Background: an optimization exercise with open tools, aiming at small area. Do not read the settings as production practice.
Function was checked by simulation only, so behaviour that the tests miss may differ from the original.
Some runs may be left out. An edit can pass the tests and still lose a function that they never use.

--- flow/design.v: outline only ---
// module Posit_mult_N32_ES6_PIPE6: 75 lines
// module pack_ctl: 8 lines
// module inc31: 16 lines
// module posit_dec: 302 lines
// module lzc32: 9 lines
// module lzc16: 11 lines
// module lzc8: 8 lines
// module mul24: 986 lines
// module pack: 205 lines
// module fa_cell: 6 lines
// module ha_cell: 6 lines
// module sel_cell: 5 lines
// module xor_cell: 5 lines
// module xnor_cell: 5 lines
// module or_cell: 5 lines
// module muxi_cell: 5 lines
// module cpa48: 253 lines
module Posit_mult_N32_ES6_PIPE6(clk, in1, in2, start, out, inf, zero, done);
  // ...
==> flow/run.sh <==
#!/bin/bash
# synth_recipe.tcl (not shown) runs the flow's synth.tcl, then flattens the netlist and writes it again
# the make line also repeats each setting of config.mk as NAME=value (left out here)
make -C /OpenROAD-flow-scripts/flow DESIGN_CONFIG=/design/flow/config.mk WORK_HOME=/design/flow/orfs CLKGATE_MAP_FILE= SYNTH_SCRIPT=/design/flow/synth_recipe.tcl finish
==> flow/config.mk <==
export PLATFORM = sky130hd
export DESIGN_NAME = Posit_mult_N32_ES6_PIPE6
export DESIGN_NICKNAME = Posit_mult_N32_ES6_PIPE6
export VERILOG_FILES = /design/flow/design.v
export SDC_FILE = /design/flow/constraint.sdc
export NUM_CORES = 4
export LEC_CHECK = 0
export CAP_MARGIN = 0
export CORE_MARGIN = 2
export CORE_UTILIZATION = 40
export CTS_BUF_LIST = sky130_fd_sc_hd__clkbuf_8
export SLEW_MARGIN = 0
export SYNTH_HIERARCHICAL = 1
export SYNTH_MINIMUM_KEEP_SIZE = 0
==> flow/constraint.sdc <==
create_clock -name core_clock -period 9.0 [get_ports {clk}]
set_input_delay 1.8000 -clock core_clock [delete_from_list [all_inputs] [get_ports {clk}]]
set_output_delay 1.8000 -clock core_clock [all_outputs]
set_load 0.01 [all_outputs]
Run 1, layout detail:
Window x 114 to 144, y 62 to 92 microns. Cells in grey, sequential cells in the stronger grey; small squares are vias.
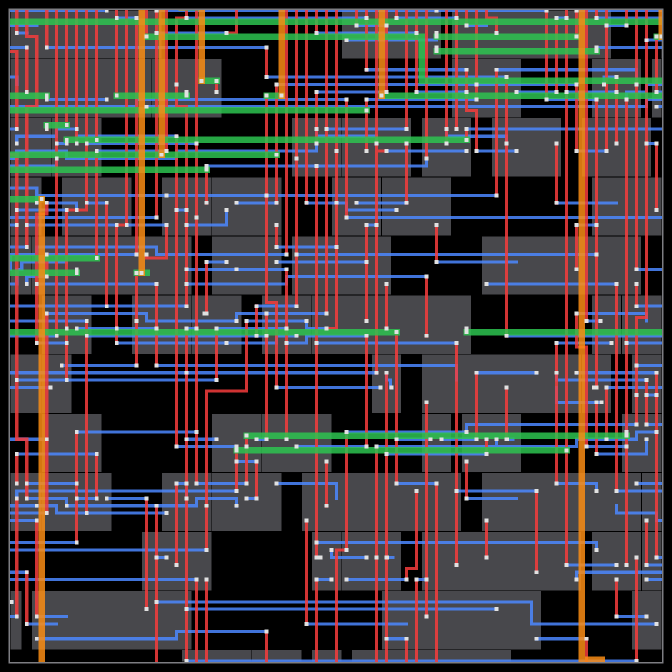
legend:
  green:
    layer: metal 3
  orange:
    layer: metal 4
  red:
    layer: metal 2
  blue:
    layer: metal 1
sequential cells in the window: 0
cells with their middle in the window: 55
most frequent: o22ai_1 (13), xor2_1 (13), fa_1 (12)

Run 1, drive-strength map:
Drawn at 2 px/micron.
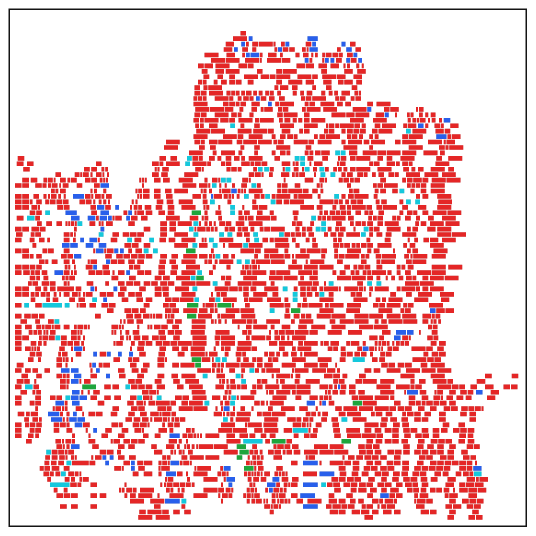
legend:
  red:
    size: _0 and _1 cells
    cells: 2450
    share: 91%
    most_used: mux2i_1
  cyan:
    size: _3 and _4 cells
    cells: 105
    share: 3.9%
    most_used: buf_4
  green:
    size: _6 and larger
    cells: 17
    share: 0.63%
    most_used: clkbuf_8
  blue:
    size: _2 cells
    cells: 115
    share: 4.3%
    most_used: or2_2
worst-case setup margin in the final layout: 0.572 ns
Signal buffers: 198

Run 1, logic cells by family:
Drawn at 1.5 px/micron.
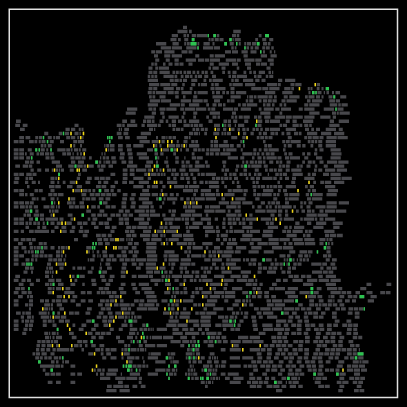
legend:
  green:
    family: NAND gates
    cells: 130
    where: widely spread
  yellow:
    family: inverters
    cells: 135
post-route insts no fill: 3542
multi-input gate share of the layout cell area: 78.9%
most common cell after layout, fill and taps aside: mux2i_1

==> summary.txt, run 1 <==
- For the pin with the worst max-slew slack, the measured transition is 1.15 ns.
- The detail-routed net length per standard cell is 20.6 microns.
- The final-report hold violation count is 0.
- The count of final max-slew check failures is 0.
- In the routed design, unresolved DRC markers number 0.
- The first TritonRoute pass finished after 8 iterations.
- The weighted congestion reported at the end of routability-driven placement is 0.959.
- The minimum period implied by the final worst setup slack is 8.43 ns.
- From left edge to right edge, the die measures 258 microns.
- The mapped cell area is 25800 sq um.
- The count of nets left with antenna violations once routing finished came out at 0.
- The number of cells on the worst reg-to-reg path is 21.
- The number of buffers on the longest clock path is 2.
- The clock drives 108 sinks.
- STA puts the critical path data arrival time at 8.79 ns.
- Once the floorplan was initialized, standard cells occupied 40.2% of the core.
- In the final design database the tool counted 3146 nets.
- The library cells used most frequently in the layout, excluding fill and tap cells, are mux2i_1, xor2_1, fa_1, o22ai_1, ha_1.
- Gates resized during post-CTS repair numbered 0.
- Cells with a size suffix above 1 make up 8.82% of the layout.
- Max-cap violations in this run came to 0.
- Relative to the synthesized area, the layout overhead comes to 4.99%.
- For this design, the CTS-stage hold fixing added 0 buffers.
- The flip-flop count of the largest register, all copies and words added is 35.
- The number of antenna violations at the first check in global routing was 0.
- The clock tree skew after final layout is 0.0274 ns.
- The overall routing resource usage is 21.5%.
- STA classifies the critical path endpoint as a register.
- The clock tree root driver cell is clkbuf_8.
- STA classifies the critical path startpoint as a primary input.
- The repair_antennas step left the layout with diodes totalling 0.
- Measured along the y axis, the die boundary spans 258 microns.
- The run finished with no timing, DRC or antenna violations.
- The worst hold path belongs to the class register to register.
- The number of DRC markers in iteration 0 is 1661.
- The final critical path takes up 93.6% of the cycle.
- The number of global-route vias before repair is 21000.
- The I/O pin count is 101.
- The H-tree was split into 3 levels.
- The type of the worst setup path is primary input to register.
- Setup violations remaining at the end of the flow were counted as 0.
- The setup TNS is 0 ns.
- The count of yosys warnings during synthesis is 7.
- Static timing analysis puts the maximum clock frequency at 119 MHz.
- The number of placement rows is 93.
- The clock tree from TritonCTS is done.
- TritonCTS created 9 clock buffers.
- The clock edge transition at the registers on the reported setup and hold paths is 0.11 ns.
- After detailed routing, the number of vias per cell comes to 5.76.
- Input and output buffers added on the ports amount to 100.
- The later pin in the worst-skew pair is clocked with a latency of 0.41 ns.
- The HPWL after detailed placement is 57.8 mm.
- The total area inside the core boundary comes to 64100 sq um.
- For the worst setup path, the data required time is 9.36 ns.
- The worst slew slack as a fraction of its limit is 23.1%.
- The floorplan step defined a die boundary enclosing 66400 sq um.
- Of all nets on the critical path, the largest fanout is 23.
- The average instance in the mapped netlist occupies 9.47 sq um.
- Setup repair after global routing left no endpoint under its margin.
- Entering global routing, the biggest net connects 42 pins.
- After global routing the overflow that remains totals 0.
- The depth of the worst hold-timing path is 0.
- The cell count after synthesis is 2719.
- The first global-routing pass estimated 115 mm of wire.
- Once the clock tree was built, the setup fixing pass inserted 0 buffers.
- The routed layout has 20400 vias.
- After detailed routing, the total wire length is 73.0 mm.
run 1: critical path, stage by stage:
cell             delay (ns)
clkdlybuf4s50_1        0.46
or4_4                  0.58
or3_1                  0.51
o41a_1                 0.53
xnor2_4                0.18
buf_4                  0.27
xnor2_1                0.15
nor4_2                 0.30
nand3_1                0.22
or2_2                  0.40
mux2_2                 0.69
mux2i_1                0.22
mux2i_1                0.25
mux2i_1                0.14
mux2i_1                0.15
inv_1                  0.07
ha_1                   0.23
fa_1                   0.41
a21o_1                 0.20
a221oi_2               0.36
o31ai_2                0.14
a2111oi_2              0.36
a211o_1                0.14
run 1: per-layer routing:
metal	vias to the layer above	GRT usage (%)	part of all wire, %
met3	187	3.05	6.8
met1	9910	28.5	44
met2	855	34.9	45
met5	-	0	0
li1	9456	-	-
met4	0	9.22	4.5
run 1: final cells by class:
cell class                 instances  area, sq um
clock buffer                      10          138
clock inverter                     6         61.3
fill                            6197        37100
inverter                         135          507
multi-input combinational       2230        21300
sequential                       108         2170
tap                              855         1070
timing repair buffer             198         1770
run 1: metrics by stage:
stage                     area [sq um]  utilization, %  worst slack, ns  instances  hold slack (ns)
after floorplan                  25800               -            0.229       2719            0.310
after global placement           26800            41.9            0.277       3526            0.311
after detailed placement         26800            41.9            0.144       3526            0.315
after CTS                        27000            42.2            0.588       3542            0.345
after global routing             27000            42.2            0.165       3542            0.345
final                            27000            42.2            0.572       3542            0.339
--- run 2 (diff from run 1) ---
--- a/flow/config.mk
+++ b/flow/config.mk
@@ -7,3 +7,3 @@
 export LEC_CHECK = 0
-export CAP_MARGIN = 0
+export CAP_MARGIN = 20
 export CORE_MARGIN = 2
@@ -11,3 +11,3 @@
 export CTS_BUF_LIST = sky130_fd_sc_hd__clkbuf_8
-export SLEW_MARGIN = 0
+export SLEW_MARGIN = 20
 export SYNTH_HIERARCHICAL = 1
Run 2, routed clock nets over the placement:
Drawn at 2 px/micron.
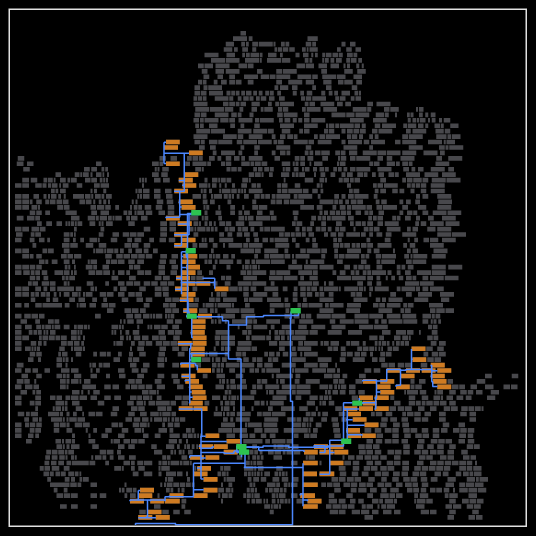
legend:
  green:
    item: clock drivers
    count: 9
  orange:
    item: flip-flops
    count: 108
  blue:
    item: clock wires
    length: 1280 microns
routed clock nets: 10
clock network latency to the later pin of the worst-skew pair: 0.41 ns
worst clock skew: 0.0274 ns

Run 2, supply voltage drop heat map:
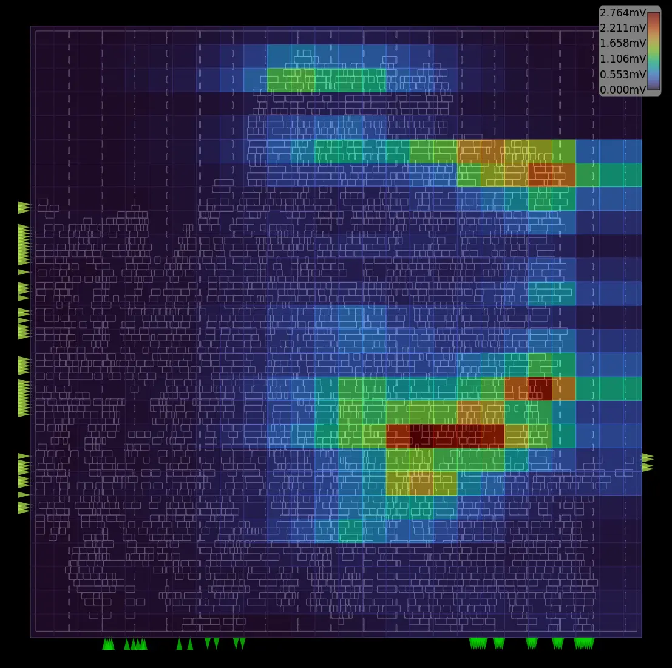

==> run 2 against run 1 <==
  * Still clean
  * Clock skew unchanged
  * Wire length unchanged
  * Fmax unchanged
  * Synthesized cell count unchanged
  * Die area unchanged
  * Area after synthesis unchanged
  * Worst setup slack unchanged
  * Critical path depth unchanged
  * Highest routed layer unchanged
==> summary.txt, run 2 <==
- The horizontal die dimension is 258 microns.
- The total grt overflow is 0.
- After synthesis the cells add up to 25800 sq um.
- The cell count after synthesis is 2719.
- The total wire length after detailed routing is 73.0 mm.
- The first global-routing pass estimated 115 mm of wire.
- The count of cells resized by post-cts repair is 0.
- The congestion estimate from routability-driven global placement came to 0.959.
- The ratio of final minimum period to clock period is 93.6%.
- The register with the most flip-flops in the layout has 35 of them.
- CTS built an H-tree with a depth of 3.
- The I/O pin count is 101.
- The leading cell type in the layout, fill and taps excluded is mux2i_1.
- Setup violations remaining at the end of the flow were counted as 0.
- The number of cell instances on the worst register-to-register path is 21.
- The final layout contains 3146 nets.
- Subtracting the final worst setup slack from the clock period gives 8.43 ns.
- Measured against its own limit, the worst slew margin works out to 23.1%.
- The count of final max-slew check failures came to 0.
- The starting density of the core is 40.2%.
- Across all register-to-register paths, the minimum setup slack is 1.48 ns.
- The setup TNS is 0 ns.
- For the worst setup path, the data arrival time is 8.79 ns.
- The startpoint kind of the worst setup timing path is a primary input.
- The depth of the worst hold-timing path is 0.
- The die is 258 microns tall.
- At the worst endpoint, the required time is 9.36 ns.
- The met3 track demand over resource in global routing is 3.05%.
- After synthesis, the mean cell area works out to 9.47 sq um.
- For this run, design rule violations remaining after detail routing come to 0.
- The top cell types in the final layout, fill and taps aside, are mux2i_1, xor2_1, fa_1, o22ai_1, ha_1.
- The via density per instance is 5.76.
- The area overhead of the layout relative to synthesis is 4.99%.
- The number of placement rows is 93.
- TritonCTS built the clock tree.
- The clock edge transition at the registers on the reported setup and hold paths is 0.11 ns.
- The detail-routed net length per standard cell is 20.6 microns.
- The transition time at the pin with the least slew margin is 1.15 ns.
- Clock tree synthesis inserted a total of 9 buffers.
- The busiest layer in global routing is met2.
- The number of global-route vias before repair came to 21000.
- The floorplan step defined a core boundary enclosing 64100 sq um.
- The overall routing resource usage is 21.5%.
- The type of the worst setup path is primary input to register.
- The longest clock path from root to sink contains 2 buffers.
- The final-report hold violation count is 0.
- The maximum fanout along the worst path is 23.
- The number of I/O port buffers is 100.
- The detail route stage leaves a number of antenna-violating nets equal to 0.
- Entering global routing, the biggest net connects 42 pins.
- Clock tree synthesis selected as its root buffer the cell clkbuf_8.
- The half-perimeter wire length of the detailed placement result is 57.8 mm.
- After clock tree synthesis, the flow added hold-fix buffers numbering 0.
- The worst setup path is captured at a register.
- The die area is 66400 sq um.
- The post-route netlist has 8.82% of its cells at a drive strength greater than 1.
- The flow ran to the end and the layout has no timing, DRC or antenna violations.
- The achievable clock frequency is 119 MHz.
- The min-delay analysis places its worst path in the category register to register.
- Setup repair after global routing left no endpoint under its margin.
- The number of max-capacitance violations reported is 0.
[run 2: metrics by stage]
stage               hold slack (ns)  setup WS [ns]  util [%]  cells  area, sq um
finish                        0.339          0.572      42.2   3542        27000
global route                  0.345          0.165      42.2   3542        27000
CTS                           0.345          0.588      42.2   3542        27000
detailed placement            0.315          0.144      41.9   3526        26800
global placement              0.311          0.277      41.9   3526        26800
floorplan                     0.310          0.229         -   2719        25800
[run 2: area by class of cell]
cell class / instances / area [sq um]
Clock buffer: 10 / 138
Clock inverter: 6 / 61.3
Fill cell: 6197 / 37100
Inverter: 135 / 507
Multi-Input combinational cell: 2230 / 21300
Sequential cell: 108 / 2170
Tap cell: 855 / 1070
Timing Repair Buffer: 198 / 1770
[run 2: critical path: stages]
cell,delay [ns]
clkdlybuf4s50_1,0.46
or4_4,0.58
or3_1,0.51
o41a_1,0.53
xnor2_4,0.18
buf_4,0.27
xnor2_1,0.15
nor4_2,0.30
nand3_1,0.22
or2_2,0.40
mux2_2,0.69
mux2i_1,0.22
mux2i_1,0.25
mux2i_1,0.14
mux2i_1,0.15
inv_1,0.07
ha_1,0.23
fa_1,0.41
a21o_1,0.20
a221oi_2,0.36
o31ai_2,0.14
a2111oi_2,0.36
a211o_1,0.14
[run 2: metal layers]
layer / vias to the layer above / wire (microns)
li1: 9456 / -
met1: 9910 / 31900
met2: 855 / 32800
met3: 187 / 4970
met4: 0 / 3300
met5: - / 0
--- run 3 (diff from run 2) ---
==> flow/flow/run.sh (new file) <==
#!/bin/bash
set -euo pipefail
export BUFFER_PORTS_ARGS="-buffer_cell sky130_fd_sc_hd__buf_1"
export REMOVE_ABC_BUFFERS=1
bash standard.sh > standard.log 2>&1
==> flow/standard.sh (new file) <==
#!/bin/bash
# synth_recipe.tcl (not shown) runs the flow's synth.tcl, then flattens the netlist and writes it again
# the make line also repeats each setting of config.mk as NAME=value (left out here)
make -C /OpenROAD-flow-scripts/flow DESIGN_CONFIG=/design/flow/config.mk WORK_HOME=/design/flow/orfs CLKGATE_MAP_FILE= SYNTH_SCRIPT=/design/flow/synth_recipe.tcl "${@:-finish}"
--- a/flow/config.mk
+++ b/flow/config.mk
@@ -11,2 +11,3 @@
 export CTS_BUF_LIST = sky130_fd_sc_hd__clkbuf_8
+export GPL_TIMING_DRIVEN = 0
 export SLEW_MARGIN = 20
removed: flow/run.sh
Run 3, routed clock nets over the placement:
Drawn at 2 px/micron.
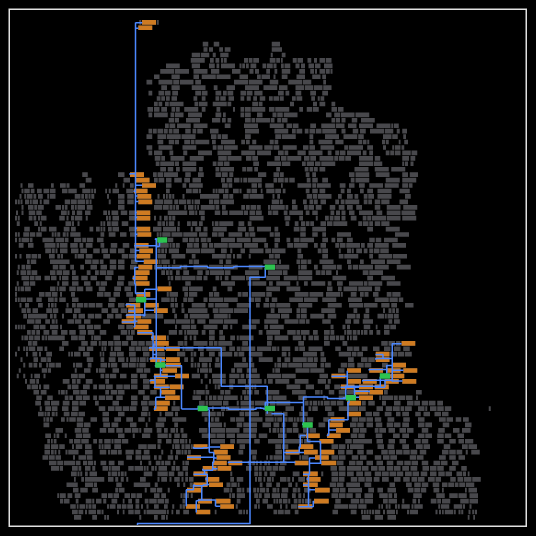
worst clock skew: 0.0255 ns

Run 3, top view of the die:
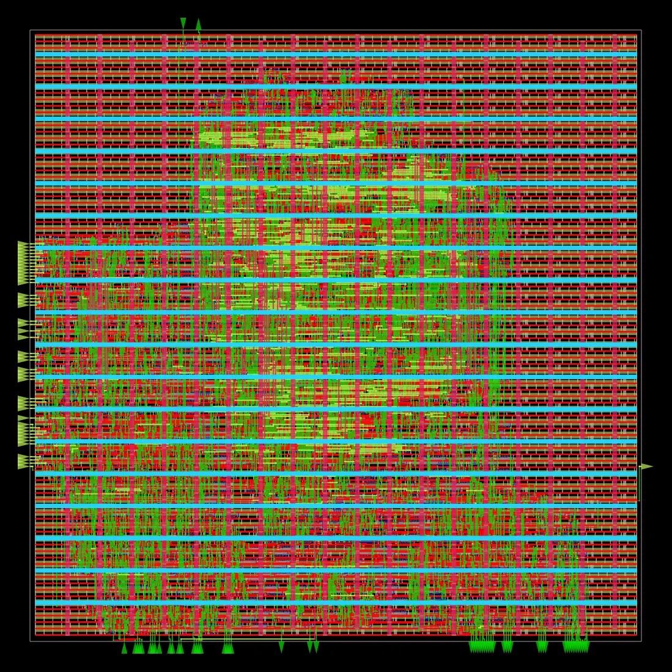
number of top-level design ports: 101
post-route insts no fill: 3467
die outline area: 66400 sq um
site row count: 93
detailed-route wire length: 73.2 mm

==> run 3 against run 2 <==
  * Sequential share of layout area up 0.30 points
  * Register-to-register slack worse by 0.96 ns
  * Fmax down 1.2%
  * Critical path type unchanged
  * Die area unchanged
  * Highest routed layer unchanged
  * Cell count down 2.1%
  * Design area down 2.8%
==> summary.txt, run 3 <==
- The flow ran to the end and the layout has no timing, DRC or antenna violations.
- Data on the critical path is required at its endpoint by 9.35 ns.
- For the worst-skew pair, the clock arrives at the later sink with an insertion delay of 0.41 ns.
- The count of final max-slew check failures was 0.
- The critical path in this run is classified as primary input to register.
- The mapped cell area is 25800 sq um.
- The detailed-route DRC error count is 0.
- The number of global-route vias before repair is 21100.
- Routability-driven placement finished with a final weighted congestion of 0.867.
- The number of cell instances on the worst register-to-register path is 24.
- In this run, CTS created clock tree buffers numbering 9.
- The number of antenna violations at the first check in global routing is 1.
- Global routing consumed, over all layers together, 21.4% of the routing resources.
- The achievable clock frequency is 117 MHz.
- Yosys printed 7 warnings.
- The floorplan step set the die width to 258 microns.
- Setup violations remaining at the end of the flow were counted as 0.
- The depth of the worst hold-timing path is 0.
- The largest net degree at the start of global routing is 35.
- The final core area utilization is 41.0%.
- The clock edge transition at the registers on the reported setup and hold paths is 0.10 ns.
- The clock tree root driver cell is clkbuf_8.
- For the pin with the worst max-slew slack, the measured transition is 1.22 ns.
- Setup slack on the worst reg-to-reg path comes out at 0.52 ns.
- The detail-routed net length per standard cell is 21.1 microns.
- The flip-flop count of the largest register, all copies and words added is 35.
- The vertical extent of the die is 258 microns.
- The worst slew slack as a fraction of its limit is 18.7%.
- The final-report hold violation count is 0.
- The level count of the clock H-tree is 3.
- Hold repair after CTS inserted 0 buffers.
- The total overflow left after global routing is 0.
- Once detailed placement completed, the half-perimeter wirelength came to 54.1 mm.
- The floorplan step defined a core boundary enclosing 64100 sq um.
- The data arrival time of the critical path is 8.88 ns.
- The starting density of the core is 40.2%.
- The tool flagged a number of max-cap violations equal to 0.
- In this run the remaining antenna-violating nets after routing total 0.
- Input and output buffers added on the ports amount to 100.
- The detailed router finished its first iteration with 1865 violations.
- For this block, the via count after detailed routing is 20500.
- Setup repair after global routing left no endpoint under its margin.
- The startpoint kind of the worst setup timing path is a primary input.
- Leaving out fill and tap cells, the most frequent cells in the layout are mux2i_1, xor2_1, fa_1, o22ai_1, ha_1.
- The setup slack after placement is -0.442 ns.
- For this run, the post-layout net count is 3070.
- The minimum period implied by the final worst setup slack is 8.53 ns.
- The leading cell type in the layout, fill and taps excluded is mux2i_1.
- The via density per instance is 5.91.
- The first-pass GRT wire length is 115 mm.
- Of the cells placed in the final design, the portion with a size suffix greater than 1 is 7.81%.
- The average instance in the mapped netlist occupies 9.47 sq um.
run 3: cell type report:
type	instances	area (sq um)	share of cell area [%]
multi-input cells	2230	21400	81.5
flip-flops and latches	108	2190	8.33
well taps	855	1070	4.07
repair buffers	122	841	3.20
inverters	135	514	1.96
clock buffers	11	151	0.576
clock inverters	5	88.8	0.338
diodes	1	2.50	0.00952
run 3: metrics by stage:
stage	cells	area [sq um]	hold slack, ns	TNS (ns)
2_1_floorplan	2473	24000	0.310	-49.79
4_1_cts	3464	26300	0.340	0
3_5_place_dp	3448	26000	0.315	-1.51
3_3_place_gp	3428	25400	0.311	-187.31
6_report	3467	26300	0.337	0
5_1_grt	3467	26300	0.348	0
run 3: what timing repair did:
action,4_1_cts,5_1_grt
resized for setup,0,6
endpoints found under the setup margin,0,8
buffers inserted,0,2
run 3: layer usage:
metal / share of wire [%] / GRT usage (%) / routed length [microns]
met1: 42 / 27.7 / 30600
met2: 47 / 35.5 / 34200
met3: 8.1 / 3.78 / 5900
met4: 3.4 / 8.01 / 2470
met5: 0 / 0 / 0
run 3: critical path, stage by stage:
cell and delay (ns):
buf_1 0.11, or4_4 0.57, or3_1 0.52, o41a_1 0.53
xnor2_4 0.49, xor3_1 0.48, nor4_2 0.31, nand3_1 0.26
or2_2 0.44, mux2_2 0.79, mux2i_1 0.35, mux2i_1 0.14
mux2i_1 0.19, inv_1 0.06, ha_1 0.22, fa_1 0.40
a21o_1 0.19, a221oi_2 0.35, o31ai_2 0.14, a2111oi_2 0.36
a211o_1 0.16
--- run 4 (diff from run 3) ---
--- a/flow/config.mk
+++ b/flow/config.mk
@@ -10,3 +10,2 @@
 export CORE_UTILIZATION = 40
-export CTS_BUF_LIST = sky130_fd_sc_hd__clkbuf_8
 export GPL_TIMING_DRIVEN = 0
Run 4, layout detail:
Window x 114 to 144, y 62 to 92 microns. Cells in grey, sequential cells in the stronger grey; small squares are vias.
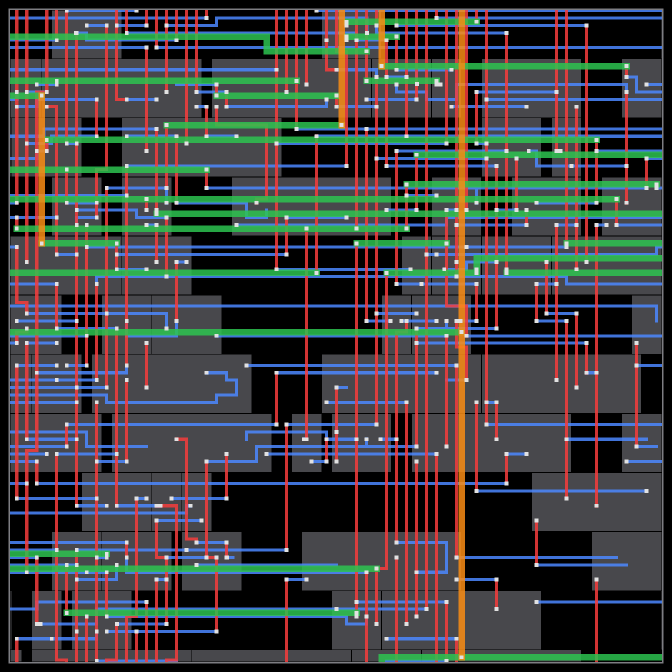
legend:
  red:
    layer: metal 2
  green:
    layer: metal 3
  blue:
    layer: metal 1
  orange:
    layer: metal 4
most frequent: fa_1 (14)
cells with their middle in the window: 50
sequential cells in the window: 0

Run 4, supply voltage drop heat map:
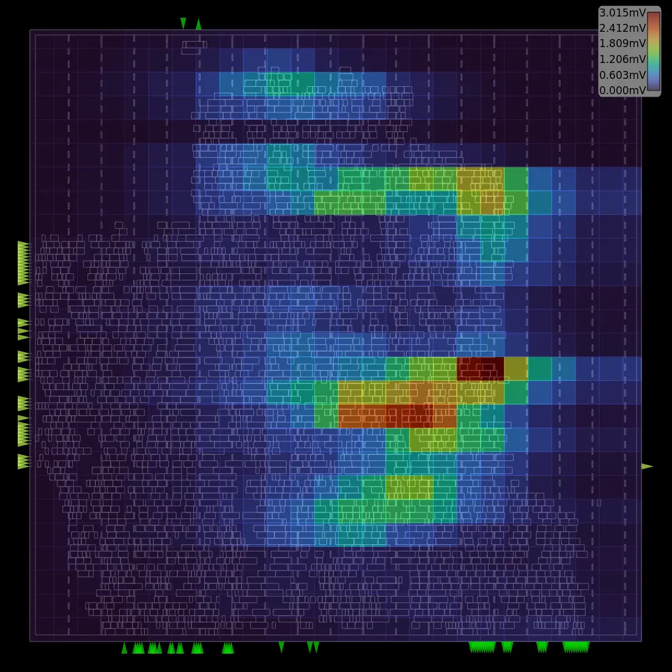

==> run 4 against run 3 <==
  * Still clean on timing, DRC and antenna
  * Worst setup slack improved by 0.036 ns
  * Area after synthesis did not move
  * Cell count did not move
  * Critical path type is now register to register
==> summary.txt, run 4 <==
- The run finished with no timing, DRC or antenna violations.
- Leaving out fill and tap cells, the most frequent cells in the layout are mux2i_1, xor2_1, fa_1, o22ai_1, ha_1.
- The starting density of the core is 40.2%.
- The element type at the critical path end is a register.
- The fill cell total of the finished layout is 6248.
- Headroom to the max-slew limit came out at 19.4%.
- The maximum fanout along the worst path is 26.
- The via density per instance is 5.91.
- Setup violations remaining at the end of the flow were counted as 0.
- The number of hold buffers added after CTS was 0.
- Setup repair after global routing left no endpoint under its margin.
- The horizontal die dimension is 258 microns.
- The total wire length after detailed routing is 73.4 mm.
- The overall routing resource usage is 21.4%.
- The count of final max-slew check failures was 0.
- The number of antenna cells inserted is 0.
- The layout net count is 3071.
- The number of antenna violations at the first check in global routing is 0.
- Of the cells placed in the final design, the portion with a size suffix greater than 1 is 7.85%.
- After floorplanning, the core was sized to cover 64100 sq um.
- The final-report hold violation count is 0.
- Clock tree synthesis inserted a total of 9 buffers.
- The count of vias placed by the detailed router is 20500.
- The register with the most flip-flops in the layout has 35 of them.
- The clock reaches the later pin of the worst-skew pair after 0.37 ns.
- The number of placement rows is 93.
- For this block, the initial DRC count from the detailed router was 1902.
- The clock edge transition at the registers on the reported setup and hold paths is 0.07 ns.
- The mapped cell area is 25800 sq um.
- The clock tree from TritonCTS is done.
- The tree built by TritonCTS fans out to 108 sinks.
- The multi-input combinational cells in the finished layout cover a total of 21400 sq um.
- The worst min-delay path category is register to register.
- The level count of the clock H-tree is 3.
- The total grt overflow is 0.
- Hold timing on the final database bottoms out at a slack of 0.329 ns.
- Based on the critical path, the design can be clocked at up to 118 MHz.
- Dividing the detail-routed wire length by the instance count gives 21.2 microns.
- The leading cell type in the layout, fill and taps excluded is mux2i_1.
- The placed standard-cell area is 26000 sq um.
- The clock tree skew after final layout is 0.0142 ns.
- The number of I/O port buffers is 100.
- The number of optimization iterations in the first detailed-route pass is 5.
- The I/O pin count is 101.
- The setup path with the least slack is of type register to register.
- The worst register-to-register path has a setup slack of 0.50 ns.
- The first-pass GRT wire length is 115 mm.
- Of the available clock period, the critical path in the final layout requires 94.4%.
- The largest net degree at the start of global routing is 35.
- The count of nets left with antenna violations once routing finished came out at 0.
- During synthesis, Yosys emitted a total of 7 warnings.
- CTS placed an instance of clkbuf_16 at the clock tree root.
- The number of buffers on the longest clock path is 2.
- The number of cell instances on the worst register-to-register path is 24.
- The transition time at the pin with the least slew margin is 1.21 ns.
- The sequential cells in the finished layout cover a total of 2190 sq um.
- Relative to the synthesized area, the layout overhead comes to 2.51%.
- In the routed design, unresolved DRC markers number 0.
- The weighted congestion reported at the end of routability-driven placement is 0.867.
- STA puts the critical path data arrival time at 8.78 ns.
- The startpoint kind of the worst setup timing path is a register.
- The number of global-route vias before repair is 21100.
- The cell area after layout is 26400 sq um.
- The minimum period implied by the final worst setup slack is 8.50 ns.
- The half-perimeter wire length of the detailed placement result is 54.1 mm.
- The vertical extent of the die is 258 microns.
- The per-instance average area after synthesis is 9.47 sq um.
- The number of max-capacitance violations reported is 0.
- The final core area utilization is 41.2%.
- The die area is 66400 sq um.
- The cell count after synthesis is 2719.
- At the worst endpoint, the required time is 9.28 ns.
- Counting instances, the worst hold path has a depth of 0.
run 4: what timing repair did:
item | in CTS | in global routing
gates resized for setup | 1 | 6
pin swaps | 0 | 1
buffers inserted | 0 | 2
cloned | 0 | 1
endpoints found under the setup margin | 1 | 8
run 4: layout make-up:
cell class / instances / share of cell area [%]
clock buffers: 11 / 0.957
clock inverters: 5 / 0.336
flip-flops and latches: 108 / 8.29
well taps: 855 / 4.05
repair buffers: 122 / 3.18
repair inverters: 1 / 0.0190
inverters: 135 / 1.95
multi-input cells: 2230 / 81.2
run 4: worst max-delay path, cell delays in order (launching register included):
cell and delay [ns]:
dfxtp_1 0.69, inv_2 0.50, ha_1 0.39, nand2_1 0.08
a21boi_2 0.56, buf_6 0.26, o22ai_1 0.11, xor2_1 0.21
fa_1 0.56, fa_1 0.44, fa_1 0.41, fa_1 0.56
fa_1 0.42, ha_1 0.35, a21oi_2 0.21, o21ai_1 0.13
a221oi_2 0.47, nor4_1 0.13, nor3_2 0.47, o31ai_4 0.17
a31o_1 0.31, xor2_4 0.31, buf_16 0.22, buf_16 0.19
mux2i_1 0.22
run 4: stage by stage:
stage          TNS (ns)  cells  setup WS [ns]
6_report              0   3467          0.503
2_1_floorplan    -49.79   2473          -1.34
3_5_place_dp      -1.51   3448         -0.442
3_3_place_gp    -187.31   3428          -4.50
5_1_grt               0   3467          0.143
4_1_cts               0   3464         0.0168
run 4: routing by layer:
layer	share of wire, %	global-route usage, %	vias up
met5	0	0	-
met4	3.4	8.49	0
met3	7.6	3.75	200
met2	47	35.7	945
met1	42	27.6	10000
li1	-	-	9321
--- run 5 (diff from run 4) ---
==> flow/flow/run.sh (replaced) <==
#!/bin/bash
# The standard layout (standard.sh: ORFS synthesis through finish),
# with the port buffers that global placement inserts made from the smallest
# buffer cell instead of the resizer's default choice.
set -euo pipefail
export BUFFER_PORTS_ARGS="-buffer_cell sky130_fd_sc_hd__buf_1"
bash standard.sh > standard.log 2>&1
--- a/flow/config.mk
+++ b/flow/config.mk
@@ -10,3 +10,3 @@
 export CORE_UTILIZATION = 40
-export GPL_TIMING_DRIVEN = 0
+export CTS_BUF_LIST = sky130_fd_sc_hd__clkbuf_8
 export SLEW_MARGIN = 20
Run 5, layout detail:
Window x 114 to 144, y 62 to 92 microns. Cells in grey, sequential cells in the stronger grey; small squares are vias.
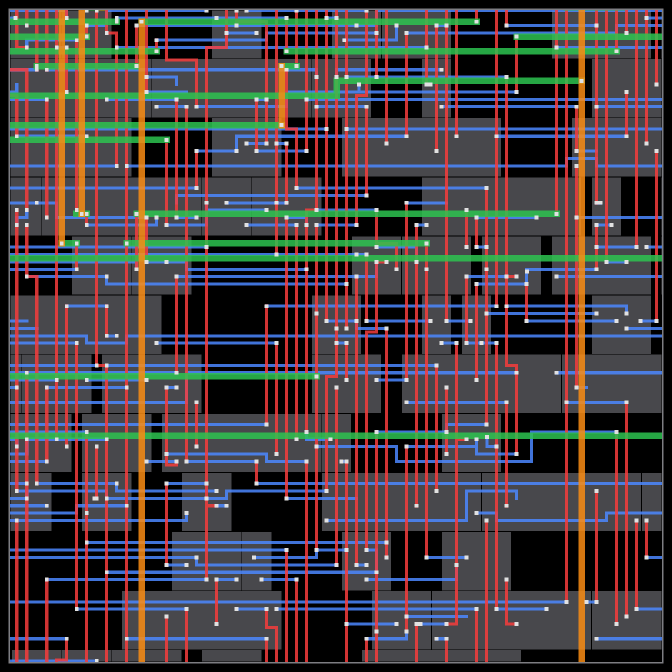

Run 5, logic cells by family:
Drawn at 1.5 px/micron.
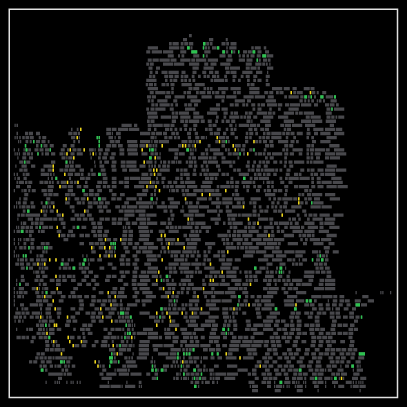
legend:
  green:
    family: NAND gates
    cells: 130
    where: widely spread
  yellow:
    family: inverters
    cells: 135
post-route insts no fill: 3535
multi-input gate share of the layout cell area: 80.8%

==> run 5 against run 4 <==
  * Still clean
  * Die area is the same
  * Clock-buffer cell count shrank 1
  * Critical path depth grew 1
  * Worst hold slack gained 0.0069 ns
  * Sequential cell count is the same
  * Global-route usage is essentially flat
  * Worst setup slack gained 0.38 ns
  * Sequential share of layout area shrank 0.068 points
  * Register-to-register slack gained 0.99 ns
  * Area after synthesis is the same
  * Largest cell class unchanged
==> summary.txt, run 5 <==
- The run finished with no timing, DRC or antenna violations.
- The H-tree was split into 3 levels.
- The worst hold slack across all endpoints is 0.336 ns.
- The detail-routed net length per standard cell is 20.6 microns.
- For the pin with the worst max-slew slack, the measured transition is 1.17 ns.
- The area taken by multi-input logic gates is 21300 sq um.
- Among cell families on the critical path, the largest total delay comes from simple AND/OR/NAND/NOR gates.
- The element type at the critical path end is a register.
- The ratio of final minimum period to clock period is 90.2%.
- The final core area utilization is 41.1%.
- In the final timing run, aggregate negative setup slack is 0 ns.
- Counting both buffers and inverters, the worst setup path holds a total of 5.
- The detailed router placed 20300 vias in this run.
- The critical path is of the primary input to register type.
- The number of antenna cells inserted is 0.
- The number of global-route vias before repair was 20800.
- The horizontal die dimension is 258 microns.
- The number of antenna violations at the first check in global routing is 0.
- Of the cells placed in the final design, the portion with a size suffix greater than 1 is 8.62%.
- Port buffering added 100 buffers.
- Counting the buffers created by CTS gives 9.
- Derived from the worst setup path, the maximum achievable clock frequency is 123 MHz.
- The net count of the finished layout is 3139.
- The minimum period implied by the final worst setup slack is 8.12 ns.
- The placed instances occupy a cell area of 26200 sq um.
- Entering global routing, the biggest net connects 42 pins.
- The slowest stage of the critical path is the or4_4 cell.
- The detailed router finished its first iteration with 1813 violations.
- The clock tree skew after final layout is 0.0294 ns.
- The initialized floorplan defines 93 standard-cell rows.
- Setup repair after global routing left no endpoint under its margin.
- For this run, global-route usage on met2 was measured as 35.3%.
- The leading cell type in the layout, fill and taps excluded is mux2i_1.
- The count of yosys warnings during synthesis is 7.
- The clock net sink count is 108.
- The later pin in the worst-skew pair is clocked with a latency of 0.41 ns.
- Dividing the synthesized area by the synthesized cell count gives 9.47 sq um.
- The global-route track usage on met1 is 28.6%.
- In the global route stage, overall resource usage came out at 21.5%.
- The setup fix buffers added after clock tree synthesis is 0.
- The detailed-route DRC error count is 0.
- The area growth from synthesis to layout is 2.41%.
- The initial utilization of the core area, before any placement, comes to 40.2%.
- The count of final max-slew check failures is 0.
- Routability-driven placement finished with a final weighted congestion of 0.945.
- The number of placed cells counting well taps is 3519.
- The core region is 64100 sq um.
- The worst slew slack as a fraction of its limit is 22.2%.
- The first detailed-routing pass ran for 6 iterations.
- STA puts the critical path data required time at 9.36 ns.
- The first-pass GRT wire length is 115 mm.
- Hold repair after CTS inserted 0 buffers.
- The worst register-to-register path has a depth of 25.
- The via density per instance is 5.74.
- The mapped cell area is 25800 sq um.
- In this design, the stage delay of the slowest critical-path cell is 0.57 ns.
- The startpoint kind of the worst setup timing path is a primary input.
- In the final layout, flip-flops and latches occupy 2170 sq um.
- The final-report hold violation count came to 0.
- The tool flagged a number of max-cap violations equal to 0.
- The finished cells cover 26400 sq um.
- The total wire length after detailed routing is 72.8 mm.
- For this design the top-level I/O count stands at 101.
- The number of setup violations in the final report is 0.
- The met3 track demand over resource in global routing is 2.94%.
- Along the worst path, the maximum fanout reaches 16.
- The critical path runs through a total of 25 cells.
==> run 5: cell types whose count changed in the layout (fill, tap and decap cells not counted), sizes merged <==
cell,previous run,this run
inv,135,137
clkbuf,11,10
clkinvlp,3,0
bufinv,2,1
clkinv,1,3
buf,122,191
==> run 5: cell type report <==
type | count | share of cell area [%]
Tap cell | 855 | 4.05
Clock inverter | 6 | 0.337
Clock buffer | 10 | 0.522
Inverter | 135 | 1.92
Sequential cell | 108 | 8.22
Timing Repair Buffer | 191 | 4.11
Multi-Input combinational cell | 2230 | 80.8
==> run 5: through the flow <==
step | setup slack, ns
after CTS | 0.912
after detailed placement | 0.475
after global placement | 0.578
after global routing | 0.410
after floorplan | 0.229
final | 0.879
==> run 5: metal layers <==
metal	routed length [microns]	vias to the layer above	part of all wire [%]
met3	4690	144	6.4
met5	0	-	0
met2	33600	794	46
li1	-	9443	-
met1	31900	9921	44
met4	2650	0	3.6
## Run 6: large edit since run 5, in outline
flow/design.v: 1911 -> 1970 lines; modules unchanged: 13
  posit_dec: edited, 302 -> 389 lines
  removed: lzc32, lzc16, lzc8
==> flow/flow/run.sh (replaced) <==
#!/bin/bash
set -euo pipefail
export BUFFER_PORTS_ARGS="-buffer_cell sky130_fd_sc_hd__buf_1"
export REMOVE_ABC_BUFFERS=1
bash standard.sh > standard.log 2>&1
--- a/flow/config.mk
+++ b/flow/config.mk
@@ -10,4 +10,5 @@
 export CORE_UTILIZATION = 40
 export CTS_BUF_LIST = sky130_fd_sc_hd__clkbuf_8
+export GPL_TIMING_DRIVEN = 0
 export SLEW_MARGIN = 20
 export SYNTH_HIERARCHICAL = 1
Run 6, drive-strength map:
Drawn at 2 px/micron.
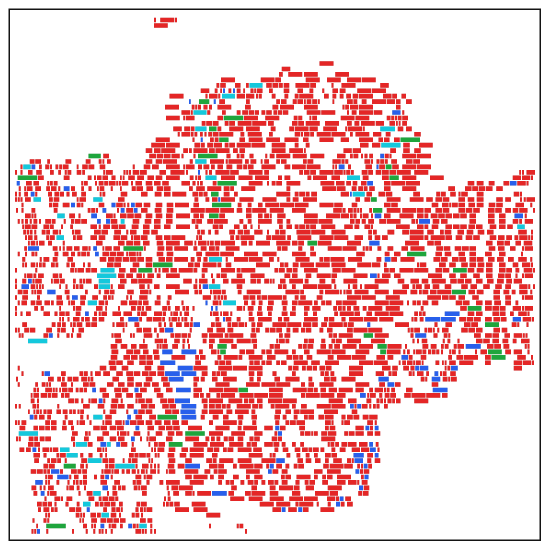
legend:
  green:
    size: _6 and larger
    cells: 38
    share: 1.3%
    most_used: buf_16
  red:
    size: _0 and _1 cells
    cells: 2645
    share: 93%
    most_used: mux2i_1
  blue:
    size: _2 cells
    cells: 126
    share: 4.4%
    most_used: or2_2
  cyan:
    size: _3 and _4 cells
    cells: 38
    share: 1.3%
    most_used: or4_4
finished layout cell area: 27600 sq um
relative area change from synthesis to final layout: 1.59%
Signal buffers: 122

Run 6, top view of the die:
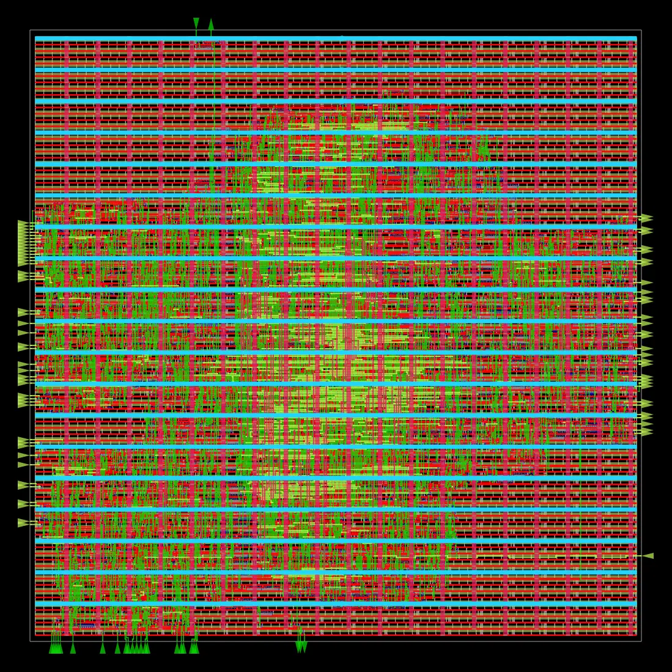
horizontal extent of the die: 265 microns
die outline area: 70100 sq um
vertical die dimension: 265 microns

==> run 6 against run 5 <==
  * Still clean on timing, DRC and antenna
  * Area after synthesis is 5.6% higher
  * Worst setup slack got worse by 0.55 ns
  * Utilization shrank 0.076 points
  * Die area grew 5.5%
  * Sequential share of layout area decreased by 0.32 points
  * Non-clock buffer count decreased by 69
  * First-iteration DRC count rose by 11%
  * Highest routed layer unchanged
==> summary.txt, run 6 <==
- The run finished with no timing, DRC or antenna violations.
- The setup fix buffers added after clock tree synthesis is 0.
- In the layout the commonest cells are mux2i_1, xor2_1, fa_1, o22ai_1, ha_1.
- The via density per instance is 5.98.
- The setup slack after placement is -2.27 ns.
- The count of final max-slew check failures is 0.
- Timing would allow up to 115 MHz.
- The pre-antenna-repair detailed-routing pass consisted of 8 iterations.
- After legalization and detailed placement, the total HPWL measured 57.5 mm.
- The number of I/O port buffers is 100.
- TritonCTS built the clock tree.
- Once detail routing completed, the nets flagged for antenna violations numbered 0.
- The count of yosys warnings during synthesis is 7.
- The detail-routed net length per standard cell is 20.9 microns.
- The element type at the critical path end is a register.
- Across the run, the number of max-cap violations was 0.
- The worst slew slack as a fraction of its limit is 16.8%.
- The cell count after synthesis is 3020.
- The data arrival time of the critical path is 9.00 ns.
- Once the floorplan was initialized, standard cells occupied 40.4% of the core.
- For the worst flop-to-flop path, the logic depth is 21.
- Counting the buffers created by CTS gives 9.
- The core region is 67300 sq um.
- The clock tree skew after final layout is 0.0256 ns.
- The type of the worst setup path is primary input to register.
- The first global-routing pass estimated 121 mm of wire.
- The weighted congestion reported at the end of routability-driven placement is 0.900.
- The overall routing resource usage is 21.5%.
- The number of placement rows is 95.
- During I/O placement, the number of pins put on the boundary was 101.
- The clock reaches the later pin of the worst-skew pair after 0.44 ns.
- The transition time at the pin with the least slew margin is 1.25 ns.
- The H-tree was split into 3 levels.
- The area taken by multi-input logic gates is 22800 sq um.
- The number of placed cells counting well taps is 3703.
- Entering global routing, the biggest net connects 39 pins.
- Setup violations remaining at the end of the flow were counted as 0.
- The placed instances occupy a cell area of 27300 sq um.
- The combined flip-flop and latch cell area is 2180 sq um.
- The number of buffers on the longest clock path is 2.
- Summing every instance area after synthesis gives 27200 sq um.
- The fraction of final layout cells with drive strength greater than 1 is 7.10%.
- The number of antenna violations at the first check in global routing was 2.
- The worst path meets setup with 0.332 ns of slack.
- The clock tree root driver cell is clkbuf_8.
- The non-filler instance count after layout is 3721.
- For this run, the register share of the synthesized area comes to 7.95%.
- The worst hold path was traced through 0 stages.
- The number of global-route vias before repair is 21700.
- Clock-pin slew was measured on the worst setup and hold paths at 0.12 ns.
- The maximum fanout along the worst path is 21.
- The per-instance average area after synthesis is 9.01 sq um.
- The total wire length after detailed routing is 77.7 mm.
- The number of DRC markers in iteration 0 is 2004.
- Setup repair after global routing left no endpoint under its margin.
- The register with the most flip-flops in the layout has 35 of them.
- The clock net sink count is 108.
- The worst min-delay path category is register to register.
- STA puts the critical path data required time at 9.34 ns.
- The final-report hold violation count is 0.
- The startpoint kind of the worst setup timing path is a primary input.
- Fill cells in the final layout number 6692.
- The total of hold buffers inserted after clock tree synthesis is 0.
- The count of vias placed by the detailed router is 22300.
- The setup TNS is 0 ns.
- The ratio of final minimum period to clock period is 96.3%.
- The total grt overflow is 0.
-- run 6: stage by stage --
stage               util, %  hold WS (ns)
finish                 41.1         0.335
global route           41.1         0.340
CTS                    41.0         0.335
detailed placement     40.6         0.312
global placement       39.5         0.312
floorplan                 -         0.310
-- run 6: timing repair --
item	in CTS	in global routing
setup endpoints to repair	13	7
gates resized for setup	16	5
cloned	0	0
-- run 6: kinds of logic after synthesis --
logic type                 Yosys count  synth area share [%]
AOI/OAI and AO/OA                  643                  16.0
xor gates and xnor gates           436                  14.0
adders and majority gates          398                  25.4
buffers and inverters              436                  9.37
DFF                                108                  7.95
muxes                              447                  16.5
other                                1                0.0138
and+or+nand+nor                    551                  10.7
-- run 6: metal layers --
metal  global-route usage [%]  share of wire [%]
met1                     27.4                 42
met5                        0                  0
met4                     7.65                3.6
met3                     4.69                8.6
met2                     35.8                 46
-- run 6: final cells by class --
class,instances,share of cell area (%)
diodes,1,0.00906
multi-input cells,2476,82.4
flip-flops and latches,108,7.91
repair buffers,122,3.21
well taps,873,3.95
inverters,125,1.82
clock inverters,7,0.226
clock buffers,9,0.448
-- run 6: worst max-delay path, stage by stage --
cell       delay (ns)
buf_1            0.28
or4_1            0.77
or4_1            0.67
o21ai_0          0.31
xnor2_2          0.31
bufinv_8         0.35
or4b_4           0.58
a21oi_4          0.35
nand2b_4         0.26
inv_4            0.28
mux2i_1          0.31
mux2i_1          0.15
mux2i_1          0.22
mux2i_1          0.14
mux2i_1          0.16
inv_1            0.06
ha_1             0.21
fa_1             0.42
a21o_1           0.20
a221oi_2         0.37
o31ai_2          0.14
a2111oi_2        0.37
a211o_1          0.27
--- run 7 (diff from run 6) ---
==> flow/flow/run.sh (replaced) <==
#!/bin/bash
# The standard layout (standard.sh: ORFS synthesis through finish),
# with the port buffers that global placement inserts made from the smallest
# buffer cell instead of the resizer's default choice.
set -euo pipefail
export BUFFER_PORTS_ARGS="-buffer_cell sky130_fd_sc_hd__buf_1"
bash standard.sh > standard.log 2>&1
--- a/flow/config.mk
+++ b/flow/config.mk
@@ -11,3 +11,2 @@
 export CTS_BUF_LIST = sky130_fd_sc_hd__clkbuf_8
-export GPL_TIMING_DRIVEN = 0
 export SLEW_MARGIN = 20
Run 7, routed clock nets over the placement:
Drawn at 2 px/micron.
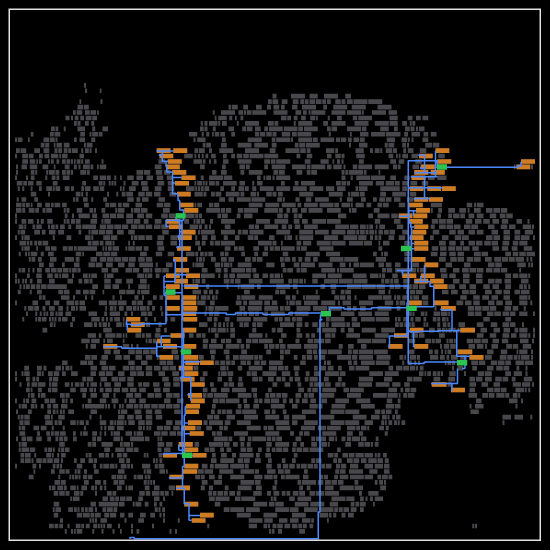

Run 7, drive-strength map:
Drawn at 2 px/micron.
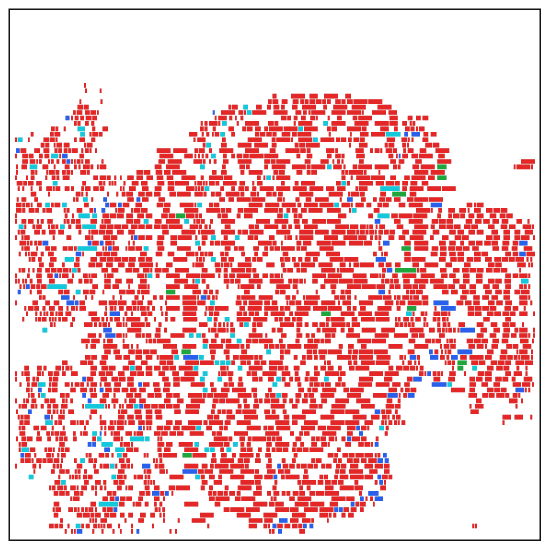
legend:
  blue:
    size: _2 cells
    cells: 100
    share: 3.4%
    most_used: or2_2
  cyan:
    size: _3 and _4 cells
    cells: 108
    share: 3.7%
    most_used: buf_4
  red:
    size: _0 and _1 cells
    cells: 2689
    share: 92%
    most_used: mux2i_1
  green:
    size: _6 and larger
    cells: 13
    share: 0.45%
    most_used: clkbuf_8
finished layout cell area: 27600 sq um
worst-case setup margin in the final layout: 0.950 ns
relative area change from synthesis to final layout: 1.35%
Signal buffers: 188

==> run 7 against run 6 <==
  * Global-route usage rose by 0.51 points
  * Utilization fell by 0.097 points
  * Sequential share of layout area barely moved
  * Worst setup slack improved by 0.62 ns
  * Cell count rose by 1.7%
  * First-iteration DRC count fell by 8.5%
  * Area after synthesis did not move
  * Fmax rose by 7.7%
  * Still clean
  * Largest cell class unchanged
==> summary.txt, run 7 <==
- The run finished with no timing, DRC or antenna violations.
- The data arrival time of the critical path is 8.43 ns.
- The count of vias placed by the detailed router is 22300.
- The level count of the clock H-tree is 3.
- The non-filler instance count after layout is 3784.
- The via density per instance is 5.90.
- The depth of the worst hold-timing path is 0.
- The clock tree from TritonCTS is done.
- Once detailed placement completed, the half-perimeter wirelength came to 60.0 mm.
- A synthesized cell averages 9.01 sq um.
- Counting every instance in the synthesized netlist gives 3020.
- After clock tree synthesis, the clock-pin slew on the worst setup and hold paths is 0.09 ns.
- The register with the most flip-flops in the layout has 35 of them.
- The highest layer used for signal routing is met4.
- For the final database, setup skew stands at 0.0344 ns.
- For this run, the register share of the synthesized area comes to 7.95%.
- The number of setup violations in the final report is 0.
- Counting the fill cells in the layout gives 6795.
- Once the clock tree was built, the setup fixing pass inserted 0 buffers.
- The number of placed cells counting well taps is 3770.
- For this configuration, the core starts out at a cell density of 40.4%.
- In this run the worst path has a maximum fanout of 23.
- The startpoint kind of the worst setup timing path is a primary input.
- The first-pass GRT wire length is 124 mm.
- The number of antenna violations at the first check in global routing is 1.
- The mapped cell area is 27200 sq um.
- Broken down by cell family, the worst path's largest delay share belongs to compound AO/OA/AOI/OAI gates.
- The horizontal die dimension is 265 microns.
- Global routing finished with a remaining overflow of 0.
- Once the clock tree was built, the resizer swapped 0 gates to a different size.
- For this block, the initial DRC count from the detailed router was 1834.
- The number of max-capacitance violations reported is 0.
- In the final routed layout, each cell accounts on average for 20.7 microns.
- The met2 wire length is 36.0 mm.
- For the pin with the worst max-slew slack, the measured transition is 1.14 ns.
- Setup repair after global routing left no endpoint under its margin.
- The number of placement rows is 95.
- In the finished design, the share of the clock period the worst path needs comes to 89.4%.
- At the worst endpoint, the required time is 9.38 ns.
- Summed over all failing endpoints, the final setup total negative slack is 0 ns.
- The die covers 70100 sq um.
- The count of yosys warnings during synthesis is 7.
- The number of I/O port buffers is 100.
- The critical path is of the primary input to register type.
- The vertical extent of the die is 265 microns.
==> run 7: routing by layer <==
layer  vias up  global-route usage, %
met5         -                      0
met4         0                   7.28
met3       155                   5.03
met2       910                   36.3
met1     10700                   28.5
li1      10500                      -
==> run 7: area by class of cell <==
type / count / area [sq um] / area share [%]
Tap cell: 873 / 1090 / 3.96
Clock inverter: 3 / 47.5 / 0.172
Sequential cell: 108 / 2170 / 7.87
Inverter: 125 / 469 / 1.70
Timing Repair Buffer: 188 / 1050 / 3.81
Antenna cell: 1 / 2.50 / 0.00908
Multi-Input combinational cell: 2476 / 22600 / 82.0
Clock buffer: 10 / 138 / 0.499
==> run 7: cells by family (layout without fill, tap and decap cells) <==
kind of cell	Yosys count	in the layout	share of synthesized area, %
simple gates	551	551	10.7
flops	108	108	7.95
fa+ha+maj	398	398	25.4
xor+xnor	436	436	14.0
compound gates	643	643	16.0
mux	447	447	16.5
other cells	1	2	0.0138
buf+inv	436	326	9.37
==> run 7: per-stage QoR <==
stage / setup WS [ns] / util [%] / hold slack (ns) / area (sq um)
2_1_floorplan: 0.0557 / - / 0.310 / 27200
3_3_place_gp: 0.641 / 40.7 / 0.312 / 27400
3_5_place_dp: 0.499 / 40.7 / 0.315 / 27400
4_1_cts: 0.958 / 41.0 / 0.334 / 27600
5_1_grt: 0.364 / 41.0 / 0.336 / 27600
6_report: 0.950 / 41.0 / 0.331 / 27600
==> run 7: worst reg2reg max path: cells and delay by family (launching register included) <==
| family | cells | cell delay [ns] |
|---|---|---|
| adders and majority gates | 7 | 3.18 |
| buffers and inverters | 5 | 1.49 |
| AOI/OAI and AO/OA | 4 | 1.01 |
| and+or+nand+nor | 3 | 0.69 |
| DFF | 1 | 0.59 |
| xor gates and xnor gates | 2 | 0.38 |
| muxes | 1 | 0.33 |
--- run 8: outline of the changes from run 7 ---
flow/design.v: 1970 -> 1971 lines; modules unchanged: 11
  Posit_mult_N32_ES6_PIPE6: edited, 75 -> 67 lines
  posit_dec: edited, 389 -> 301 lines
  lzc30: new, 93 lines
  pack: edited, 205 -> 209 lines
==> module lzc30 as of run 8 <==
module lzc30(in, k);
input [29:0] in;
output [4:0] k;
wire w1 = in[29] | in[28];
wire w2 = ~in[29];
wire w3 = in[27] | in[26];
wire w4 = ~in[27];
wire w5 = w1 | w3;
wire w6 = ~w1;
wire w7 = w1 ? w2 : w4;
wire w8 = in[25] | in[24];
wire w9 = ~in[25];
wire w10 = in[23] | in[22];
wire w11 = ~in[23];
wire w12 = w8 | w10;
wire w13 = ~w8;
wire w14 = w8 ? w9 : w11;
wire w15 = w5 | w12;
wire w16 = ~w5;
wire w17 = w5 ? w6 : w13;
wire w18 = w5 ? w7 : w14;
wire w19 = in[21] | in[20];
wire w20 = ~in[21];
wire w21 = in[19] | in[18];
wire w22 = ~in[19];
wire w23 = w19 | w21;
wire w24 = ~w19;
wire w25 = w19 ? w20 : w22;
wire w26 = in[17] | in[16];
wire w27 = ~in[17];
wire w28 = in[15] | in[14];
wire w29 = ~in[15];
wire w30 = w26 | w28;
wire w31 = ~w26;
wire w32 = w26 ? w27 : w29;
wire w33 = w23 | w30;
wire w34 = ~w23;
wire w35 = w23 ? w24 : w31;
wire w36 = w23 ? w25 : w32;
wire w37 = w15 | w33;
wire w38 = ~w15;
wire w39 = w15 ? w16 : w34;
wire w40 = w15 ? w17 : w35;
wire w41 = w15 ? w18 : w36;
wire w42 = in[13] | in[12];
wire w43 = ~in[13];
wire w44 = in[11] | in[10];
wire w45 = ~in[11];
wire w46 = w42 | w44;
wire w47 = ~w42;
wire w48 = w42 ? w43 : w45;
wire w49 = in[9] | in[8];
wire w50 = ~in[9];
wire w51 = in[7] | in[6];
wire w52 = ~in[7];
wire w53 = w49 | w51;
wire w54 = ~w49;
wire w55 = w49 ? w50 : w52;
wire w56 = w46 | w53;
wire w57 = ~w46;
wire w58 = w46 ? w47 : w54;
wire w59 = w46 ? w48 : w55;
wire w60 = in[5] | in[4];
wire w61 = ~in[5];
wire w62 = in[3] | in[2];
wire w63 = ~in[3];
wire w64 = w60 | w62;
wire w65 = ~w60;
wire w66 = w60 ? w61 : w63;
wire w67 = in[1] | in[0];
wire w68 = ~in[1];
wire w69 = 1'b1 | 1'b1;
wire w70 = ~1'b1;
wire w71 = w67 | w69;
wire w72 = ~w67;
wire w73 = w67 ? w68 : w70;
wire w74 = w64 | w71;
wire w75 = ~w64;
wire w76 = w64 ? w65 : w72;
wire w77 = w64 ? w66 : w73;
wire w78 = w56 | w74;
wire w79 = ~w56;
wire w80 = w56 ? w57 : w75;
wire w81 = w56 ? w58 : w76;
wire w82 = w56 ? w59 : w77;
wire w83 = w37 | w78;
wire w84 = ~w37;
wire w85 = w37 ? w38 : w79;
wire w86 = w37 ? w39 : w80;
wire w87 = w37 ? w40 : w81;
wire w88 = w37 ? w41 : w82;
assign k = {w84, w85, w86, w87, w88};
endmodule
==> module Posit_mult_N32_ES6_PIPE6 as of run 8 <==
module Posit_mult_N32_ES6_PIPE6(clk, in1, in2, start, out, inf, zero, done);
input clk;
input [31:0] in1, in2;
input start;
output [31:0] out;
output inf, zero;
output done;
wire nz1, nz2, sg1, sg2, rc1, rc2;
wire [4:0]  k1, k2;      
wire [28:0] g1n, g2n;    
posit_dec u_dec1 (.in(in1), .nz(nz1), .sgn(sg1), .rc(rc1), .k(k1), .fn(g1n));
posit_dec u_dec2 (.in(in2), .nz(nz2), .sgn(sg2), .rc(rc2), .k(k2), .fn(g2n));
wire [12:0] sc1 = {{2{~rc1}}, k1 ^ {5{~rc1}}, ~g1n[28:23]};
wire [12:0] sc2 = {{2{~rc2}}, k2 ^ {5{~rc2}}, ~g2n[28:23]};
wire kill_t = ~(nz1 & nz2);                  
wire inf_t  = (sg1 & ~nz1) | (sg2 & ~nz2);
wire zero_t = ~(sg1 | nz1) & ~(sg2 | nz2);
reg        d1, p1, q1;
reg [12:0] e1;
reg [22:0] fa1n, fb1n;
always @(posedge clk) begin
    d1   <= start;
    p1   <= kill_t ? inf_t  : (sg1 ^ sg2);
    q1   <= kill_t ? zero_t : (sg1 ^ sg2);
    e1   <= kill_t ? 13'h1000 : sc1 + sc2;
    fa1n <= g1n[22:0];
    fb1n <= g2n[22:0];
end
wire [47:0] px, py;
mul24 u_mul (.an(fa1n), .bn(fb1n), .x(px), .y(py));
wire [28:0] ph;          
wire        pz;          
cpa48 u_cpa (.x(px), .y(py), .sh(ph), .zlo(pz));
wire ovf = ph[28];
wire [12:0] ctl0, ctl1;
pack_ctl u_ctl0 (.e(e1),         .ctl(ctl0));
pack_ctl u_ctl1 (.e(e1 + 13'd1), .ctl(ctl1));
wire [4:0] sh1 = ctl1[4:0] + 5'd1;
wire [35:28] ztop = ovf ? {ctl1[12:6], ph[27]} : {~ctl0[12], ctl0[12:6]};
reg        d2, p2, q2, r2, f2;
reg [4:0]  sh2;          
reg [35:0] z2;           
always @(posedge clk) begin
    d2  <= d1;
    p2  <= p1;
    q2  <= q1;
    r2  <= ovf ? ctl1[5] : ctl0[5];
    f2  <= ovf ? ~ctl1[12] : ~ctl0[12];
    sh2 <= ovf ? sh1 : ctl0[4:0];
    z2  <= {ztop, ph[26:0], ~pz};
end
wire [33:2] wn;          
wire stk;
pack u_pack (.z(z2), .fill(f2), .sh(sh2), .wn(wn), .stk(stk));
wire [30:0] yn = {~f2, wn[33:4]};             
wire gn = wn[3], rn = wn[2];
wire n2 = p2 & q2;
wire ulp = ~gn & (~rn | stk | ~yn[0]) & r2;
wire inc = n2 ? gn : ulp;
wire [30:0] t = yn ^ {31{~n2}};
wire [30:0] mag;
inc31 u_inc (.a(t), .ci(inc), .s(mag));
assign out  = {p2, mag};
assign inf  = p2 & ~q2;
assign zero = ~p2 & q2;
assign done = d2;
endmodule
==> flow/flow/run.sh (replaced) <==
#!/bin/bash
set -euo pipefail
export BUFFER_PORTS_ARGS="-buffer_cell sky130_fd_sc_hd__buf_1"
export REMOVE_ABC_BUFFERS=1
bash standard.sh > standard.log 2>&1
--- a/flow/config.mk
+++ b/flow/config.mk
@@ -10,4 +10,5 @@
 export CORE_UTILIZATION = 40
 export CTS_BUF_LIST = sky130_fd_sc_hd__clkbuf_8
+export GPL_TIMING_DRIVEN = 0
 export SLEW_MARGIN = 20
 export SYNTH_HIERARCHICAL = 1
Run 8, logic cells by family:
Drawn at 1.5 px/micron.
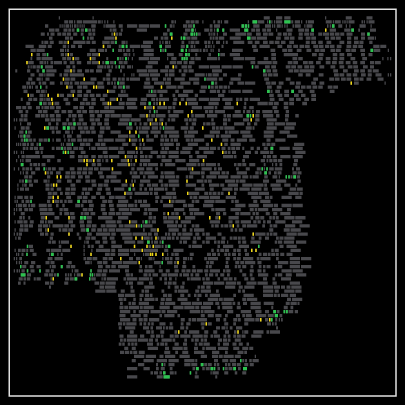
legend:
  green:
    family: NAND gates
    cells: 138
    where: widely spread
  yellow:
    family: inverters
    cells: 123
multi-input gate share of the layout cell area: 81.1%
post-route insts no fill: 3459

Run 8, supply voltage drop heat map:
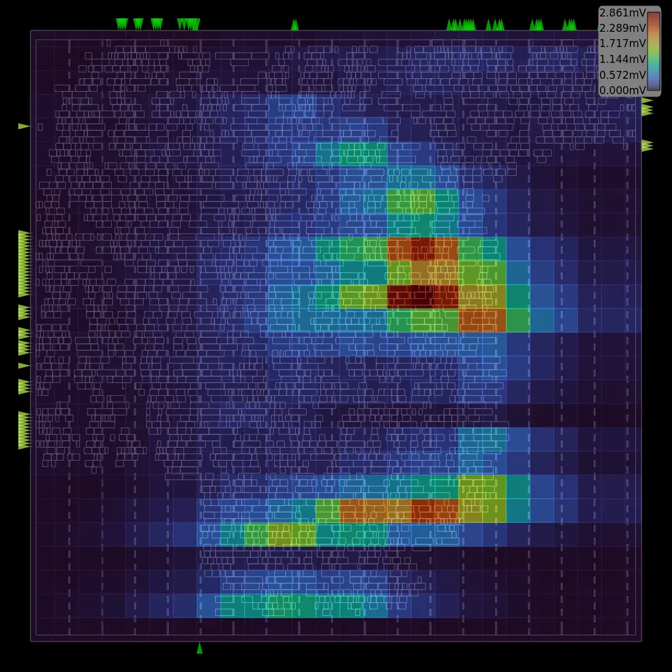

==> run 8 against run 7 <==
  * Still clean
  * Non-clock buffer count down 50
  * Wire length down 7.5%
  * Cell count down 8.6%
  * Clock-buffer cell count down 1
  * Global-route usage down 0.41 points
  * Register-to-register slack worse by 0.81 ns
  * Largest cell class unchanged
==> summary.txt, run 8 <==
- The synthesized netlist occupies a cell area of 25600 sq um.
- The worst setup path is of the register to register kind.
- Counting every sink on the clock net gives 108.
- The count of vias placed by the detailed router is 20300.
- The final-report hold violation count is 0.
- The smallest clock period supported by the final layout is computed as 8.56 ns.
- The fraction of final layout cells with drive strength greater than 1 is 7.35%.
- The prevailing post-synth register cell is dfxtp_1.
- The worst setup path is launched from a register.
- The element type at the critical path end is a register.
- Traced cell by cell, the critical path runs through inv_2 > ha_1 > inv_1 > o22ai_1 > xor2_1 > fa_1 > fa_1 > fa_1 > fa_1 > fa_1 > ha_1 > a21oi_2 > o21ai_1 > a221oi_2 > nor4_1 > nor3_2 > o31ai_4 > a31o_1 > xor2_2 > buf_6 > mux2_1.
- The proportion of netlist area held by the largest area contributor is 20.1%.
- The die area is 66000 sq um.
- Ranked by instance count, the synthesized netlist is headed by mux2i_1, xor2_1, fa_1, o22ai_1, buf_4.
- After synthesis the netlist holds a flip-flop and latch count of 108.
- Data on the critical path arrives at its endpoint at 8.87 ns.
- The fill cell total of the finished layout is 6256.
- mux2i_1 is the most common cell in the netlist.
- The run finished with no timing, DRC or antenna violations.
- The library cell used most frequently in the layout, excluding fill and tap cells, is mux2i_1.
- The portion of the post-synthesis area used by sequential elements is 8.46%.
- The transition time at the pin with the least slew margin is 1.21 ns.
- For this configuration, the core starts out at a cell density of 40.5%.
- The horizontal die dimension is 257 microns.
- Global routing consumed, over all layers together, 21.6% of the routing resources.
- The total grt overflow is 0.
- In this run the worst hold path is classified as register to register.
- The first detailed-routing pass ran for 6 iterations.
- The via density per instance is 5.86.
- At the end of routability-driven placement, the weighted congestion stood at 0.894.
- The synthesized netlist contains 79 unique library cells.
- The floorplan step set the die height to 257 microns.
- The setup TNS is 0 ns.
- The core region is 63100 sq um.
- The half-perimeter wire length of the detailed placement result is 55.0 mm.
- Once layout is done, the placed cells without fillers occupy 26300 sq um.
- The most frequent cell on the critical path is fa_1.
- fa_1 takes more of the synthesized area than any other cell.
- The floorplan has 92 rows.
- The number of CTS-inserted buffers is 9.
- The worst path meets setup with 0.438 ns of slack.
- The library cells used most frequently in the layout, excluding fill and tap cells, are mux2i_1, xor2_1, fa_1, o22ai_1, ha_1.
- The number of global-route vias before repair is 20900.
- The first routing iteration left 1611 violations.
- The maximum fanout along the worst path is 26.
- The residual antenna-violating net count after detailed routing is 0.
- The register with the most flip-flops in the layout has 36 of them.
- After synthesis, the share of flip-flops with an asynchronous set or reset is 0%.
- The number of max-capacitance violations reported is 0.
- For this design the top-level I/O count stands at 101.
- The number of antenna violations at the first check in global routing is 1.
- Setup violations remaining at the end of the flow were counted as 0.
- The clock passes through at most 2 buffers.
- The level count of the clock H-tree is 3.
- Ranked by total cell area, the synthesized netlist is headed by fa_1, mux2i_1, xor2_1, dfxtp_1, ha_1.
- The delay of the slowest cell on the worst path is 0.78 ns.
- The number of enable flip-flop cells after synthesis is 0.
- The clock tree from TritonCTS is done.
- The first-pass GRT wire length is 115 mm.
- The detailed-route DRC error count is 0.
- The worst slew slack as a fraction of its limit is 19.2%.
- Among all stages on the critical path, the largest delay is contributed by dfxtp_1.
- Along the worst hold path, the cell count comes to 0.
- The total wire length after detailed routing is 72.5 mm.
- From synthesis to final layout, the design area changed by 2.91%.
- The per-instance average area after synthesis is 9.42 sq um.
- Clock latency on the worst-skew pair, taken at its later pin, is 0.44 ns.
- The placed standard-cell area is 26000 sq um.
- The setup slack after placement is -0.427 ns.
- In this run the tool buffered the top-level ports with 100 buffer cells.
- The count of final max-slew check failures is 0.
- The critical path data required time is 9.30 ns.
- The number of cells on the worst reg-to-reg path is 21.
- Entering global routing, the biggest net connects 35 pins.
- The achievable clock frequency is 117 MHz.
- Setup repair after global routing left no endpoint under its margin.
- The clock tree root driver cell is clkbuf_8.
- The ratio of final minimum period to clock period is 95.1%.
- The final layout contains 3072 nets.
- Yosys printed 7 warnings.
- The clock tree skew after final layout is 0.0320 ns.
- Cells fill 41.7% of the core in the end.
- The detail-routed net length per standard cell is 21.0 microns.
- The cell count after synthesis is 2714.
- Setup slack on the worst reg-to-reg path comes out at 0.44 ns.
- Clock-pin slew was measured on the worst setup and hold paths at 0.12 ns.
- Hold timing on the final database bottoms out at a slack of 0.340 ns.
- After detailed placement, the design holds a cell count of 3435.
==> run 8: cell count changes in the layout (fill, tap and decap cells not counted), moves of 18 or more <==
cell,delta
nand2_1,-54
nor2_1,-34
xor2_1,+18
mux2i_1,-49
buf_4,-79
xnor2_1,+29
nor3_1,-19
nand3_1,-18
==> run 8: cell type report <==
type | instances | area, sq um | area share, %
Inverter | 123 | 462 | 1.75
Tap cell | 846 | 1060 | 4.02
Multi-Input combinational cell | 2227 | 21300 | 81.1
Sequential cell | 108 | 2180 | 8.29
Clock buffer | 9 | 124 | 0.471
Clock inverter | 7 | 60.1 | 0.228
Antenna cell | 1 | 2.50 | 0.00951
Timing Repair Buffer | 138 | 1090 | 4.15
==> run 8: logic make-up (layout without fill, tap and decap cells) <==
logic type | Yosys count | after routing | synth area share, %
buffers and inverters | 379 | 277 | 9.16
muxes | 405 | 405 | 15.9
adders and majority gates | 399 | 399 | 27.1
AOI/OAI and AO/OA | 525 | 525 | 13.6
and+or+nand+nor | 405 | 405 | 8.66
xor gates and xnor gates | 492 | 492 | 17.1
other | 1 | 2 | 0.0147
DFF | 108 | 108 | 8.46
==> run 8: routing by layer <==
metal	wire length, microns	global-route usage, %
met5	0	0
met4	2280	7.45
met3	5060	3.09
met1	31600	28.7
met2	33600	35.9
==> run 8: critical path, delay by kind of cell (launching register included) <==
family,cells,cell delay (ns)
AO/OA/AOI/OAI,6,1.51
XOR/XNOR,2,0.49
adder cells (fa/ha/maj),7,3.22
buffers and inverters,3,1.40
flip-flops,1,0.78
multiplexers,1,0.37
AND/OR/NAND/NOR,2,0.61
==> run 8: repair_timing <==
| action | in CTS | in global routing |
|---|---|---|
| buffers inserted | 0 | 6 |
| setup endpoints to repair | 0 | 9 |
| hold buffers | 0 | 0 |
| resized for setup | 0 | 3 |
| hold endpoints to repair | 0 | 0 |
--- run 9 (diff from run 8) ---
==> flow/flow/run.sh (replaced) <==
#!/bin/bash
# The standard layout (standard.sh: ORFS synthesis through finish),
# with the port buffers that global placement inserts made from the smallest
# buffer cell instead of the resizer's default choice.
set -euo pipefail
export BUFFER_PORTS_ARGS="-buffer_cell sky130_fd_sc_hd__buf_1"
bash standard.sh > standard.log 2>&1
--- a/flow/config.mk
+++ b/flow/config.mk
@@ -11,3 +11,2 @@
 export CTS_BUF_LIST = sky130_fd_sc_hd__clkbuf_8
-export GPL_TIMING_DRIVEN = 0
 export SLEW_MARGIN = 20
Run 9, supply voltage drop heat map:
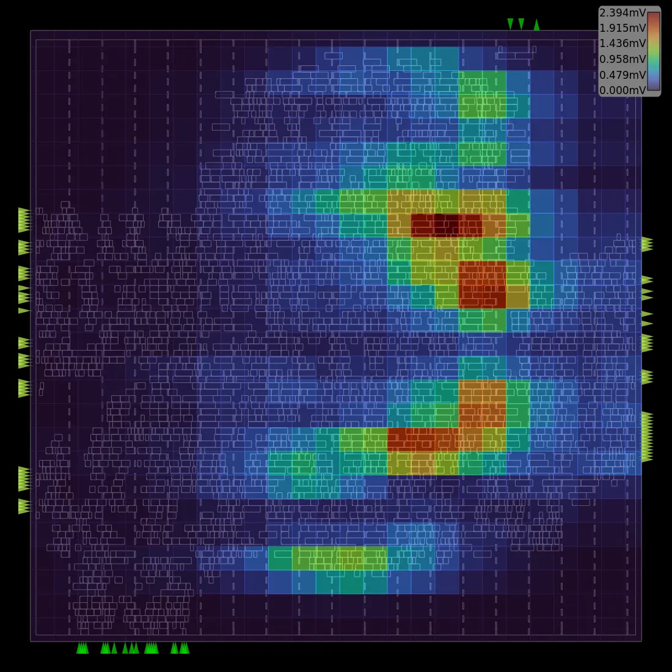

Run 9, drive-strength map:
Drawn at 2 px/micron.
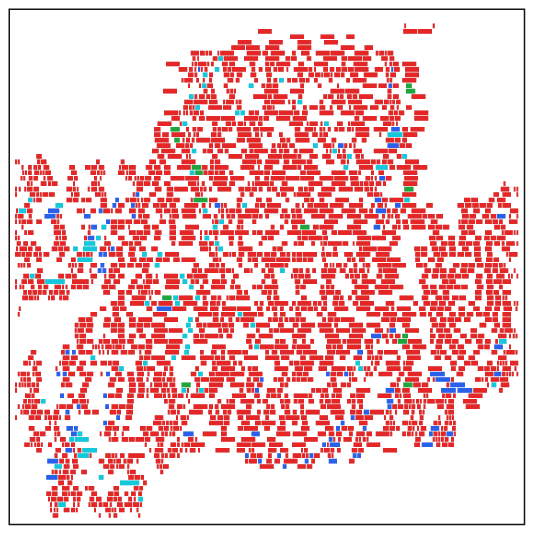
legend:
  green:
    size: _6 and larger
    cells: 14
    share: 0.53%
    most_used: clkbuf_8
  blue:
    size: _2 cells
    cells: 90
    share: 3.4%
    most_used: or2_2
  cyan:
    size: _3 and _4 cells
    cells: 83
    share: 3.1%
    most_used: buf_4
  red:
    size: _0 and _1 cells
    cells: 2453
    share: 93%
    most_used: mux2i_1
relative area change from synthesis to final layout: 1.53%
Signal buffers: 167
worst-case setup margin in the final layout: 0.925 ns
finished layout cell area: 26000 sq um

==> run 9 against run 8 <==
  * Critical path type is now primary input to register
  * Highest routed layer unchanged
  * First-iteration DRC count increased by 4.1%
  * Via count increased by 0.64%
  * Utilization shrank 0.56 points
  * Design area shrank 1.3%
  * Critical path depth grew 2
==> summary.txt, run 9 <==
- The flow ran to the end and the layout has no timing, DRC or antenna violations.
- The element type at the critical path end is a register.
- The number of DRC markers in iteration 0 is 1677.
- Once layout is complete, the cells apart from fillers number 3487.
- For the worst setup path, the data required time is 9.39 ns.
- The die covers 66000 sq um.
- On the critical path, the stage with the largest delay is an instance of or4_1.
- The starting density of the core is 40.5%.
- STA classifies the critical path startpoint as a primary input.
- The worst hold path was traced through 0 stages.
- The library cell used most frequently in the layout, excluding fill and tap cells, is mux2i_1.
- The top cell type by total area after synthesis is fa_1.
- By count the netlist is led by mux2i_1, xor2_1, fa_1, o22ai_1, buf_4.
- The count of cells resized by post-cts repair is 0.
- The detailed-route DRC error count is 0.
- Among all flip-flop cells after synthesis, the most frequent one is dfxtp_1.
- The overall routing resource usage is 22.1%.
- The clock tree from TritonCTS is done.
- By area the synthesized netlist is led by fa_1, mux2i_1, xor2_1, dfxtp_1, ha_1.
- The detail-routed net length per standard cell is 21.3 microns.
- Detailed placement ended at an HPWL of 57.3 mm.
- The residual antenna-violating net count after detailed routing is 0.
- A synthesized cell averages 9.42 sq um.
- The maximum fanout along the worst path is 31.
- In this run, synthesis inferred 0 flip-flops with an integrated enable.
- The worst slew slack as a fraction of its limit is 20.5%.
- The clock edge transition at the registers on the reported setup and hold paths is 0.10 ns.
- The vertical extent of the die is 257 microns.
- The number of cell instances on the worst register-to-register path is 22.
- The area of the core is 63100 sq um.
- In this run the cell area measured after placement is 25800 sq um.
- The critical path runs through a total of 23 cells.
- The H-tree generated during clock tree synthesis spans 3 levels.
- By instance count, the leading cell after synthesis is mux2i_1.
- After floorplanning, the core was divided into 92 placement rows.
- Counting flops with an async set or reset pin after synthesis yields a share of 0%.
- During I/O placement, the number of pins put on the boundary was 101.
- The number of I/O port buffers is 100.
- Entering global routing, the biggest net connects 35 pins.
- Setup repair after global routing left no endpoint under its margin.
- The count of final max-slew check failures was 0.
- The routed layout has 20400 vias.
- At the worst endpoint, the arrival time is 8.47 ns.
- The first-pass GRT wire length is 116 mm.
- In the final timing run, aggregate negative setup slack is 0 ns.
- Synthesis produced a netlist whose cell count is 2714.
- The delay of the slowest cell on the worst path is 0.58 ns.
- CTS saw 108 sinks.
- At the later pin of the worst-skew pair, clock insertion delay measures 0.44 ns.
- In this run the cell area of the synthesized design comes to 25600 sq um.
- The clock passes through at most 2 buffers.
- The number of global-route vias before repair is 20900.
==> run 9: cell count changes in the layout (fill, tap and decap cells not counted), moves of 6 or more <==
cell / before / now
buf_16: 17 / 0
inv_2: 13 / 2
inv_1: 111 / 121
a21boi_1: 0 / 6
dfxtp_1: 93 / 102
buf_8: 6 / 0
dfxtp_2: 15 / 6
buf_4: 8 / 66
==> run 9: logic make-up (layout without fill, tap and decap cells) <==
group	Yosys count	count (layout)	share of synthesized area, %
flops	108	108	8.46
other cells	1	2	0.0147
compound gates	525	525	13.6
mux	405	405	15.9
simple gates	405	405	8.66
buf+inv	379	305	9.16
fa+ha+maj	399	399	27.1
xor+xnor	492	492	17.1
==> run 9: per-layer routing <==
| metal | vias to the layer above | GRT usage [%] | part of all wire [%] |
|---|---|---|---|
| met4 | 0 | 9.14 | 3.7 |
| met3 | 188 | 3.89 | 7.8 |
| met2 | 903 | 37.7 | 47 |
| met5 | - | 0 | 0 |
| met1 | 9965 | 27.5 | 41 |
| li1 | 9341 | - | - |
==> run 9: layout make-up <==
cell class | count | area (sq um)
Timing Repair Buffer | 167 | 891
Tap cell | 846 | 1060
Inverter | 123 | 462
Fill cell | 6339 | 37100
Clock buffer | 9 | 124
Clock inverter | 6 | 53.8
Sequential cell | 108 | 2170
Multi-Input combinational cell | 2227 | 21200
Antenna cell | 1 | 2.50
==> run 9: stage by stage <==
| stage | utilization (%) | hold WS (ns) | worst slack (ns) |
|---|---|---|---|
| after floorplan | - | 0.310 | 0.651 |
| after global placement | 40.9 | 0.310 | 0.672 |
| after detailed placement | 40.9 | 0.312 | 0.469 |
| after CTS | 41.1 | 0.334 | 0.968 |
| after global routing | 41.1 | 0.339 | 0.574 |
| final | 41.2 | 0.334 | 0.925 |
--- run 10 (diff from run 9) ---
--- a/flow/design.v
+++ b/flow/design.v
@@ -29,2 +29,3 @@
 end
+genvar gi;
 wire [47:0] px, py;
@@ -32,4 +33,12 @@
 wire [28:0] ph;          
-wire        pz;          
-cpa48 u_cpa (.x(px), .y(py), .sh(ph), .zlo(pz));
+cpa48 u_cpa (.x(px), .y(py), .sh(ph));
+wire [19:0] za, zb;
+assign za[0] = 1'b1;
+assign zb[0] = 1'b1;
+generate for (gi = 1; gi < 20; gi = gi + 1) begin : g_tz
+    assign za[gi] = za[gi-1] & fa1n[gi-1];
+    assign zb[gi] = zb[gi-1] & fb1n[gi-1];
+end endgenerate
+wire pz = |(za & {zb[0], zb[1], zb[2], zb[3], zb[4], zb[5], zb[6], zb[7], zb[8], zb[9],
+                  zb[10], zb[11], zb[12], zb[13], zb[14], zb[15], zb[16], zb[17], zb[18], zb[19]});
 wire ovf = ph[28];
@@ -1718,6 +1727,5 @@
 endmodule
-module cpa48(x, y, sh, zlo);
+module cpa48(x, y, sh);
 input [47:0] x, y;
 output [28:0] sh;
-output zlo;
 wire g0_0, p0_0; ha_cell u_gp0 (.a(x[0]), .b(y[0]), .s(p0_0), .co(g0_0));
@@ -1933,39 +1941,2 @@
 xor_cell u_s47 (.a(p47_47), .b(g46_0), .y(sh[28]));
-wire o0 = g0_0 | p0_0;
-wire z1; xnor_cell u_z1 (.a(p1_1), .b(o0), .y(z1));
-wire o1 = g1_1 | p1_1;
-wire z2; xnor_cell u_z2 (.a(p2_2), .b(o1), .y(z2));
-wire o2 = g2_2 | p2_2;
-wire z3; xnor_cell u_z3 (.a(p3_3), .b(o2), .y(z3));
-wire o3 = g3_3 | p3_3;
-wire z4; xnor_cell u_z4 (.a(p4_4), .b(o3), .y(z4));
-wire o4 = g4_4 | p4_4;
-wire z5; xnor_cell u_z5 (.a(p5_5), .b(o4), .y(z5));
-wire o5 = g5_5 | p5_5;
-wire z6; xnor_cell u_z6 (.a(p6_6), .b(o5), .y(z6));
-wire o6 = g6_6 | p6_6;
-wire z7; xnor_cell u_z7 (.a(p7_7), .b(o6), .y(z7));
-wire o7 = g7_7 | p7_7;
-wire z8; xnor_cell u_z8 (.a(p8_8), .b(o7), .y(z8));
-wire o8 = g8_8 | p8_8;
-wire z9; xnor_cell u_z9 (.a(p9_9), .b(o8), .y(z9));
-wire o9 = g9_9 | p9_9;
-wire z10; xnor_cell u_z10 (.a(p10_10), .b(o9), .y(z10));
-wire o10 = g10_10 | p10_10;
-wire z11; xnor_cell u_z11 (.a(p11_11), .b(o10), .y(z11));
-wire o11 = g11_11 | p11_11;
-wire z12; xnor_cell u_z12 (.a(p12_12), .b(o11), .y(z12));
-wire o12 = g12_12 | p12_12;
-wire z13; xnor_cell u_z13 (.a(p13_13), .b(o12), .y(z13));
-wire o13 = g13_13 | p13_13;
-wire z14; xnor_cell u_z14 (.a(p14_14), .b(o13), .y(z14));
-wire o14 = g14_14 | p14_14;
-wire z15; xnor_cell u_z15 (.a(p15_15), .b(o14), .y(z15));
-wire o15 = g15_15 | p15_15;
-wire z16; xnor_cell u_z16 (.a(p16_16), .b(o15), .y(z16));
-wire o16 = g16_16 | p16_16;
-wire z17; xnor_cell u_z17 (.a(p17_17), .b(o16), .y(z17));
-wire o17 = g17_17 | p17_17;
-wire z18; xnor_cell u_z18 (.a(p18_18), .b(o17), .y(z18));
-assign zlo = ~p0_0 & z1 & z2 & z3 & z4 & z5 & z6 & z7 & z8 & z9 & z10 & z11 & z12 & z13 & z14 & z15 & z16 & z17 & z18;
 endmodule
--- a/flow/config.mk
+++ b/flow/config.mk
@@ -9,4 +9,4 @@
 export CORE_MARGIN = 2
-export CORE_UTILIZATION = 40
-export CTS_BUF_LIST = sky130_fd_sc_hd__clkbuf_8
+export CORE_UTILIZATION = 60
+export PLACE_DENSITY = 0.7
 export SLEW_MARGIN = 20
Run 10, routed clock nets over the placement:
Drawn at 2 px/micron.
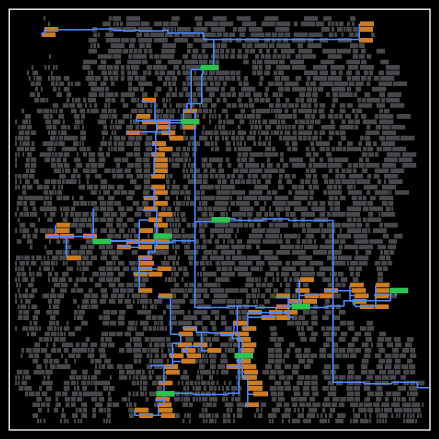
legend:
  blue:
    item: clock wires
    length: 1580 microns
  orange:
    item: flip-flops
    count: 108
  green:
    item: clock drivers
    count: 9
routed clock nets: 10
worst clock skew: 0.0288 ns
clock network latency to the later pin of the worst-skew pair: 0.40 ns

Run 10, drive-strength map:
Drawn at 3 px/micron.
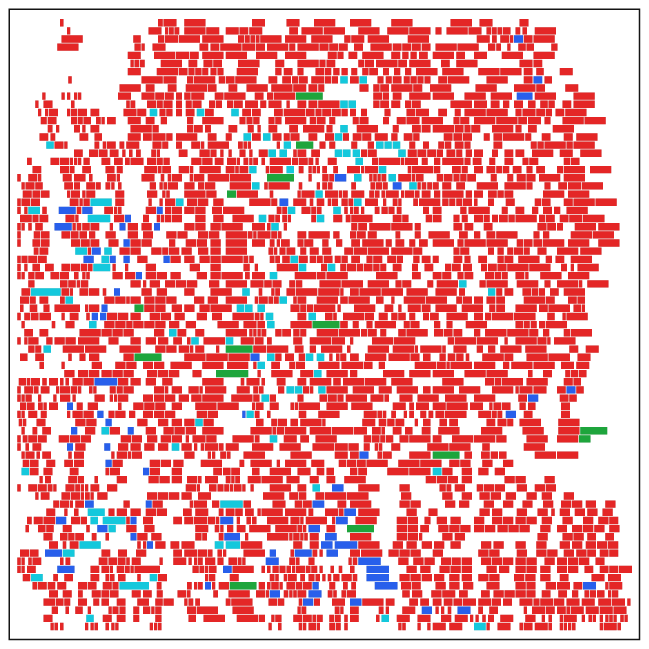
legend:
  blue:
    size: _2 cells
    cells: 77
    share: 2.9%
    most_used: or2_2
  cyan:
    size: _3 and _4 cells
    cells: 98
    share: 3.7%
    most_used: buf_4
  red:
    size: _0 and _1 cells
    cells: 2445
    share: 93%
    most_used: mux2i_1
  green:
    size: _6 and larger
    cells: 14
    share: 0.53%
    most_used: clkbuf_16
relative area change from synthesis to final layout: 0.898%
Signal buffers: 181
finished layout cell area: 25600 sq um
worst-case setup margin in the final layout: 0.675 ns

==> run 10 against run 9 <==
  * Global-route usage up 9.6 points
  * Clock skew grew 0.014 ns
  * Cell count down 9.0%
  * Register-to-register slack got worse by 0.47 ns
  * Wire length is 6.9% lower
  * Via count down 0.31%
  * Die area down 33%
  * Still clean
  * Area after synthesis down 0.80%
  * Critical endpoint is now z2[34]$_DFF_P_
==> summary.txt, run 10 <==
- The run finished with no timing, DRC or antenna violations.
- The half-perimeter wire length of the detailed placement result is 54.1 mm.
- The prevailing post-synth register cell is dfxtp_1.
- The biggest area contributor in the post-synthesis netlist is fa_1.
- Buffers added to address setup during post-CTS repair amount to 0.
- During placement, the flow inserted port buffers numbering 100.
- The total of hold buffers inserted after clock tree synthesis is 0.
- In the post-synthesis netlist, the cell with the most instances is mux2i_1.
- The mapped netlist covers 25400 sq um.
- Dividing the detail-routed via count by the number of cells gives 6.41.
- The first global-routing pass estimated 111 mm of wire.
- The transition time at the pin with the least slew margin is 1.07 ns.
- The I/O pin count is 101.
- 0 antenna diodes ended up in the layout.
- In this run, CTS created clock tree buffers numbering 9.
- The die area is 43900 sq um.
- The final critical path takes up 92.5% of the cycle.
- In this run the clock root is driven by a clkbuf_16.
- The layer flagged by global routing as most heavily used is met2.
- For this run, the post-layout net count is 3094.
- The number of global-route vias before repair came to 20600.
- Setup repair after global routing left no endpoint under its margin.
- The setup TNS is 0 ns.
- Leaving out fill and tap cells, the most frequent cells in the layout are mux2i_1, xor2_1, fa_1, o22ai_1, ha_1.
- The register with the most flip-flops in the layout has 36 of them.
- The smallest clock period supported by the final layout is computed as 8.32 ns.
- The weighted congestion reported at the end of routability-driven placement is 0.936.
- The met2 track demand over resource in global routing is 52.8%.
- The portion of the post-synthesis area used by sequential elements is 8.52%.
- The library cell used most frequently in the layout, excluding fill and tap cells, is mux2i_1.
- Along the worst hold path, the cell count comes to 0.
- STA puts the critical path data required time at 9.27 ns.
- The die is 210 microns tall.
- The number of antenna violations at the first check in global routing came to 1.
- The count of vias placed by the detailed router is 20300.
- The clock tree from TritonCTS is done.
- The cell count after synthesis is 2695.
- Fill cells in the final layout number 3590.
- The tightest min-delay check is of the register to register type.
- Ranked by total cell area, the synthesized netlist is headed by fa_1, mux2i_1, xor2_1, dfxtp_1, ha_1.
- Before antenna repair, the detailed router went through 6 iterations.
- The setup slack after placement is 0.507 ns.
- Wires add up to 69.3 mm.
- Along the worst path, the maximum fanout reaches 23.
- The number of buffers on the longest clock path is 2.
- In this run the remaining antenna-violating nets after routing total 0.
- The total grt overflow is 0.
- The level count of the clock H-tree is 3.
- The achievable clock frequency is 120 MHz.
- After detailed routing, the number of remaining DRC violations is 0.
- The horizontal die dimension is 210 microns.
- The area of the core is 41900 sq um.
- The count of different cell masters after synthesis is 82.
- The fraction of final layout cells with drive strength greater than 1 is 7.18%.
- At the end of the flow the core is filled with cells to 61.1%.
- In this run, synthesis produced a sequential element count of 108.
- The startpoint kind of the worst setup timing path is a register.
- The largest net degree at the start of global routing is 35.
- Global routing consumed, on the met3 layer, 6.78% of the routing resources.
- The element type at the critical path end is a register.
- The count of final max-slew check failures came to 0.
- For this run, the number of Yosys warnings is 7.
- Once the clock tree was built, the resizer swapped 0 gates to a different size.
- In the global route stage, met1 resource usage came out at 40.9%.
- The number of cell instances on the worst register-to-register path is 22.
- The proportion of netlist area held by the largest area contributor is 20.3%.
- For this block, the initial DRC count from the detailed router was 2120.
- In this run the mean area of a mapped cell was 9.41 sq um.
- Global routing consumed, over all layers together, 31.7% of the routing resources.
- The clock net sink count is 108.
- The number of enable flip-flop cells after synthesis is 0.
- The final-report hold violation count is 0.
- Row generation in the floorplan step produced 75 rows.
- The clock edge transition at the registers on the reported setup and hold paths is 0.07 ns.
- The share of async-settable or async-resettable flops after synthesis is 0%.
- The number of max-capacitance violations reported is 0.
- The worst slew slack as a fraction of its limit is 28.4%.
- The initial utilization of the core area, before any placement, comes to 60.6%.
- After synthesis, the most frequently instantiated cells are mux2i_1, xor2_1, fa_1, o22ai_1, buf_4.
- Setup violations remaining at the end of the flow were counted as 0.
- Data arrives at the worst endpoint at 8.60 ns.
- The worst setup path is of the register to register kind.
- The detail-routed net length per standard cell is 21.8 microns.
run 10: cell count changes after synthesis, moves of 7 or more:
cell and change:
mux2_1 -9, mux2_2 +9, nand3_1 +7, nand4_1 -8, nor3_1 +8, o21ai_0 +8
o21ai_1 -8, or2_2 -18, xnor2_1 -24
run 10: stage by stage:
step                std cells  area [sq um]  hold slack [ns]
CTS                      3173         25600            0.336
finish                   3173         25600            0.334
detailed placement       3157         25300            0.313
global route             3173         25600            0.343
floorplan                2695         25400            0.310
global placement         3157         25300            0.316
run 10: cells by family after synthesis:
logic type      count (synthesis)  share of synthesized area (%)
compound gates                530                           13.8
xor+xnor                      470                           16.5
mux                           406                           16.1
simple gates                  403                           8.57
fa+ha+maj                     399                           27.3
buf+inv                       378                           9.20
flops                         108                           8.52
other cells                     1                         0.0148
run 10: cell type report:
class	count	area (sq um)	area share, %
clock inverter	7	92.6	0.362
tap	539	674	2.64
sequential	108	2170	8.48
timing repair buffer	181	983	3.84
clock buffer	9	225	0.880
multi-input combinational	2209	21000	82.0
inverter	120	450	1.76
run 10: worst max-delay path: stages, from the launching register on:
cell,delay [ns]
dfxtp_1,0.64
inv_1,0.14
ha_1,0.35
inv_1,0.67
o22ai_1,0.19
xor2_1,0.21
fa_1,0.48
fa_1,0.52
fa_1,0.46
fa_1,0.55
fa_1,0.43
ha_1,0.36
a21o_1,0.21
a21o_1,0.18
a221oi_2,0.48
nand2b_1,0.17
or3b_1,0.47
a221o_1,0.42
a31o_1,0.27
a31o_1,0.24
xor2_1,0.14
buf_4,0.25
mux2_2,0.37
run 10: per-layer routing:
layer	vias to the layer above	wire length, microns
li1	9345	-
met1	9931	28700
met2	873	32700
met3	183	5380
met4	2	2500
met5	-	13
--- run 11 (diff from run 10) ---
--- a/flow/config.mk
+++ b/flow/config.mk
@@ -9,4 +9,4 @@
 export CORE_MARGIN = 2
-export CORE_UTILIZATION = 60
-export PLACE_DENSITY = 0.7
+export CORE_UTILIZATION = 40
+export CTS_BUF_LIST = sky130_fd_sc_hd__clkbuf_8
 export SLEW_MARGIN = 20
Run 11, drive-strength map:
Drawn at 2 px/micron.
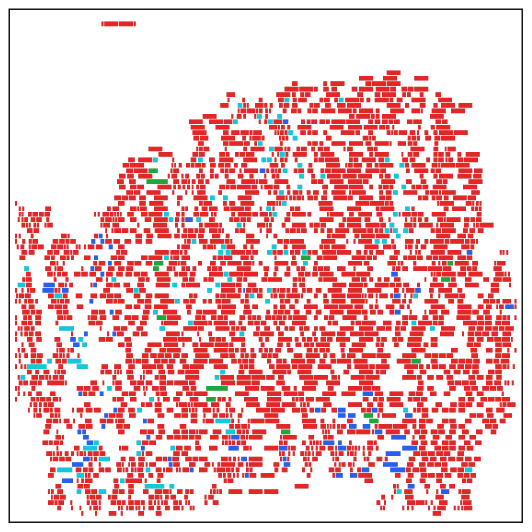
finished layout cell area: 26000 sq um
worst-case setup margin in the final layout: 0.885 ns
Signal buffers: 191
relative area change from synthesis to final layout: 2.37%

Run 11, logic cells by family:
Drawn at 1.5 px/micron.
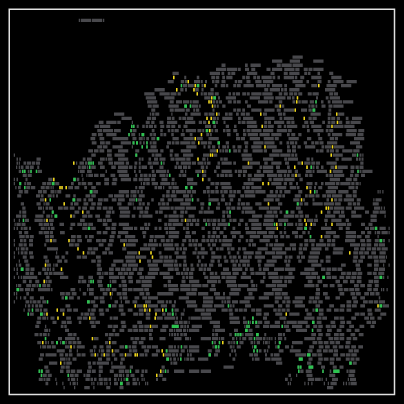
legend:
  green:
    family: NAND gates
    cells: 139
  yellow:
    family: inverters
    cells: 120
    where: widely spread
multi-input gate share of the layout cell area: 80.9%
post-route insts no fill: 3491

==> run 11 against run 10 <==
  * Global-route usage shrank 9.4 points
  * Largest cell class unchanged
  * Register-to-register slack gained 0.21 ns
  * Utilization shrank 20 points
  * Clock-buffer cell count grew 1
  * Critical path depth is the same
  * Fmax grew 2.6%
  * Die area grew 49%
  * Highest routed layer is now met4
  * Worst setup slack gained 0.21 ns
==> summary.txt, run 11 <==
- The clock tree from TritonCTS is done.
- STA puts the critical path data arrival time at 8.45 ns.
- The setup TNS is 0 ns.
- CTS built an H-tree with a depth of 3.
- Once detailed placement completed, the half-perimeter wirelength came to 59.4 mm.
- In this run, post-CTS repair resized a total of 0 instances.
- No sink is reached through more buffers than the 2 on the longest clock path.
- The flip-flop count of the largest register, all copies and words added is 36.
- The count of final max-slew check failures is 0.
- The count of different cell masters after synthesis is 82.
- The synthesized design spends more area on one cell type than any other, namely fa_1.
- The worst setup path is captured at a register.
- The clock drives 108 sinks.
- The region available for standard cell placement spans 62900 sq um.
- For this run, the detailed router's first-pass iteration total came to 7.
- The number of flip-flops and latches in the synthesized netlist is 108.
- The number of antenna violations at the first check in global routing is 1.
- Setup violations remaining at the end of the flow were counted as 0.
- Dividing the detail-routed wire length by the instance count gives 21.6 microns.
- The minimum period implied by the final worst setup slack is 8.12 ns.
- The Yosys step of the flow raised 7 warnings.
- The total wire length after detailed routing is 75.3 mm.
- The library cell used most frequently in the layout, excluding fill and tap cells, is mux2i_1.
- The number of enable flip-flop cells after synthesis is 0.
- For this run, the register share of the synthesized area comes to 8.52%.
- The flow ran to the end and the layout has no timing, DRC or antenna violations.
- The setup slack after placement is 0.561 ns.
- The worst min-delay path category is register to register.
- The clock network latency to the later pin of the worst-skew pair is 0.44 ns.
- The achievable clock frequency is 123 MHz.
- By area the synthesized netlist is led by fa_1, mux2i_1, xor2_1, dfxtp_1, ha_1.
- The tree is rooted in a clkbuf_8.
- Entering global routing, the biggest net connects 35 pins.
- The critical path data required time is 9.34 ns.
- The final-report hold violation count is 0.
- The depth of the worst hold-timing path is 0.
- The number of I/O port buffers is 100.
- The top cell types in the final layout, fill and taps aside, are mux2i_1, xor2_1, fa_1, o22ai_1, ha_1.
- In this run, the number of DRC markers left after iteration 0 of detailed routing was 1591.
- In the synthesized netlist the async set-or-reset flop fraction comes to 0%.
- The horizontal die dimension is 256 microns.
- Synthesis produced 2695 cells.
- In this run the tightest slew margin relative to its limit is 32.5%.
- The number of global-route vias before repair came to 20800.
- The final route contains 20400 vias.
- After clock tree synthesis, the clock-pin slew on the worst setup and hold paths is 0.11 ns.
- The per-instance average area after synthesis is 9.41 sq um.
- The number of cell instances on the worst register-to-register path is 22.
- After clock tree synthesis, the flow added hold-fix buffers numbering 0.
- The detailed-route DRC error count is 0.
- The type of the worst setup path is register to register.
- The fraction of final layout cells with drive strength greater than 1 is 7.49%.
- The layout net count is 3104.
- The maximum fanout along the worst path is 19.
- The ratio of final minimum period to clock period is 90.2%.
- The congestion estimate from routability-driven global placement came to 0.937.
- Setup repair after global routing left no endpoint under its margin.
- The number of CTS-inserted buffers is 9.
- Ranked by instance count, the synthesized netlist is headed by mux2i_1, xor2_1, fa_1, o22ai_1, buf_4.
- The floorplan has 92 rows.
- The die area is 65400 sq um.
- The worst setup path is launched from a register.
- The number of setup buffers added after CTS is 0.
- The proportion of netlist area held by the largest area contributor is 20.3%.
- From bottom edge to top edge, the die measures 256 microns.
- After detailed routing, the number of vias per cell comes to 5.83.
- The mapped cell area is 25400 sq um.
- For this design the top-level I/O count stands at 101.
- The prevailing post-synth register cell is dfxtp_1.
- The overall routing resource usage is 22.3%.
- In this run the register-to-register setup slack is 0.88 ns.
- The starting density of the core is 40.4%.
- The tool flagged a number of max-cap violations equal to 0.
- The residual antenna-violating net count after detailed routing is 0.
- The first-pass GRT wire length is 117 mm.
- The transition time at the pin with the least slew margin is 1.01 ns.
- Yosys instantiated no cell more often than mux2i_1.
- The clock tree skew after final layout is 0.0247 ns.
- Final hold analysis gives a worst-case slack of 0.337 ns.
- Global routing finished with a remaining overflow of 0.
==> run 11: worst max-delay path: stages (launching register included) <==
cell      delay [ns]
dfxtp_1         0.63
inv_1           0.13
ha_1            0.35
inv_1           0.47
buf_4           0.34
o22ai_1         0.12
xor2_1          0.20
fa_1            0.61
fa_1            0.46
fa_1            0.42
fa_1            0.57
fa_1            0.46
ha_1            0.37
nor2b_1         0.17
o21ai_0         0.20
o211ai_1        0.12
or3b_1          0.52
a221o_1         0.43
a31o_1          0.27
a31o_1          0.24
xor2_1          0.24
buf_4           0.29
mux2_2          0.37
==> run 11: cell type report <==
cell class,count,area (sq um)
repair buffers,191,1060
clock buffers,10,138
diodes,1,2.50
inverters,120,450
flip-flops and latches,108,2170
clock inverters,6,93.8
multi-input cells,2209,21000
well taps,846,1060
fillers,6295,36900
==> run 11: per-layer routing <==
metal	vias up	global-route usage (%)	part of all wire [%]	wire length [microns]
met5	-	0	0	0
met1	9969	27.8	42	31500
met4	0	9.00	3.6	2680
li1	9374	-	-	-
met2	828	38.4	48	36000
met3	189	3.79	6.9	5220
==> run 11: kinds of logic (layout without fill, tap and decap cells) <==
| family | count (synthesis) | count (layout) | share of synthesized area [%] |
|---|---|---|---|
| adder cells (fa/ha/maj) | 399 | 399 | 27.3 |
| XOR/XNOR | 470 | 470 | 16.5 |
| other | 1 | 2 | 0.0148 |
| AND/OR/NAND/NOR | 403 | 403 | 8.57 |
| multiplexers | 406 | 406 | 16.1 |
| AO/OA/AOI/OAI | 530 | 530 | 13.8 |
| flip-flops | 108 | 108 | 8.52 |
| buffers and inverters | 378 | 327 | 9.20 |
==> run 11: per-stage QoR <==
step	instance area, sq um	cells	utilization (%)
6_report	26000	3491	41.3
5_1_grt	26000	3491	41.3
4_1_cts	26000	3490	41.3
3_5_place_dp	25700	3474	40.9
3_3_place_gp	25700	3474	40.9
2_1_floorplan	25400	2695	-
## Run 12: large edit since run 11, in outline
flow/design.v: 1942 -> 1952 lines; modules unchanged: 12
  posit_dec: edited, 301 -> 306 lines
  pack: edited, 209 -> 214 lines
  muxi_cell: edited, 5 -> 5 lines
==> module muxi_cell as of run 12 <==
module muxi_cell(a0, a1, s, sn, y);
input a0, a1, s, sn;
output y;
assign y = ~((a1 | sn) & (a0 | s));
endmodule
--- a/flow/config.mk
+++ b/flow/config.mk
@@ -8,6 +8,6 @@
 export CAP_MARGIN = 20
 export CORE_MARGIN = 2
-export CORE_UTILIZATION = 40
-export CTS_BUF_LIST = sky130_fd_sc_hd__clkbuf_8
+export CORE_UTILIZATION = 60
+export PLACE_DENSITY = 0.7
 export SLEW_MARGIN = 20
 export SYNTH_HIERARCHICAL = 1
Run 12, logic cells by family:
Drawn at 2 px/micron.
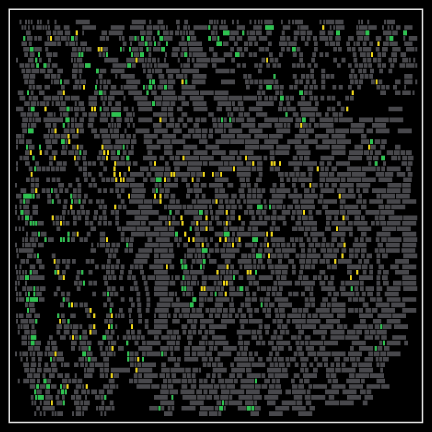
legend:
  green:
    family: NAND gates
    cells: 182
  yellow:
    family: inverters
    cells: 133
multi-input gate share of the layout cell area: 81.2%
post-route insts no fill: 3266
most common cell after layout, fill and taps aside: o22ai_1

Run 12, layout detail:
Window x 88 to 118, y 47 to 77 microns. Cells in grey, sequential cells in the stronger grey; small squares are vias.
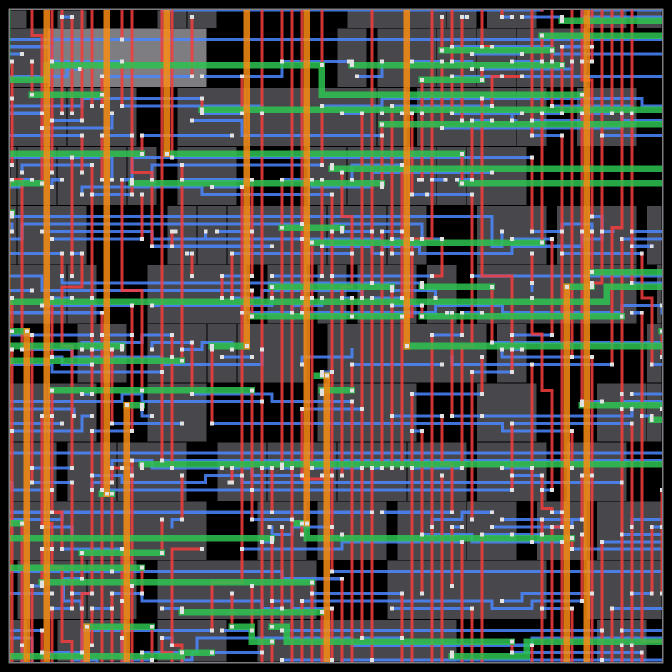
legend:
  green:
    layer: metal 3
  red:
    layer: metal 2
  orange:
    layer: metal 4
  blue:
    layer: metal 1
most frequent: buf_4 (11), xor2_1 (10), o22ai_1 (8)
sequential cells in the window: 1
cells with their middle in the window: 77

==> run 12 against run 11 <==
  * Still clean on timing, DRC and antenna
  * Cell count fell by 6.4%
  * Register-to-register slack got worse by 0.19 ns
  * Worst setup slack got worse by 0.19 ns
  * Area after synthesis fell by 3.5%
  * First-iteration DRC count rose by 37%
  * Fmax fell by 2.3%
  * Via count rose by 7.1%
  * Design area fell by 5.4%
  * Highest routed layer unchanged
==> summary.txt, run 12 <==
- The run finished with no timing, DRC or antenna violations.
- STA classifies the critical path endpoint as a register.
- The achievable clock frequency is 120 MHz.
- The setup TNS is 0 ns.
- At the pin with the least slew margin, the transition time is 1.02 ns.
- The number of antenna violations at the first check in global routing is 0.
- For the worst setup path, the data arrival time is 8.57 ns.
- Of the total synthesized cell area, the portion taken by full adders, half adders and majority gates is 28.3%.
- The clock network latency to the later pin of the worst-skew pair is 0.38 ns.
- By area, the combinational part of the netlist is dominated by adder cells.
- The cell area after layout is 24600 sq um.
- In the synthesized netlist, the cells that appear most often are o22ai_1, xor2_1, fa_1, buf_4, xnor2_1.
- Among all flip-flop cells after synthesis, the most frequent one is dfxtp_1.
- For this run, the number of Yosys warnings is 7.
- Summing all placed instances gives a cell area of 24300 sq um.
- The proportion of netlist area held by the largest area contributor is 21.0%.
- The area taken by multi-input logic gates is 20000 sq um.
- In this run, distinct cell masters in the synthesized netlist total 88.
- The via density per instance is 6.67.
- The most frequent cell on the critical path is fa_1.
- For the worst setup path, the data required time is 9.27 ns.
- Once the floorplan was initialized, standard cells occupied 61.2% of the core.
- Walking the worst path, the cells encountered are inv_1 > ha_1 > nand2_1 > a21boi_1 > o22ai_1 > xor2_1 > fa_1 > fa_1 > fa_1 > fa_1 > fa_1 > ha_1 > a21o_1 > a21o_1 > a221oi_2 > nand2b_1 > or3b_1 > a221o_1 > a31o_1 > a31o_1 > xor2_1 > buf_4 > mux2_2.
- On the worst path, the slowest cell contributes a delay of 0.68 ns.
- The post-synthesis mux area share is 0.701%.
- The weighted congestion reported at the end of routability-driven placement is 0.981.
- The type of the worst setup path is register to register.
- In this run, synthesis produced a sequential element count of 108.
- Counting every sink on the clock net gives 108.
- In this run the vertical extent of the chip is 206 microns.
- The total wire length after detailed routing is 72.1 mm.
- The count of cells resized by post-cts repair is 0.
- The number of global-route vias before repair is 21400.
- The clock tree from TritonCTS is done.
- Summed over all instances, the cell type with the most area after synthesis is fa_1.
- The master of the slowest instance on the critical path is a21boi_1.
- The clock edge transition at the registers on the reported setup and hold paths is 0.08 ns.
- Across the run, the number of max-cap violations was 0.
- The repair_antennas step left the layout with diodes totalling 0.
- Of all nets on the critical path, the largest fanout is 19.
- The detail route stage leaves a number of antenna-violating nets equal to 0.
- The share of async-settable or async-resettable flops after synthesis is 0%.
- The total grt overflow is 0.
- The die area is 42400 sq um.
- Pin placement for this block handled 101 I/O pins.
- The core region is 40000 sq um.
- A synthesized cell averages 8.69 sq um.
- The clock tree skew after final layout is 0.0202 ns.
- Sorting the synthesized cells by area gives the leading types as fa_1, o22ai_1, xor2_1, dfxtp_1, ha_1.
- The combined flip-flop and latch cell area is 2160 sq um.
- The initialized floorplan defines 73 standard-cell rows.
- In this run the cell area of the synthesized design comes to 24500 sq um.
- Of the cells placed in the final design, the portion with a size suffix greater than 1 is 6.71%.
- Counting instances, the worst hold path has a depth of 0.
- The first global-routing pass estimated 115 mm of wire.
- The detail-routed net length per standard cell is 22.1 microns.
- After clock tree synthesis, the flow added hold-fix buffers numbering 0.
- The number of buffers on the longest clock path is 2.
- The horizontal die dimension is 206 microns.
- Counting flops with a built-in enable in the synthesized netlist gives 0.
- The number of setup violations in the final report is 0.
- The fraction of synthesized cell area in xor and xnor cells is 18.0%.
- The layout has 3590 filler cells.
- Across all hold checks on the routed design, the worst slack comes to 0.333 ns.
- The number of placed cells counting well taps is 3250.
- The number of cell instances on the worst register-to-register path is 23.
- Leaving out fill and tap cells, the most frequent cells in the layout are o22ai_1, xor2_1, fa_1, xnor2_1, ha_1.
- In this run the register-to-register setup slack is 0.69 ns.
- Relative to the synthesized area, the layout overhead comes to 0.419%.
- The min-delay analysis places its worst path in the category register to register.
- Counting I/O delays and the setup requirement, the final critical path takes 8.31 ns.
- CTS built an H-tree with a depth of 3.
[run 12: cell count changes in the layout (fill, tap and decap cells not counted), moves of 17 or more]
cell,change
xnor2_1,+44
nand2b_1,-17
nor2_1,+20
or3_1,-18
mux2i_1,-390
nand2_1,+36
o22ai_1,+392
[run 12: logic make-up after synthesis]
kind of cell,Yosys count
AOI/OAI and AO/OA,918
xor gates and xnor gates,498
adders and majority gates,399
buffers and inverters,405
DFF,108
muxes,16
other,1
and+or+nand+nor,470
[run 12: final cells by class]
cell class / count / share of cell area (%)
multi-input cells: 2302 / 81.2
clock buffers: 9 / 0.917
well taps: 525 / 2.67
inverters: 133 / 2.03
flip-flops and latches: 108 / 8.80
repair buffers: 182 / 4.03
clock inverters: 7 / 0.326
[run 12: metal layers]
| metal | part of all wire (%) | vias to the layer above | wire length [microns] | global-route usage (%) |
|---|---|---|---|---|
| met4 | 4.5 | 0 | 3230 | 15.0 |
| met3 | 8.6 | 187 | 6240 | 7.21 |
| li1 | - | 10100 | - | - |
| met5 | 0 | - | 0 | 0 |
| met1 | 41 | 10500 | 29900 | 44.4 |
| met2 | 45 | 999 | 32800 | 54.8 |
[run 12: through the flow]
stage	util [%]	setup slack [ns]
floorplan	-	0.201
global route	61.4	0.404
CTS	61.4	1.02
detailed placement	60.6	1.01
global placement	60.6	1.15
finish	61.4	0.694
[run 12: critical path: cells and delay by family, from the launching register on]
kind,cells,cell delay (ns)
multiplexers,1,0.37
AND/OR/NAND/NOR,3,0.78
adder cells (fa/ha/maj),7,2.96
XOR/XNOR,2,0.37
AO/OA/AOI/OAI,8,2.75
flip-flops,1,0.61
buffers and inverters,2,0.37
==> run 13: too many edits to list; what changed since run 12 <==
flow/design.v: 1952 -> 1916 lines; modules unchanged: 14
  mul24: edited, 986 -> 950 lines
==> flow/flow/run.sh (replaced) <==
#!/bin/bash
# The standard layout (standard.sh: ORFS synthesis through finish)
# with two changes to how the layout is made:
#  - the port buffers that global placement inserts use the smallest buffer
#    cell instead of the resizer's default choice;
#  - after the standard synthesis, the layout steps may not use the larger
#    buffer cells, so repair_design buffers high-fanout nets with buf_1/buf_2.
set -euo pipefail
export BUFFER_PORTS_ARGS="-buffer_cell sky130_fd_sc_hd__buf_1"
bash standard.sh synth > standard_synth.log 2>&1
export DONT_USE_CELLS="sky130_fd_sc_hd__buf_4 sky130_fd_sc_hd__buf_6 sky130_fd_sc_hd__buf_8 sky130_fd_sc_hd__buf_12 sky130_fd_sc_hd__buf_16"
bash standard.sh > standard.log 2>&1
--- a/flow/config.mk
+++ b/flow/config.mk
@@ -8,6 +8,5 @@
 export CAP_MARGIN = 20
 export CORE_MARGIN = 2
-export CORE_UTILIZATION = 60
-export PLACE_DENSITY = 0.7
+export CORE_UTILIZATION = 45
 export SLEW_MARGIN = 20
 export SYNTH_HIERARCHICAL = 1
Run 13, top view of the die:
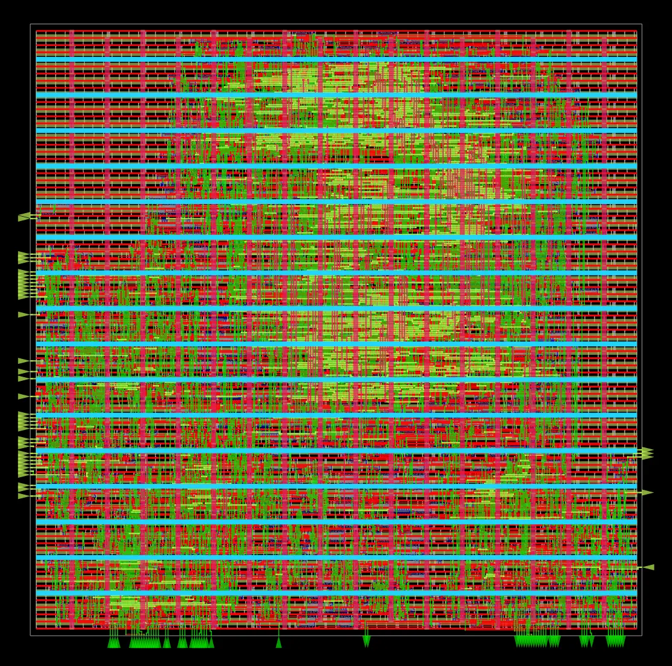
finished layout cell area: 24200 sq um
die outline area: 54700 sq um
horizontal extent of the die: 234 microns

Run 13, logic cells by family:
Drawn at 1.5 px/micron.
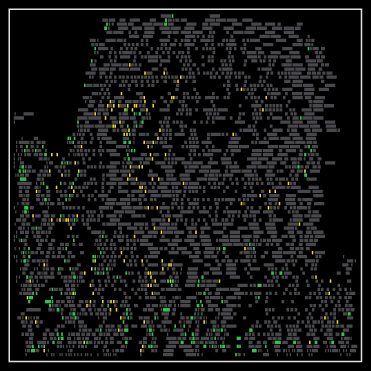
multi-input gate share of the layout cell area: 79.7%
post-route insts no fill: 3417

==> run 13 against run 12 <==
  * Global-route usage fell by 4.5 points
  * Worst hold slack worse by 0.0019 ns
  * Register-to-register slack worse by 0.05 ns
  * Design area decreased by 1.4%
  * Synthesized cell count decreased by 1.0%
  * Non-clock buffer count is 11 higher
  * Still clean on timing, DRC and antenna
  * Highest routed layer unchanged
  * Sequential share of layout area grew 0.12 points
==> summary.txt, run 13 <==
- Detailed routing inserted a total of 23300 vias.
- The count of different cell masters after synthesis is 85.
- The commonest cells after synthesis are o22ai_1, fa_1, buf_4, ha_1, xnor2_1.
- The data arrival time of the critical path is 8.62 ns.
- The layout net count is 3189.
- Walking the worst path, the cells encountered are inv_1 > ha_1 > or2_2 > inv_1 > o22ai_1 > o22ai_1 > fa_1 > fa_1 > fa_1 > fa_1 > fa_1 > ha_1 > and4_1 > a221oi_2 > nand2b_1 > or3b_1 > a221o_1 > a31o_1 > a31o_1 > xor2_1 > buf_4 > mux2_2.
- STA classifies the critical path startpoint as a register.
- The highest layer touched by signal routing is met4.
- For this configuration, the core starts out at a cell density of 45.3%.
- The area growth from synthesis to layout is 1.93%.
- The number of flip-flops and latches in the synthesized netlist is 108.
- For this design the top-level I/O count stands at 101.
- The congestion estimate from routability-driven global placement came to 0.984.
- The leading cell type by number of instances after synthesis is o22ai_1.
- The final-report hold violation count is 0.
- Setup total negative slack on the finished layout was measured at 0 ns.
- The number of antenna cells inserted is 0.
- The total of hold buffers inserted after clock tree synthesis is 0.
- The detail-routed net length per standard cell is 24.0 microns.
- Data on the critical path is required at its endpoint by 9.27 ns.
- TritonCTS built the clock tree.
- The master of the slowest instance on the critical path is or2_2.
- The delay of the slowest cell on the worst path is 0.55 ns.
- The per-instance average area after synthesis is 8.53 sq um.
- After floorplanning, the core was sized to cover 52400 sq um.
- The number of I/O port buffers is 100.
- The longest clock path from root to sink contains 2 buffers.
- In this run, post-CTS repair resized a total of 0 instances.
- Measured against its own limit, the worst slew margin works out to 26.6%.
- The biggest area contributor in the post-synthesis netlist is o22ai_1.
- The run finished with no timing, DRC or antenna violations.
- The setup fix buffers added after clock tree synthesis is 0.
- The element type at the critical path end is a register.
- The count of final max-slew check failures is 0.
- The critical path runs through a total of 22 cells.
- The number of global-route vias before repair is 22600.
- The final core area utilization is 46.2%.
- The largest net degree at the start of global routing is 37.
- The first detailed-routing pass took 10 iterations.
- Clock-pin slew was measured on the worst setup and hold paths at 0.07 ns.
- After synthesis the cells add up to 23800 sq um.
- The maximum fanout along the worst path is 27.
- The number of setup violations in the final report is 0.
- Summing all placed instances gives a cell area of 23900 sq um.
- In this run the register-to-register setup slack is 0.65 ns.
- Leaving out fill and tap cells, the most frequent cell in the layout is o22ai_1.
- The global-route track usage on met1 is 38.6%.
- The depth of the worst hold-timing path is 0.
- The detailed-route DRC error count is 0.
- The busiest layer in global routing is met2.
- Sequential cells were found to cover 9.10% of the synthesized design area.
## run 13: cell count changes after synthesis, moves of 5 or more
cell / change
o22ai_1: +286
xnor2_1: -11
a21boi_0: -6
xor2_1: -242
nor2_1: -11
nand2_1: -6
mux2i_1: +10
buf_2: -5
nand2b_2: -6
a21oi_1: -31
o21ai_0: -6
inv_1: +6
or2_1: +5
## run 13: cells by family (layout without fill, tap and decap cells)
| logic type | after synthesis | in the layout | share of synthesized area [%] |
|---|---|---|---|
| muxes | 26 | 26 | 1.14 |
| and+or+nand+nor | 450 | 450 | 10.1 |
| buffers and inverters | 404 | 347 | 10.2 |
| xor gates and xnor gates | 245 | 245 | 9.18 |
| DFF | 108 | 108 | 9.10 |
| adders and majority gates | 399 | 399 | 29.1 |
| AOI/OAI and AO/OA | 1153 | 1153 | 31.2 |
| other | 1 | 1 | 0.0158 |
## run 13: stage by stage
step	instances	hold WS, ns	setup WS [ns]
6_report	3417	0.331	0.646
5_1_grt	3417	0.335	0.392
4_1_cts	3417	0.334	0.762
3_5_place_dp	3401	0.321	0.744
3_3_place_gp	3401	0.316	0.865
2_1_floorplan	2786	0.310	0.269
## run 13: area by class of cell
cell class	instances	area [sq um]	area share [%]
multi-input combinational	2274	19300	79.7
sequential	108	2160	8.92
timing repair buffer	193	1070	4.43
tap	688	861	3.55
inverter	138	518	2.14
clock buffer	9	225	0.929
clock inverter	7	78.8	0.325
## run 13: worst register-to-register path, cell delays in order, from the launching register on
cell,delay (ns)
dfxtp_1,0.46
inv_1,0.08
ha_1,0.24
or2_2,0.55
inv_1,0.55
o22ai_1,0.22
o22ai_1,0.35
fa_1,0.50
fa_1,0.48
fa_1,0.40
fa_1,0.53
fa_1,0.44
ha_1,0.34
and4_1,0.23
a221oi_2,0.40
nand2b_1,0.15
or3b_1,0.49
a221o_1,0.42
a31o_1,0.27
a31o_1,0.23
xor2_1,0.23
buf_4,0.29
mux2_2,0.37
--- run 14 (diff from run 13) ---
==> flow/flow/run.sh (replaced) <==
#!/bin/bash
# The standard layout (standard.sh: ORFS synthesis through finish),
# with the port buffers that global placement inserts made from the smallest
# buffer cell instead of the resizer's default choice.
set -euo pipefail
export BUFFER_PORTS_ARGS="-buffer_cell sky130_fd_sc_hd__buf_1"
bash standard.sh > standard.log 2>&1
Run 14, drive-strength map:
Drawn at 2 px/micron.
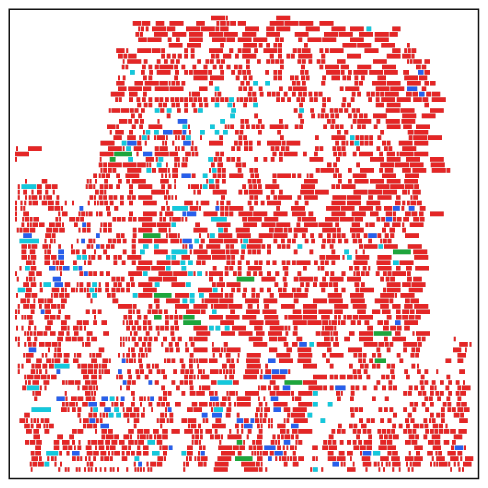
legend:
  green:
    size: _6 and larger
    cells: 14
    share: 0.51%
    most_used: clkbuf_16
  cyan:
    size: _3 and _4 cells
    cells: 111
    share: 4.1%
    most_used: buf_4
  blue:
    size: _2 cells
    cells: 77
    share: 2.8%
    most_used: or2_2
  red:
    size: _0 and _1 cells
    cells: 2527
    share: 93%
    most_used: o22ai_1
worst-case setup margin in the final layout: 0.646 ns
Signal buffers: 193
relative area change from synthesis to final layout: 1.93%

Run 14, supply voltage drop heat map:
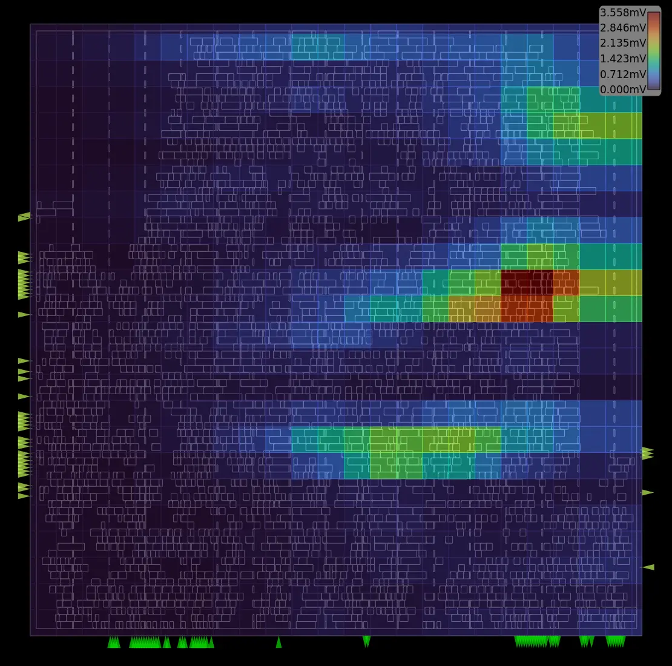

==> run 14 against run 13 <==
  * Design area did not move
  * Critical path type unchanged
==> summary.txt, run 14 <==
- The flow ran to the end and the layout has no timing, DRC or antenna violations.
- The clock tree skew after final layout is 0.0115 ns.
- Max-cap violations in this run came to 0.
- Setup repair after global routing left no endpoint under its margin.
- Global routing finished with a remaining overflow of 0.
- The half-perimeter wire length of the detailed placement result is 62.7 mm.
- The number of antenna violations at the first check in global routing is 1.
- The fill cell total of the finished layout is 5223.
- The clock passes through at most 2 buffers.
- Yosys printed 7 warnings.
- In the finished design, the share of the clock period the worst path needs comes to 92.8%.
- On the worst path, the slowest cell contributes a delay of 0.55 ns.
- The prevailing post-synth register cell is dfxtp_1.
- The synthesized design devotes to its leading area cell type 24.3% of total area.
- The element type at the critical path end is a register.
- Counting stages on the worst path, the most repeated cell is fa_1.
- The number of flip-flops and latches in the synthesized netlist is 108.
- The leading cell type in the layout, fill and taps excluded is o22ai_1.
- For this block, the initial DRC count from the detailed router was 3117.
- For met2 alone, demand over resource in global routing was 46.5%.
- The number of I/O port buffers is 100.
- In the layout the commonest cells are o22ai_1, fa_1, ha_1, xnor2_1, inv_1.
- The total number of cells along the worst setup path is 22.
- The detail-routed net length per standard cell is 24.0 microns.
- The area of the core is 52400 sq um.
- Of all flip-flops after synthesis, the portion carrying an async set or reset was 0%.
- The largest individual stage delay along the critical path comes from the cell or2_2.
- In this run the worst path has a maximum fanout of 27.
- By area the synthesized netlist is led by o22ai_1, fa_1, dfxtp_1, ha_1, buf_4.
- The busiest layer in global routing is met2.
- For the final routed database, the setup TNS stands at 0 ns.
- The commonest cells after synthesis are o22ai_1, fa_1, buf_4, ha_1, xnor2_1.
- The minimum period implied by the final worst setup slack is 8.35 ns.
- The number of enable flip-flop cells after synthesis is 0.
- The number of buffer and inverter stages on the critical path is 3.
- The count of nets left with antenna violations once routing finished came out at 0.
- The tree built by TritonCTS fans out to 108 sinks.
- The weighted congestion reported at the end of routability-driven placement is 0.984.
- The portion of the post-synthesis area used by sequential elements is 9.10%.
- Counting instances, the worst hold path has a depth of 0.
- The clock tree root driver cell is clkbuf_16.
- The layout net count is 3189.
- The met3 track demand over resource in global routing is 8.09%.
- The category of cells accounting for the largest share of critical-path delay is adder cells.
- The startpoint kind of the worst setup timing path is a register.
- The critical path data required time is 9.27 ns.
- The top cell type by total area after synthesis is o22ai_1.
- The die area is 54700 sq um.
- The overall routing resource usage is 29.6%.
- In the final layout, the multi-input gates occupy 19300 sq um.
- The count of different cell masters after synthesis is 85.
- TritonCTS built the clock tree.
- The starting density of the core is 45.3%.
- The vertical extent of the die is 234 microns.
- The first-pass GRT wire length is 127 mm.
- The fraction of final layout cells with drive strength greater than 1 is 7.40%.
- Measured against its own limit, the worst slew margin works out to 26.6%.
- The number of CTS-inserted buffers is 9.
- The later pin in the worst-skew pair is clocked with a latency of 0.38 ns.
- The level count of the clock H-tree is 3.
- The worst min-delay path category is register to register.
- The floorplan has 84 rows.
- The mapped cell area is 23800 sq um.
- Setup violations remaining at the end of the flow were counted as 0.
- The count of final max-slew check failures is 0.
- The setup fix buffers added after clock tree synthesis is 0.
- The final-report hold violation count is 0.
- Global routing consumed, on the met1 layer, 38.6% of the routing resources.
- The register with the most flip-flops in the layout has 36 of them.
- Across all hold checks on the routed design, the worst slack comes to 0.331 ns.
- Gates resized during post-CTS repair numbered 0.
- The most common cell in the synthesized netlist is o22ai_1.
- The per-instance average area after synthesis is 8.53 sq um.
- The number of global-route vias before repair is 22600.
- The cell count after synthesis came out at 2786.
- The die is 234 microns wide.
- The combined flip-flop and latch cell area is 2160 sq um.
- STA puts the critical path data arrival time at 8.62 ns.
- The number of antenna cells inserted is 0.
- Traced cell by cell, the critical path runs through inv_1 > ha_1 > or2_2 > inv_1 > o22ai_1 > o22ai_1 > fa_1 > fa_1 > fa_1 > fa_1 > fa_1 > ha_1 > and4_1 > a221oi_2 > nand2b_1 > or3b_1 > a221o_1 > a31o_1 > a31o_1 > xor2_1 > buf_4 > mux2_2.
- The largest net degree at the start of global routing is 37.
- The number of optimization iterations in the first detailed-route pass is 10.
- For the pin with the worst max-slew slack, the measured transition is 1.08 ns.
- The total wire length after detailed routing is 82.1 mm.
==> run 14: cell counts in the layout (fill, tap and decap cells not counted) <==
No cell type changed its count.
==> run 14: final cells by class <==
cell class | instances | share of cell area [%]
Multi-Input combinational cell | 2274 | 79.7
Sequential cell | 108 | 8.92
Timing Repair Buffer | 193 | 4.43
Tap cell | 688 | 3.55
Inverter | 138 | 2.14
Clock buffer | 9 | 0.929
Clock inverter | 7 | 0.325
==> run 14: per-stage QoR <==
step                      cells  utilization [%]  area [sq um]  setup WS [ns]
final                      3417             46.2         24200          0.646
after global placement     3401             45.6         23900          0.865
after CTS                  3417             46.2         24200          0.762
after global routing       3417             46.2         24200          0.392
after detailed placement   3401             45.6         23900          0.744
after floorplan            2786                -         23800          0.269
==> run 14: kinds of logic after synthesis <==
logic type	synth area share, %
buf+inv	10.2
other cells	0.0158
flops	9.10
compound gates	31.2
fa+ha+maj	29.1
xor+xnor	9.18
simple gates	10.1
mux	1.14
==> run 14: routing by layer <==
| metal | vias to the layer above | share of wire, % |
|---|---|---|
| met5 | - | 0 |
| met3 | 294 | 10 |
| met1 | 11100 | 41 |
| met2 | 1391 | 44 |
| met4 | 0 | 4.4 |
| li1 | 10500 | - |
==> run 14: worst reg2reg max path, cell delays in order (launching register included) <==
cell and delay [ns]:
dfxtp_1 0.46, inv_1 0.08, ha_1 0.24, or2_2 0.55
inv_1 0.55, o22ai_1 0.22, o22ai_1 0.35, fa_1 0.50
fa_1 0.48, fa_1 0.40, fa_1 0.53, fa_1 0.44
ha_1 0.34, and4_1 0.23, a221oi_2 0.40, nand2b_1 0.15
or3b_1 0.49, a221o_1 0.42, a31o_1 0.27, a31o_1 0.23
xor2_1 0.23, buf_4 0.29, mux2_2 0.37

-- afterwards: timing with drivers on the ports --
In the flow no input, the clock included, has a driving cell. The finished layouts below were timed again as built, in two steps. Step 1 sets driving cells, clkbuf_16 on the clock port and buf_2 on the other inputs (assumed; they add their load-dependent delay and slew). Step 2 times the ports against the registers' clock, not the clock port: input delays grow and output delays shrink by t, the midpoint of the rising clock arrivals with the driver on. a / b / c = ideal / step 1 / step 2; a / b = the first two.
run	t, ns	setup slack, ns	worst setup path at the end	clock arrival spread, ns	pins driven straight from the clock port
run 1	0.442	0.572 / 0.595 / 0.153	input to register	0.029 / 0.029	1
run 2	0.442	0.572 / 0.595 / 0.153	input to register	0.029 / 0.029	1
run 3	0.452	0.468 / 0.487 / 0.035	input to register	0.025 / 0.025	1
run 4	0.418	0.503 / 0.503 / 0.188	input to register	0.014 / 0.015	1
run 5	0.438	0.879 / 0.902 / 0.465	input to register	0.032 / 0.031	1
run 6	0.480	0.332 / 0.368 / -0.112	input to register	0.026 / 0.026	1
run 7	0.480	0.950 / 0.947 / 0.467	input to register	0.035 / 0.034	1
run 8	0.479	0.438 / 0.438 / 0.262	input to register	0.032 / 0.032	1
run 9	0.485	0.925 / 0.951 / 0.466	input to register	0.018 / 0.018	1
run 10	0.451	0.675 / 0.675 / 0.479	input to register	0.029 / 0.030	1
run 11	0.480	0.885 / 0.885 / 0.598	input to register	0.025 / 0.024	1
run 12	0.429	0.694 / 0.694 / 0.694	register to register	0.021 / 0.021	1
run 13	0.432	0.646 / 0.646 / 0.646	register to register	0.014 / 0.014	1
run 14	0.432	0.646 / 0.646 / 0.646	register to register	0.014 / 0.014	1
With both steps, setup timing fails in run 6, where it was met with ideal ports. For run 7, which loses most, drivers alone change the setup slack by -0.003 ns; drivers and shift together by -0.483 ns.
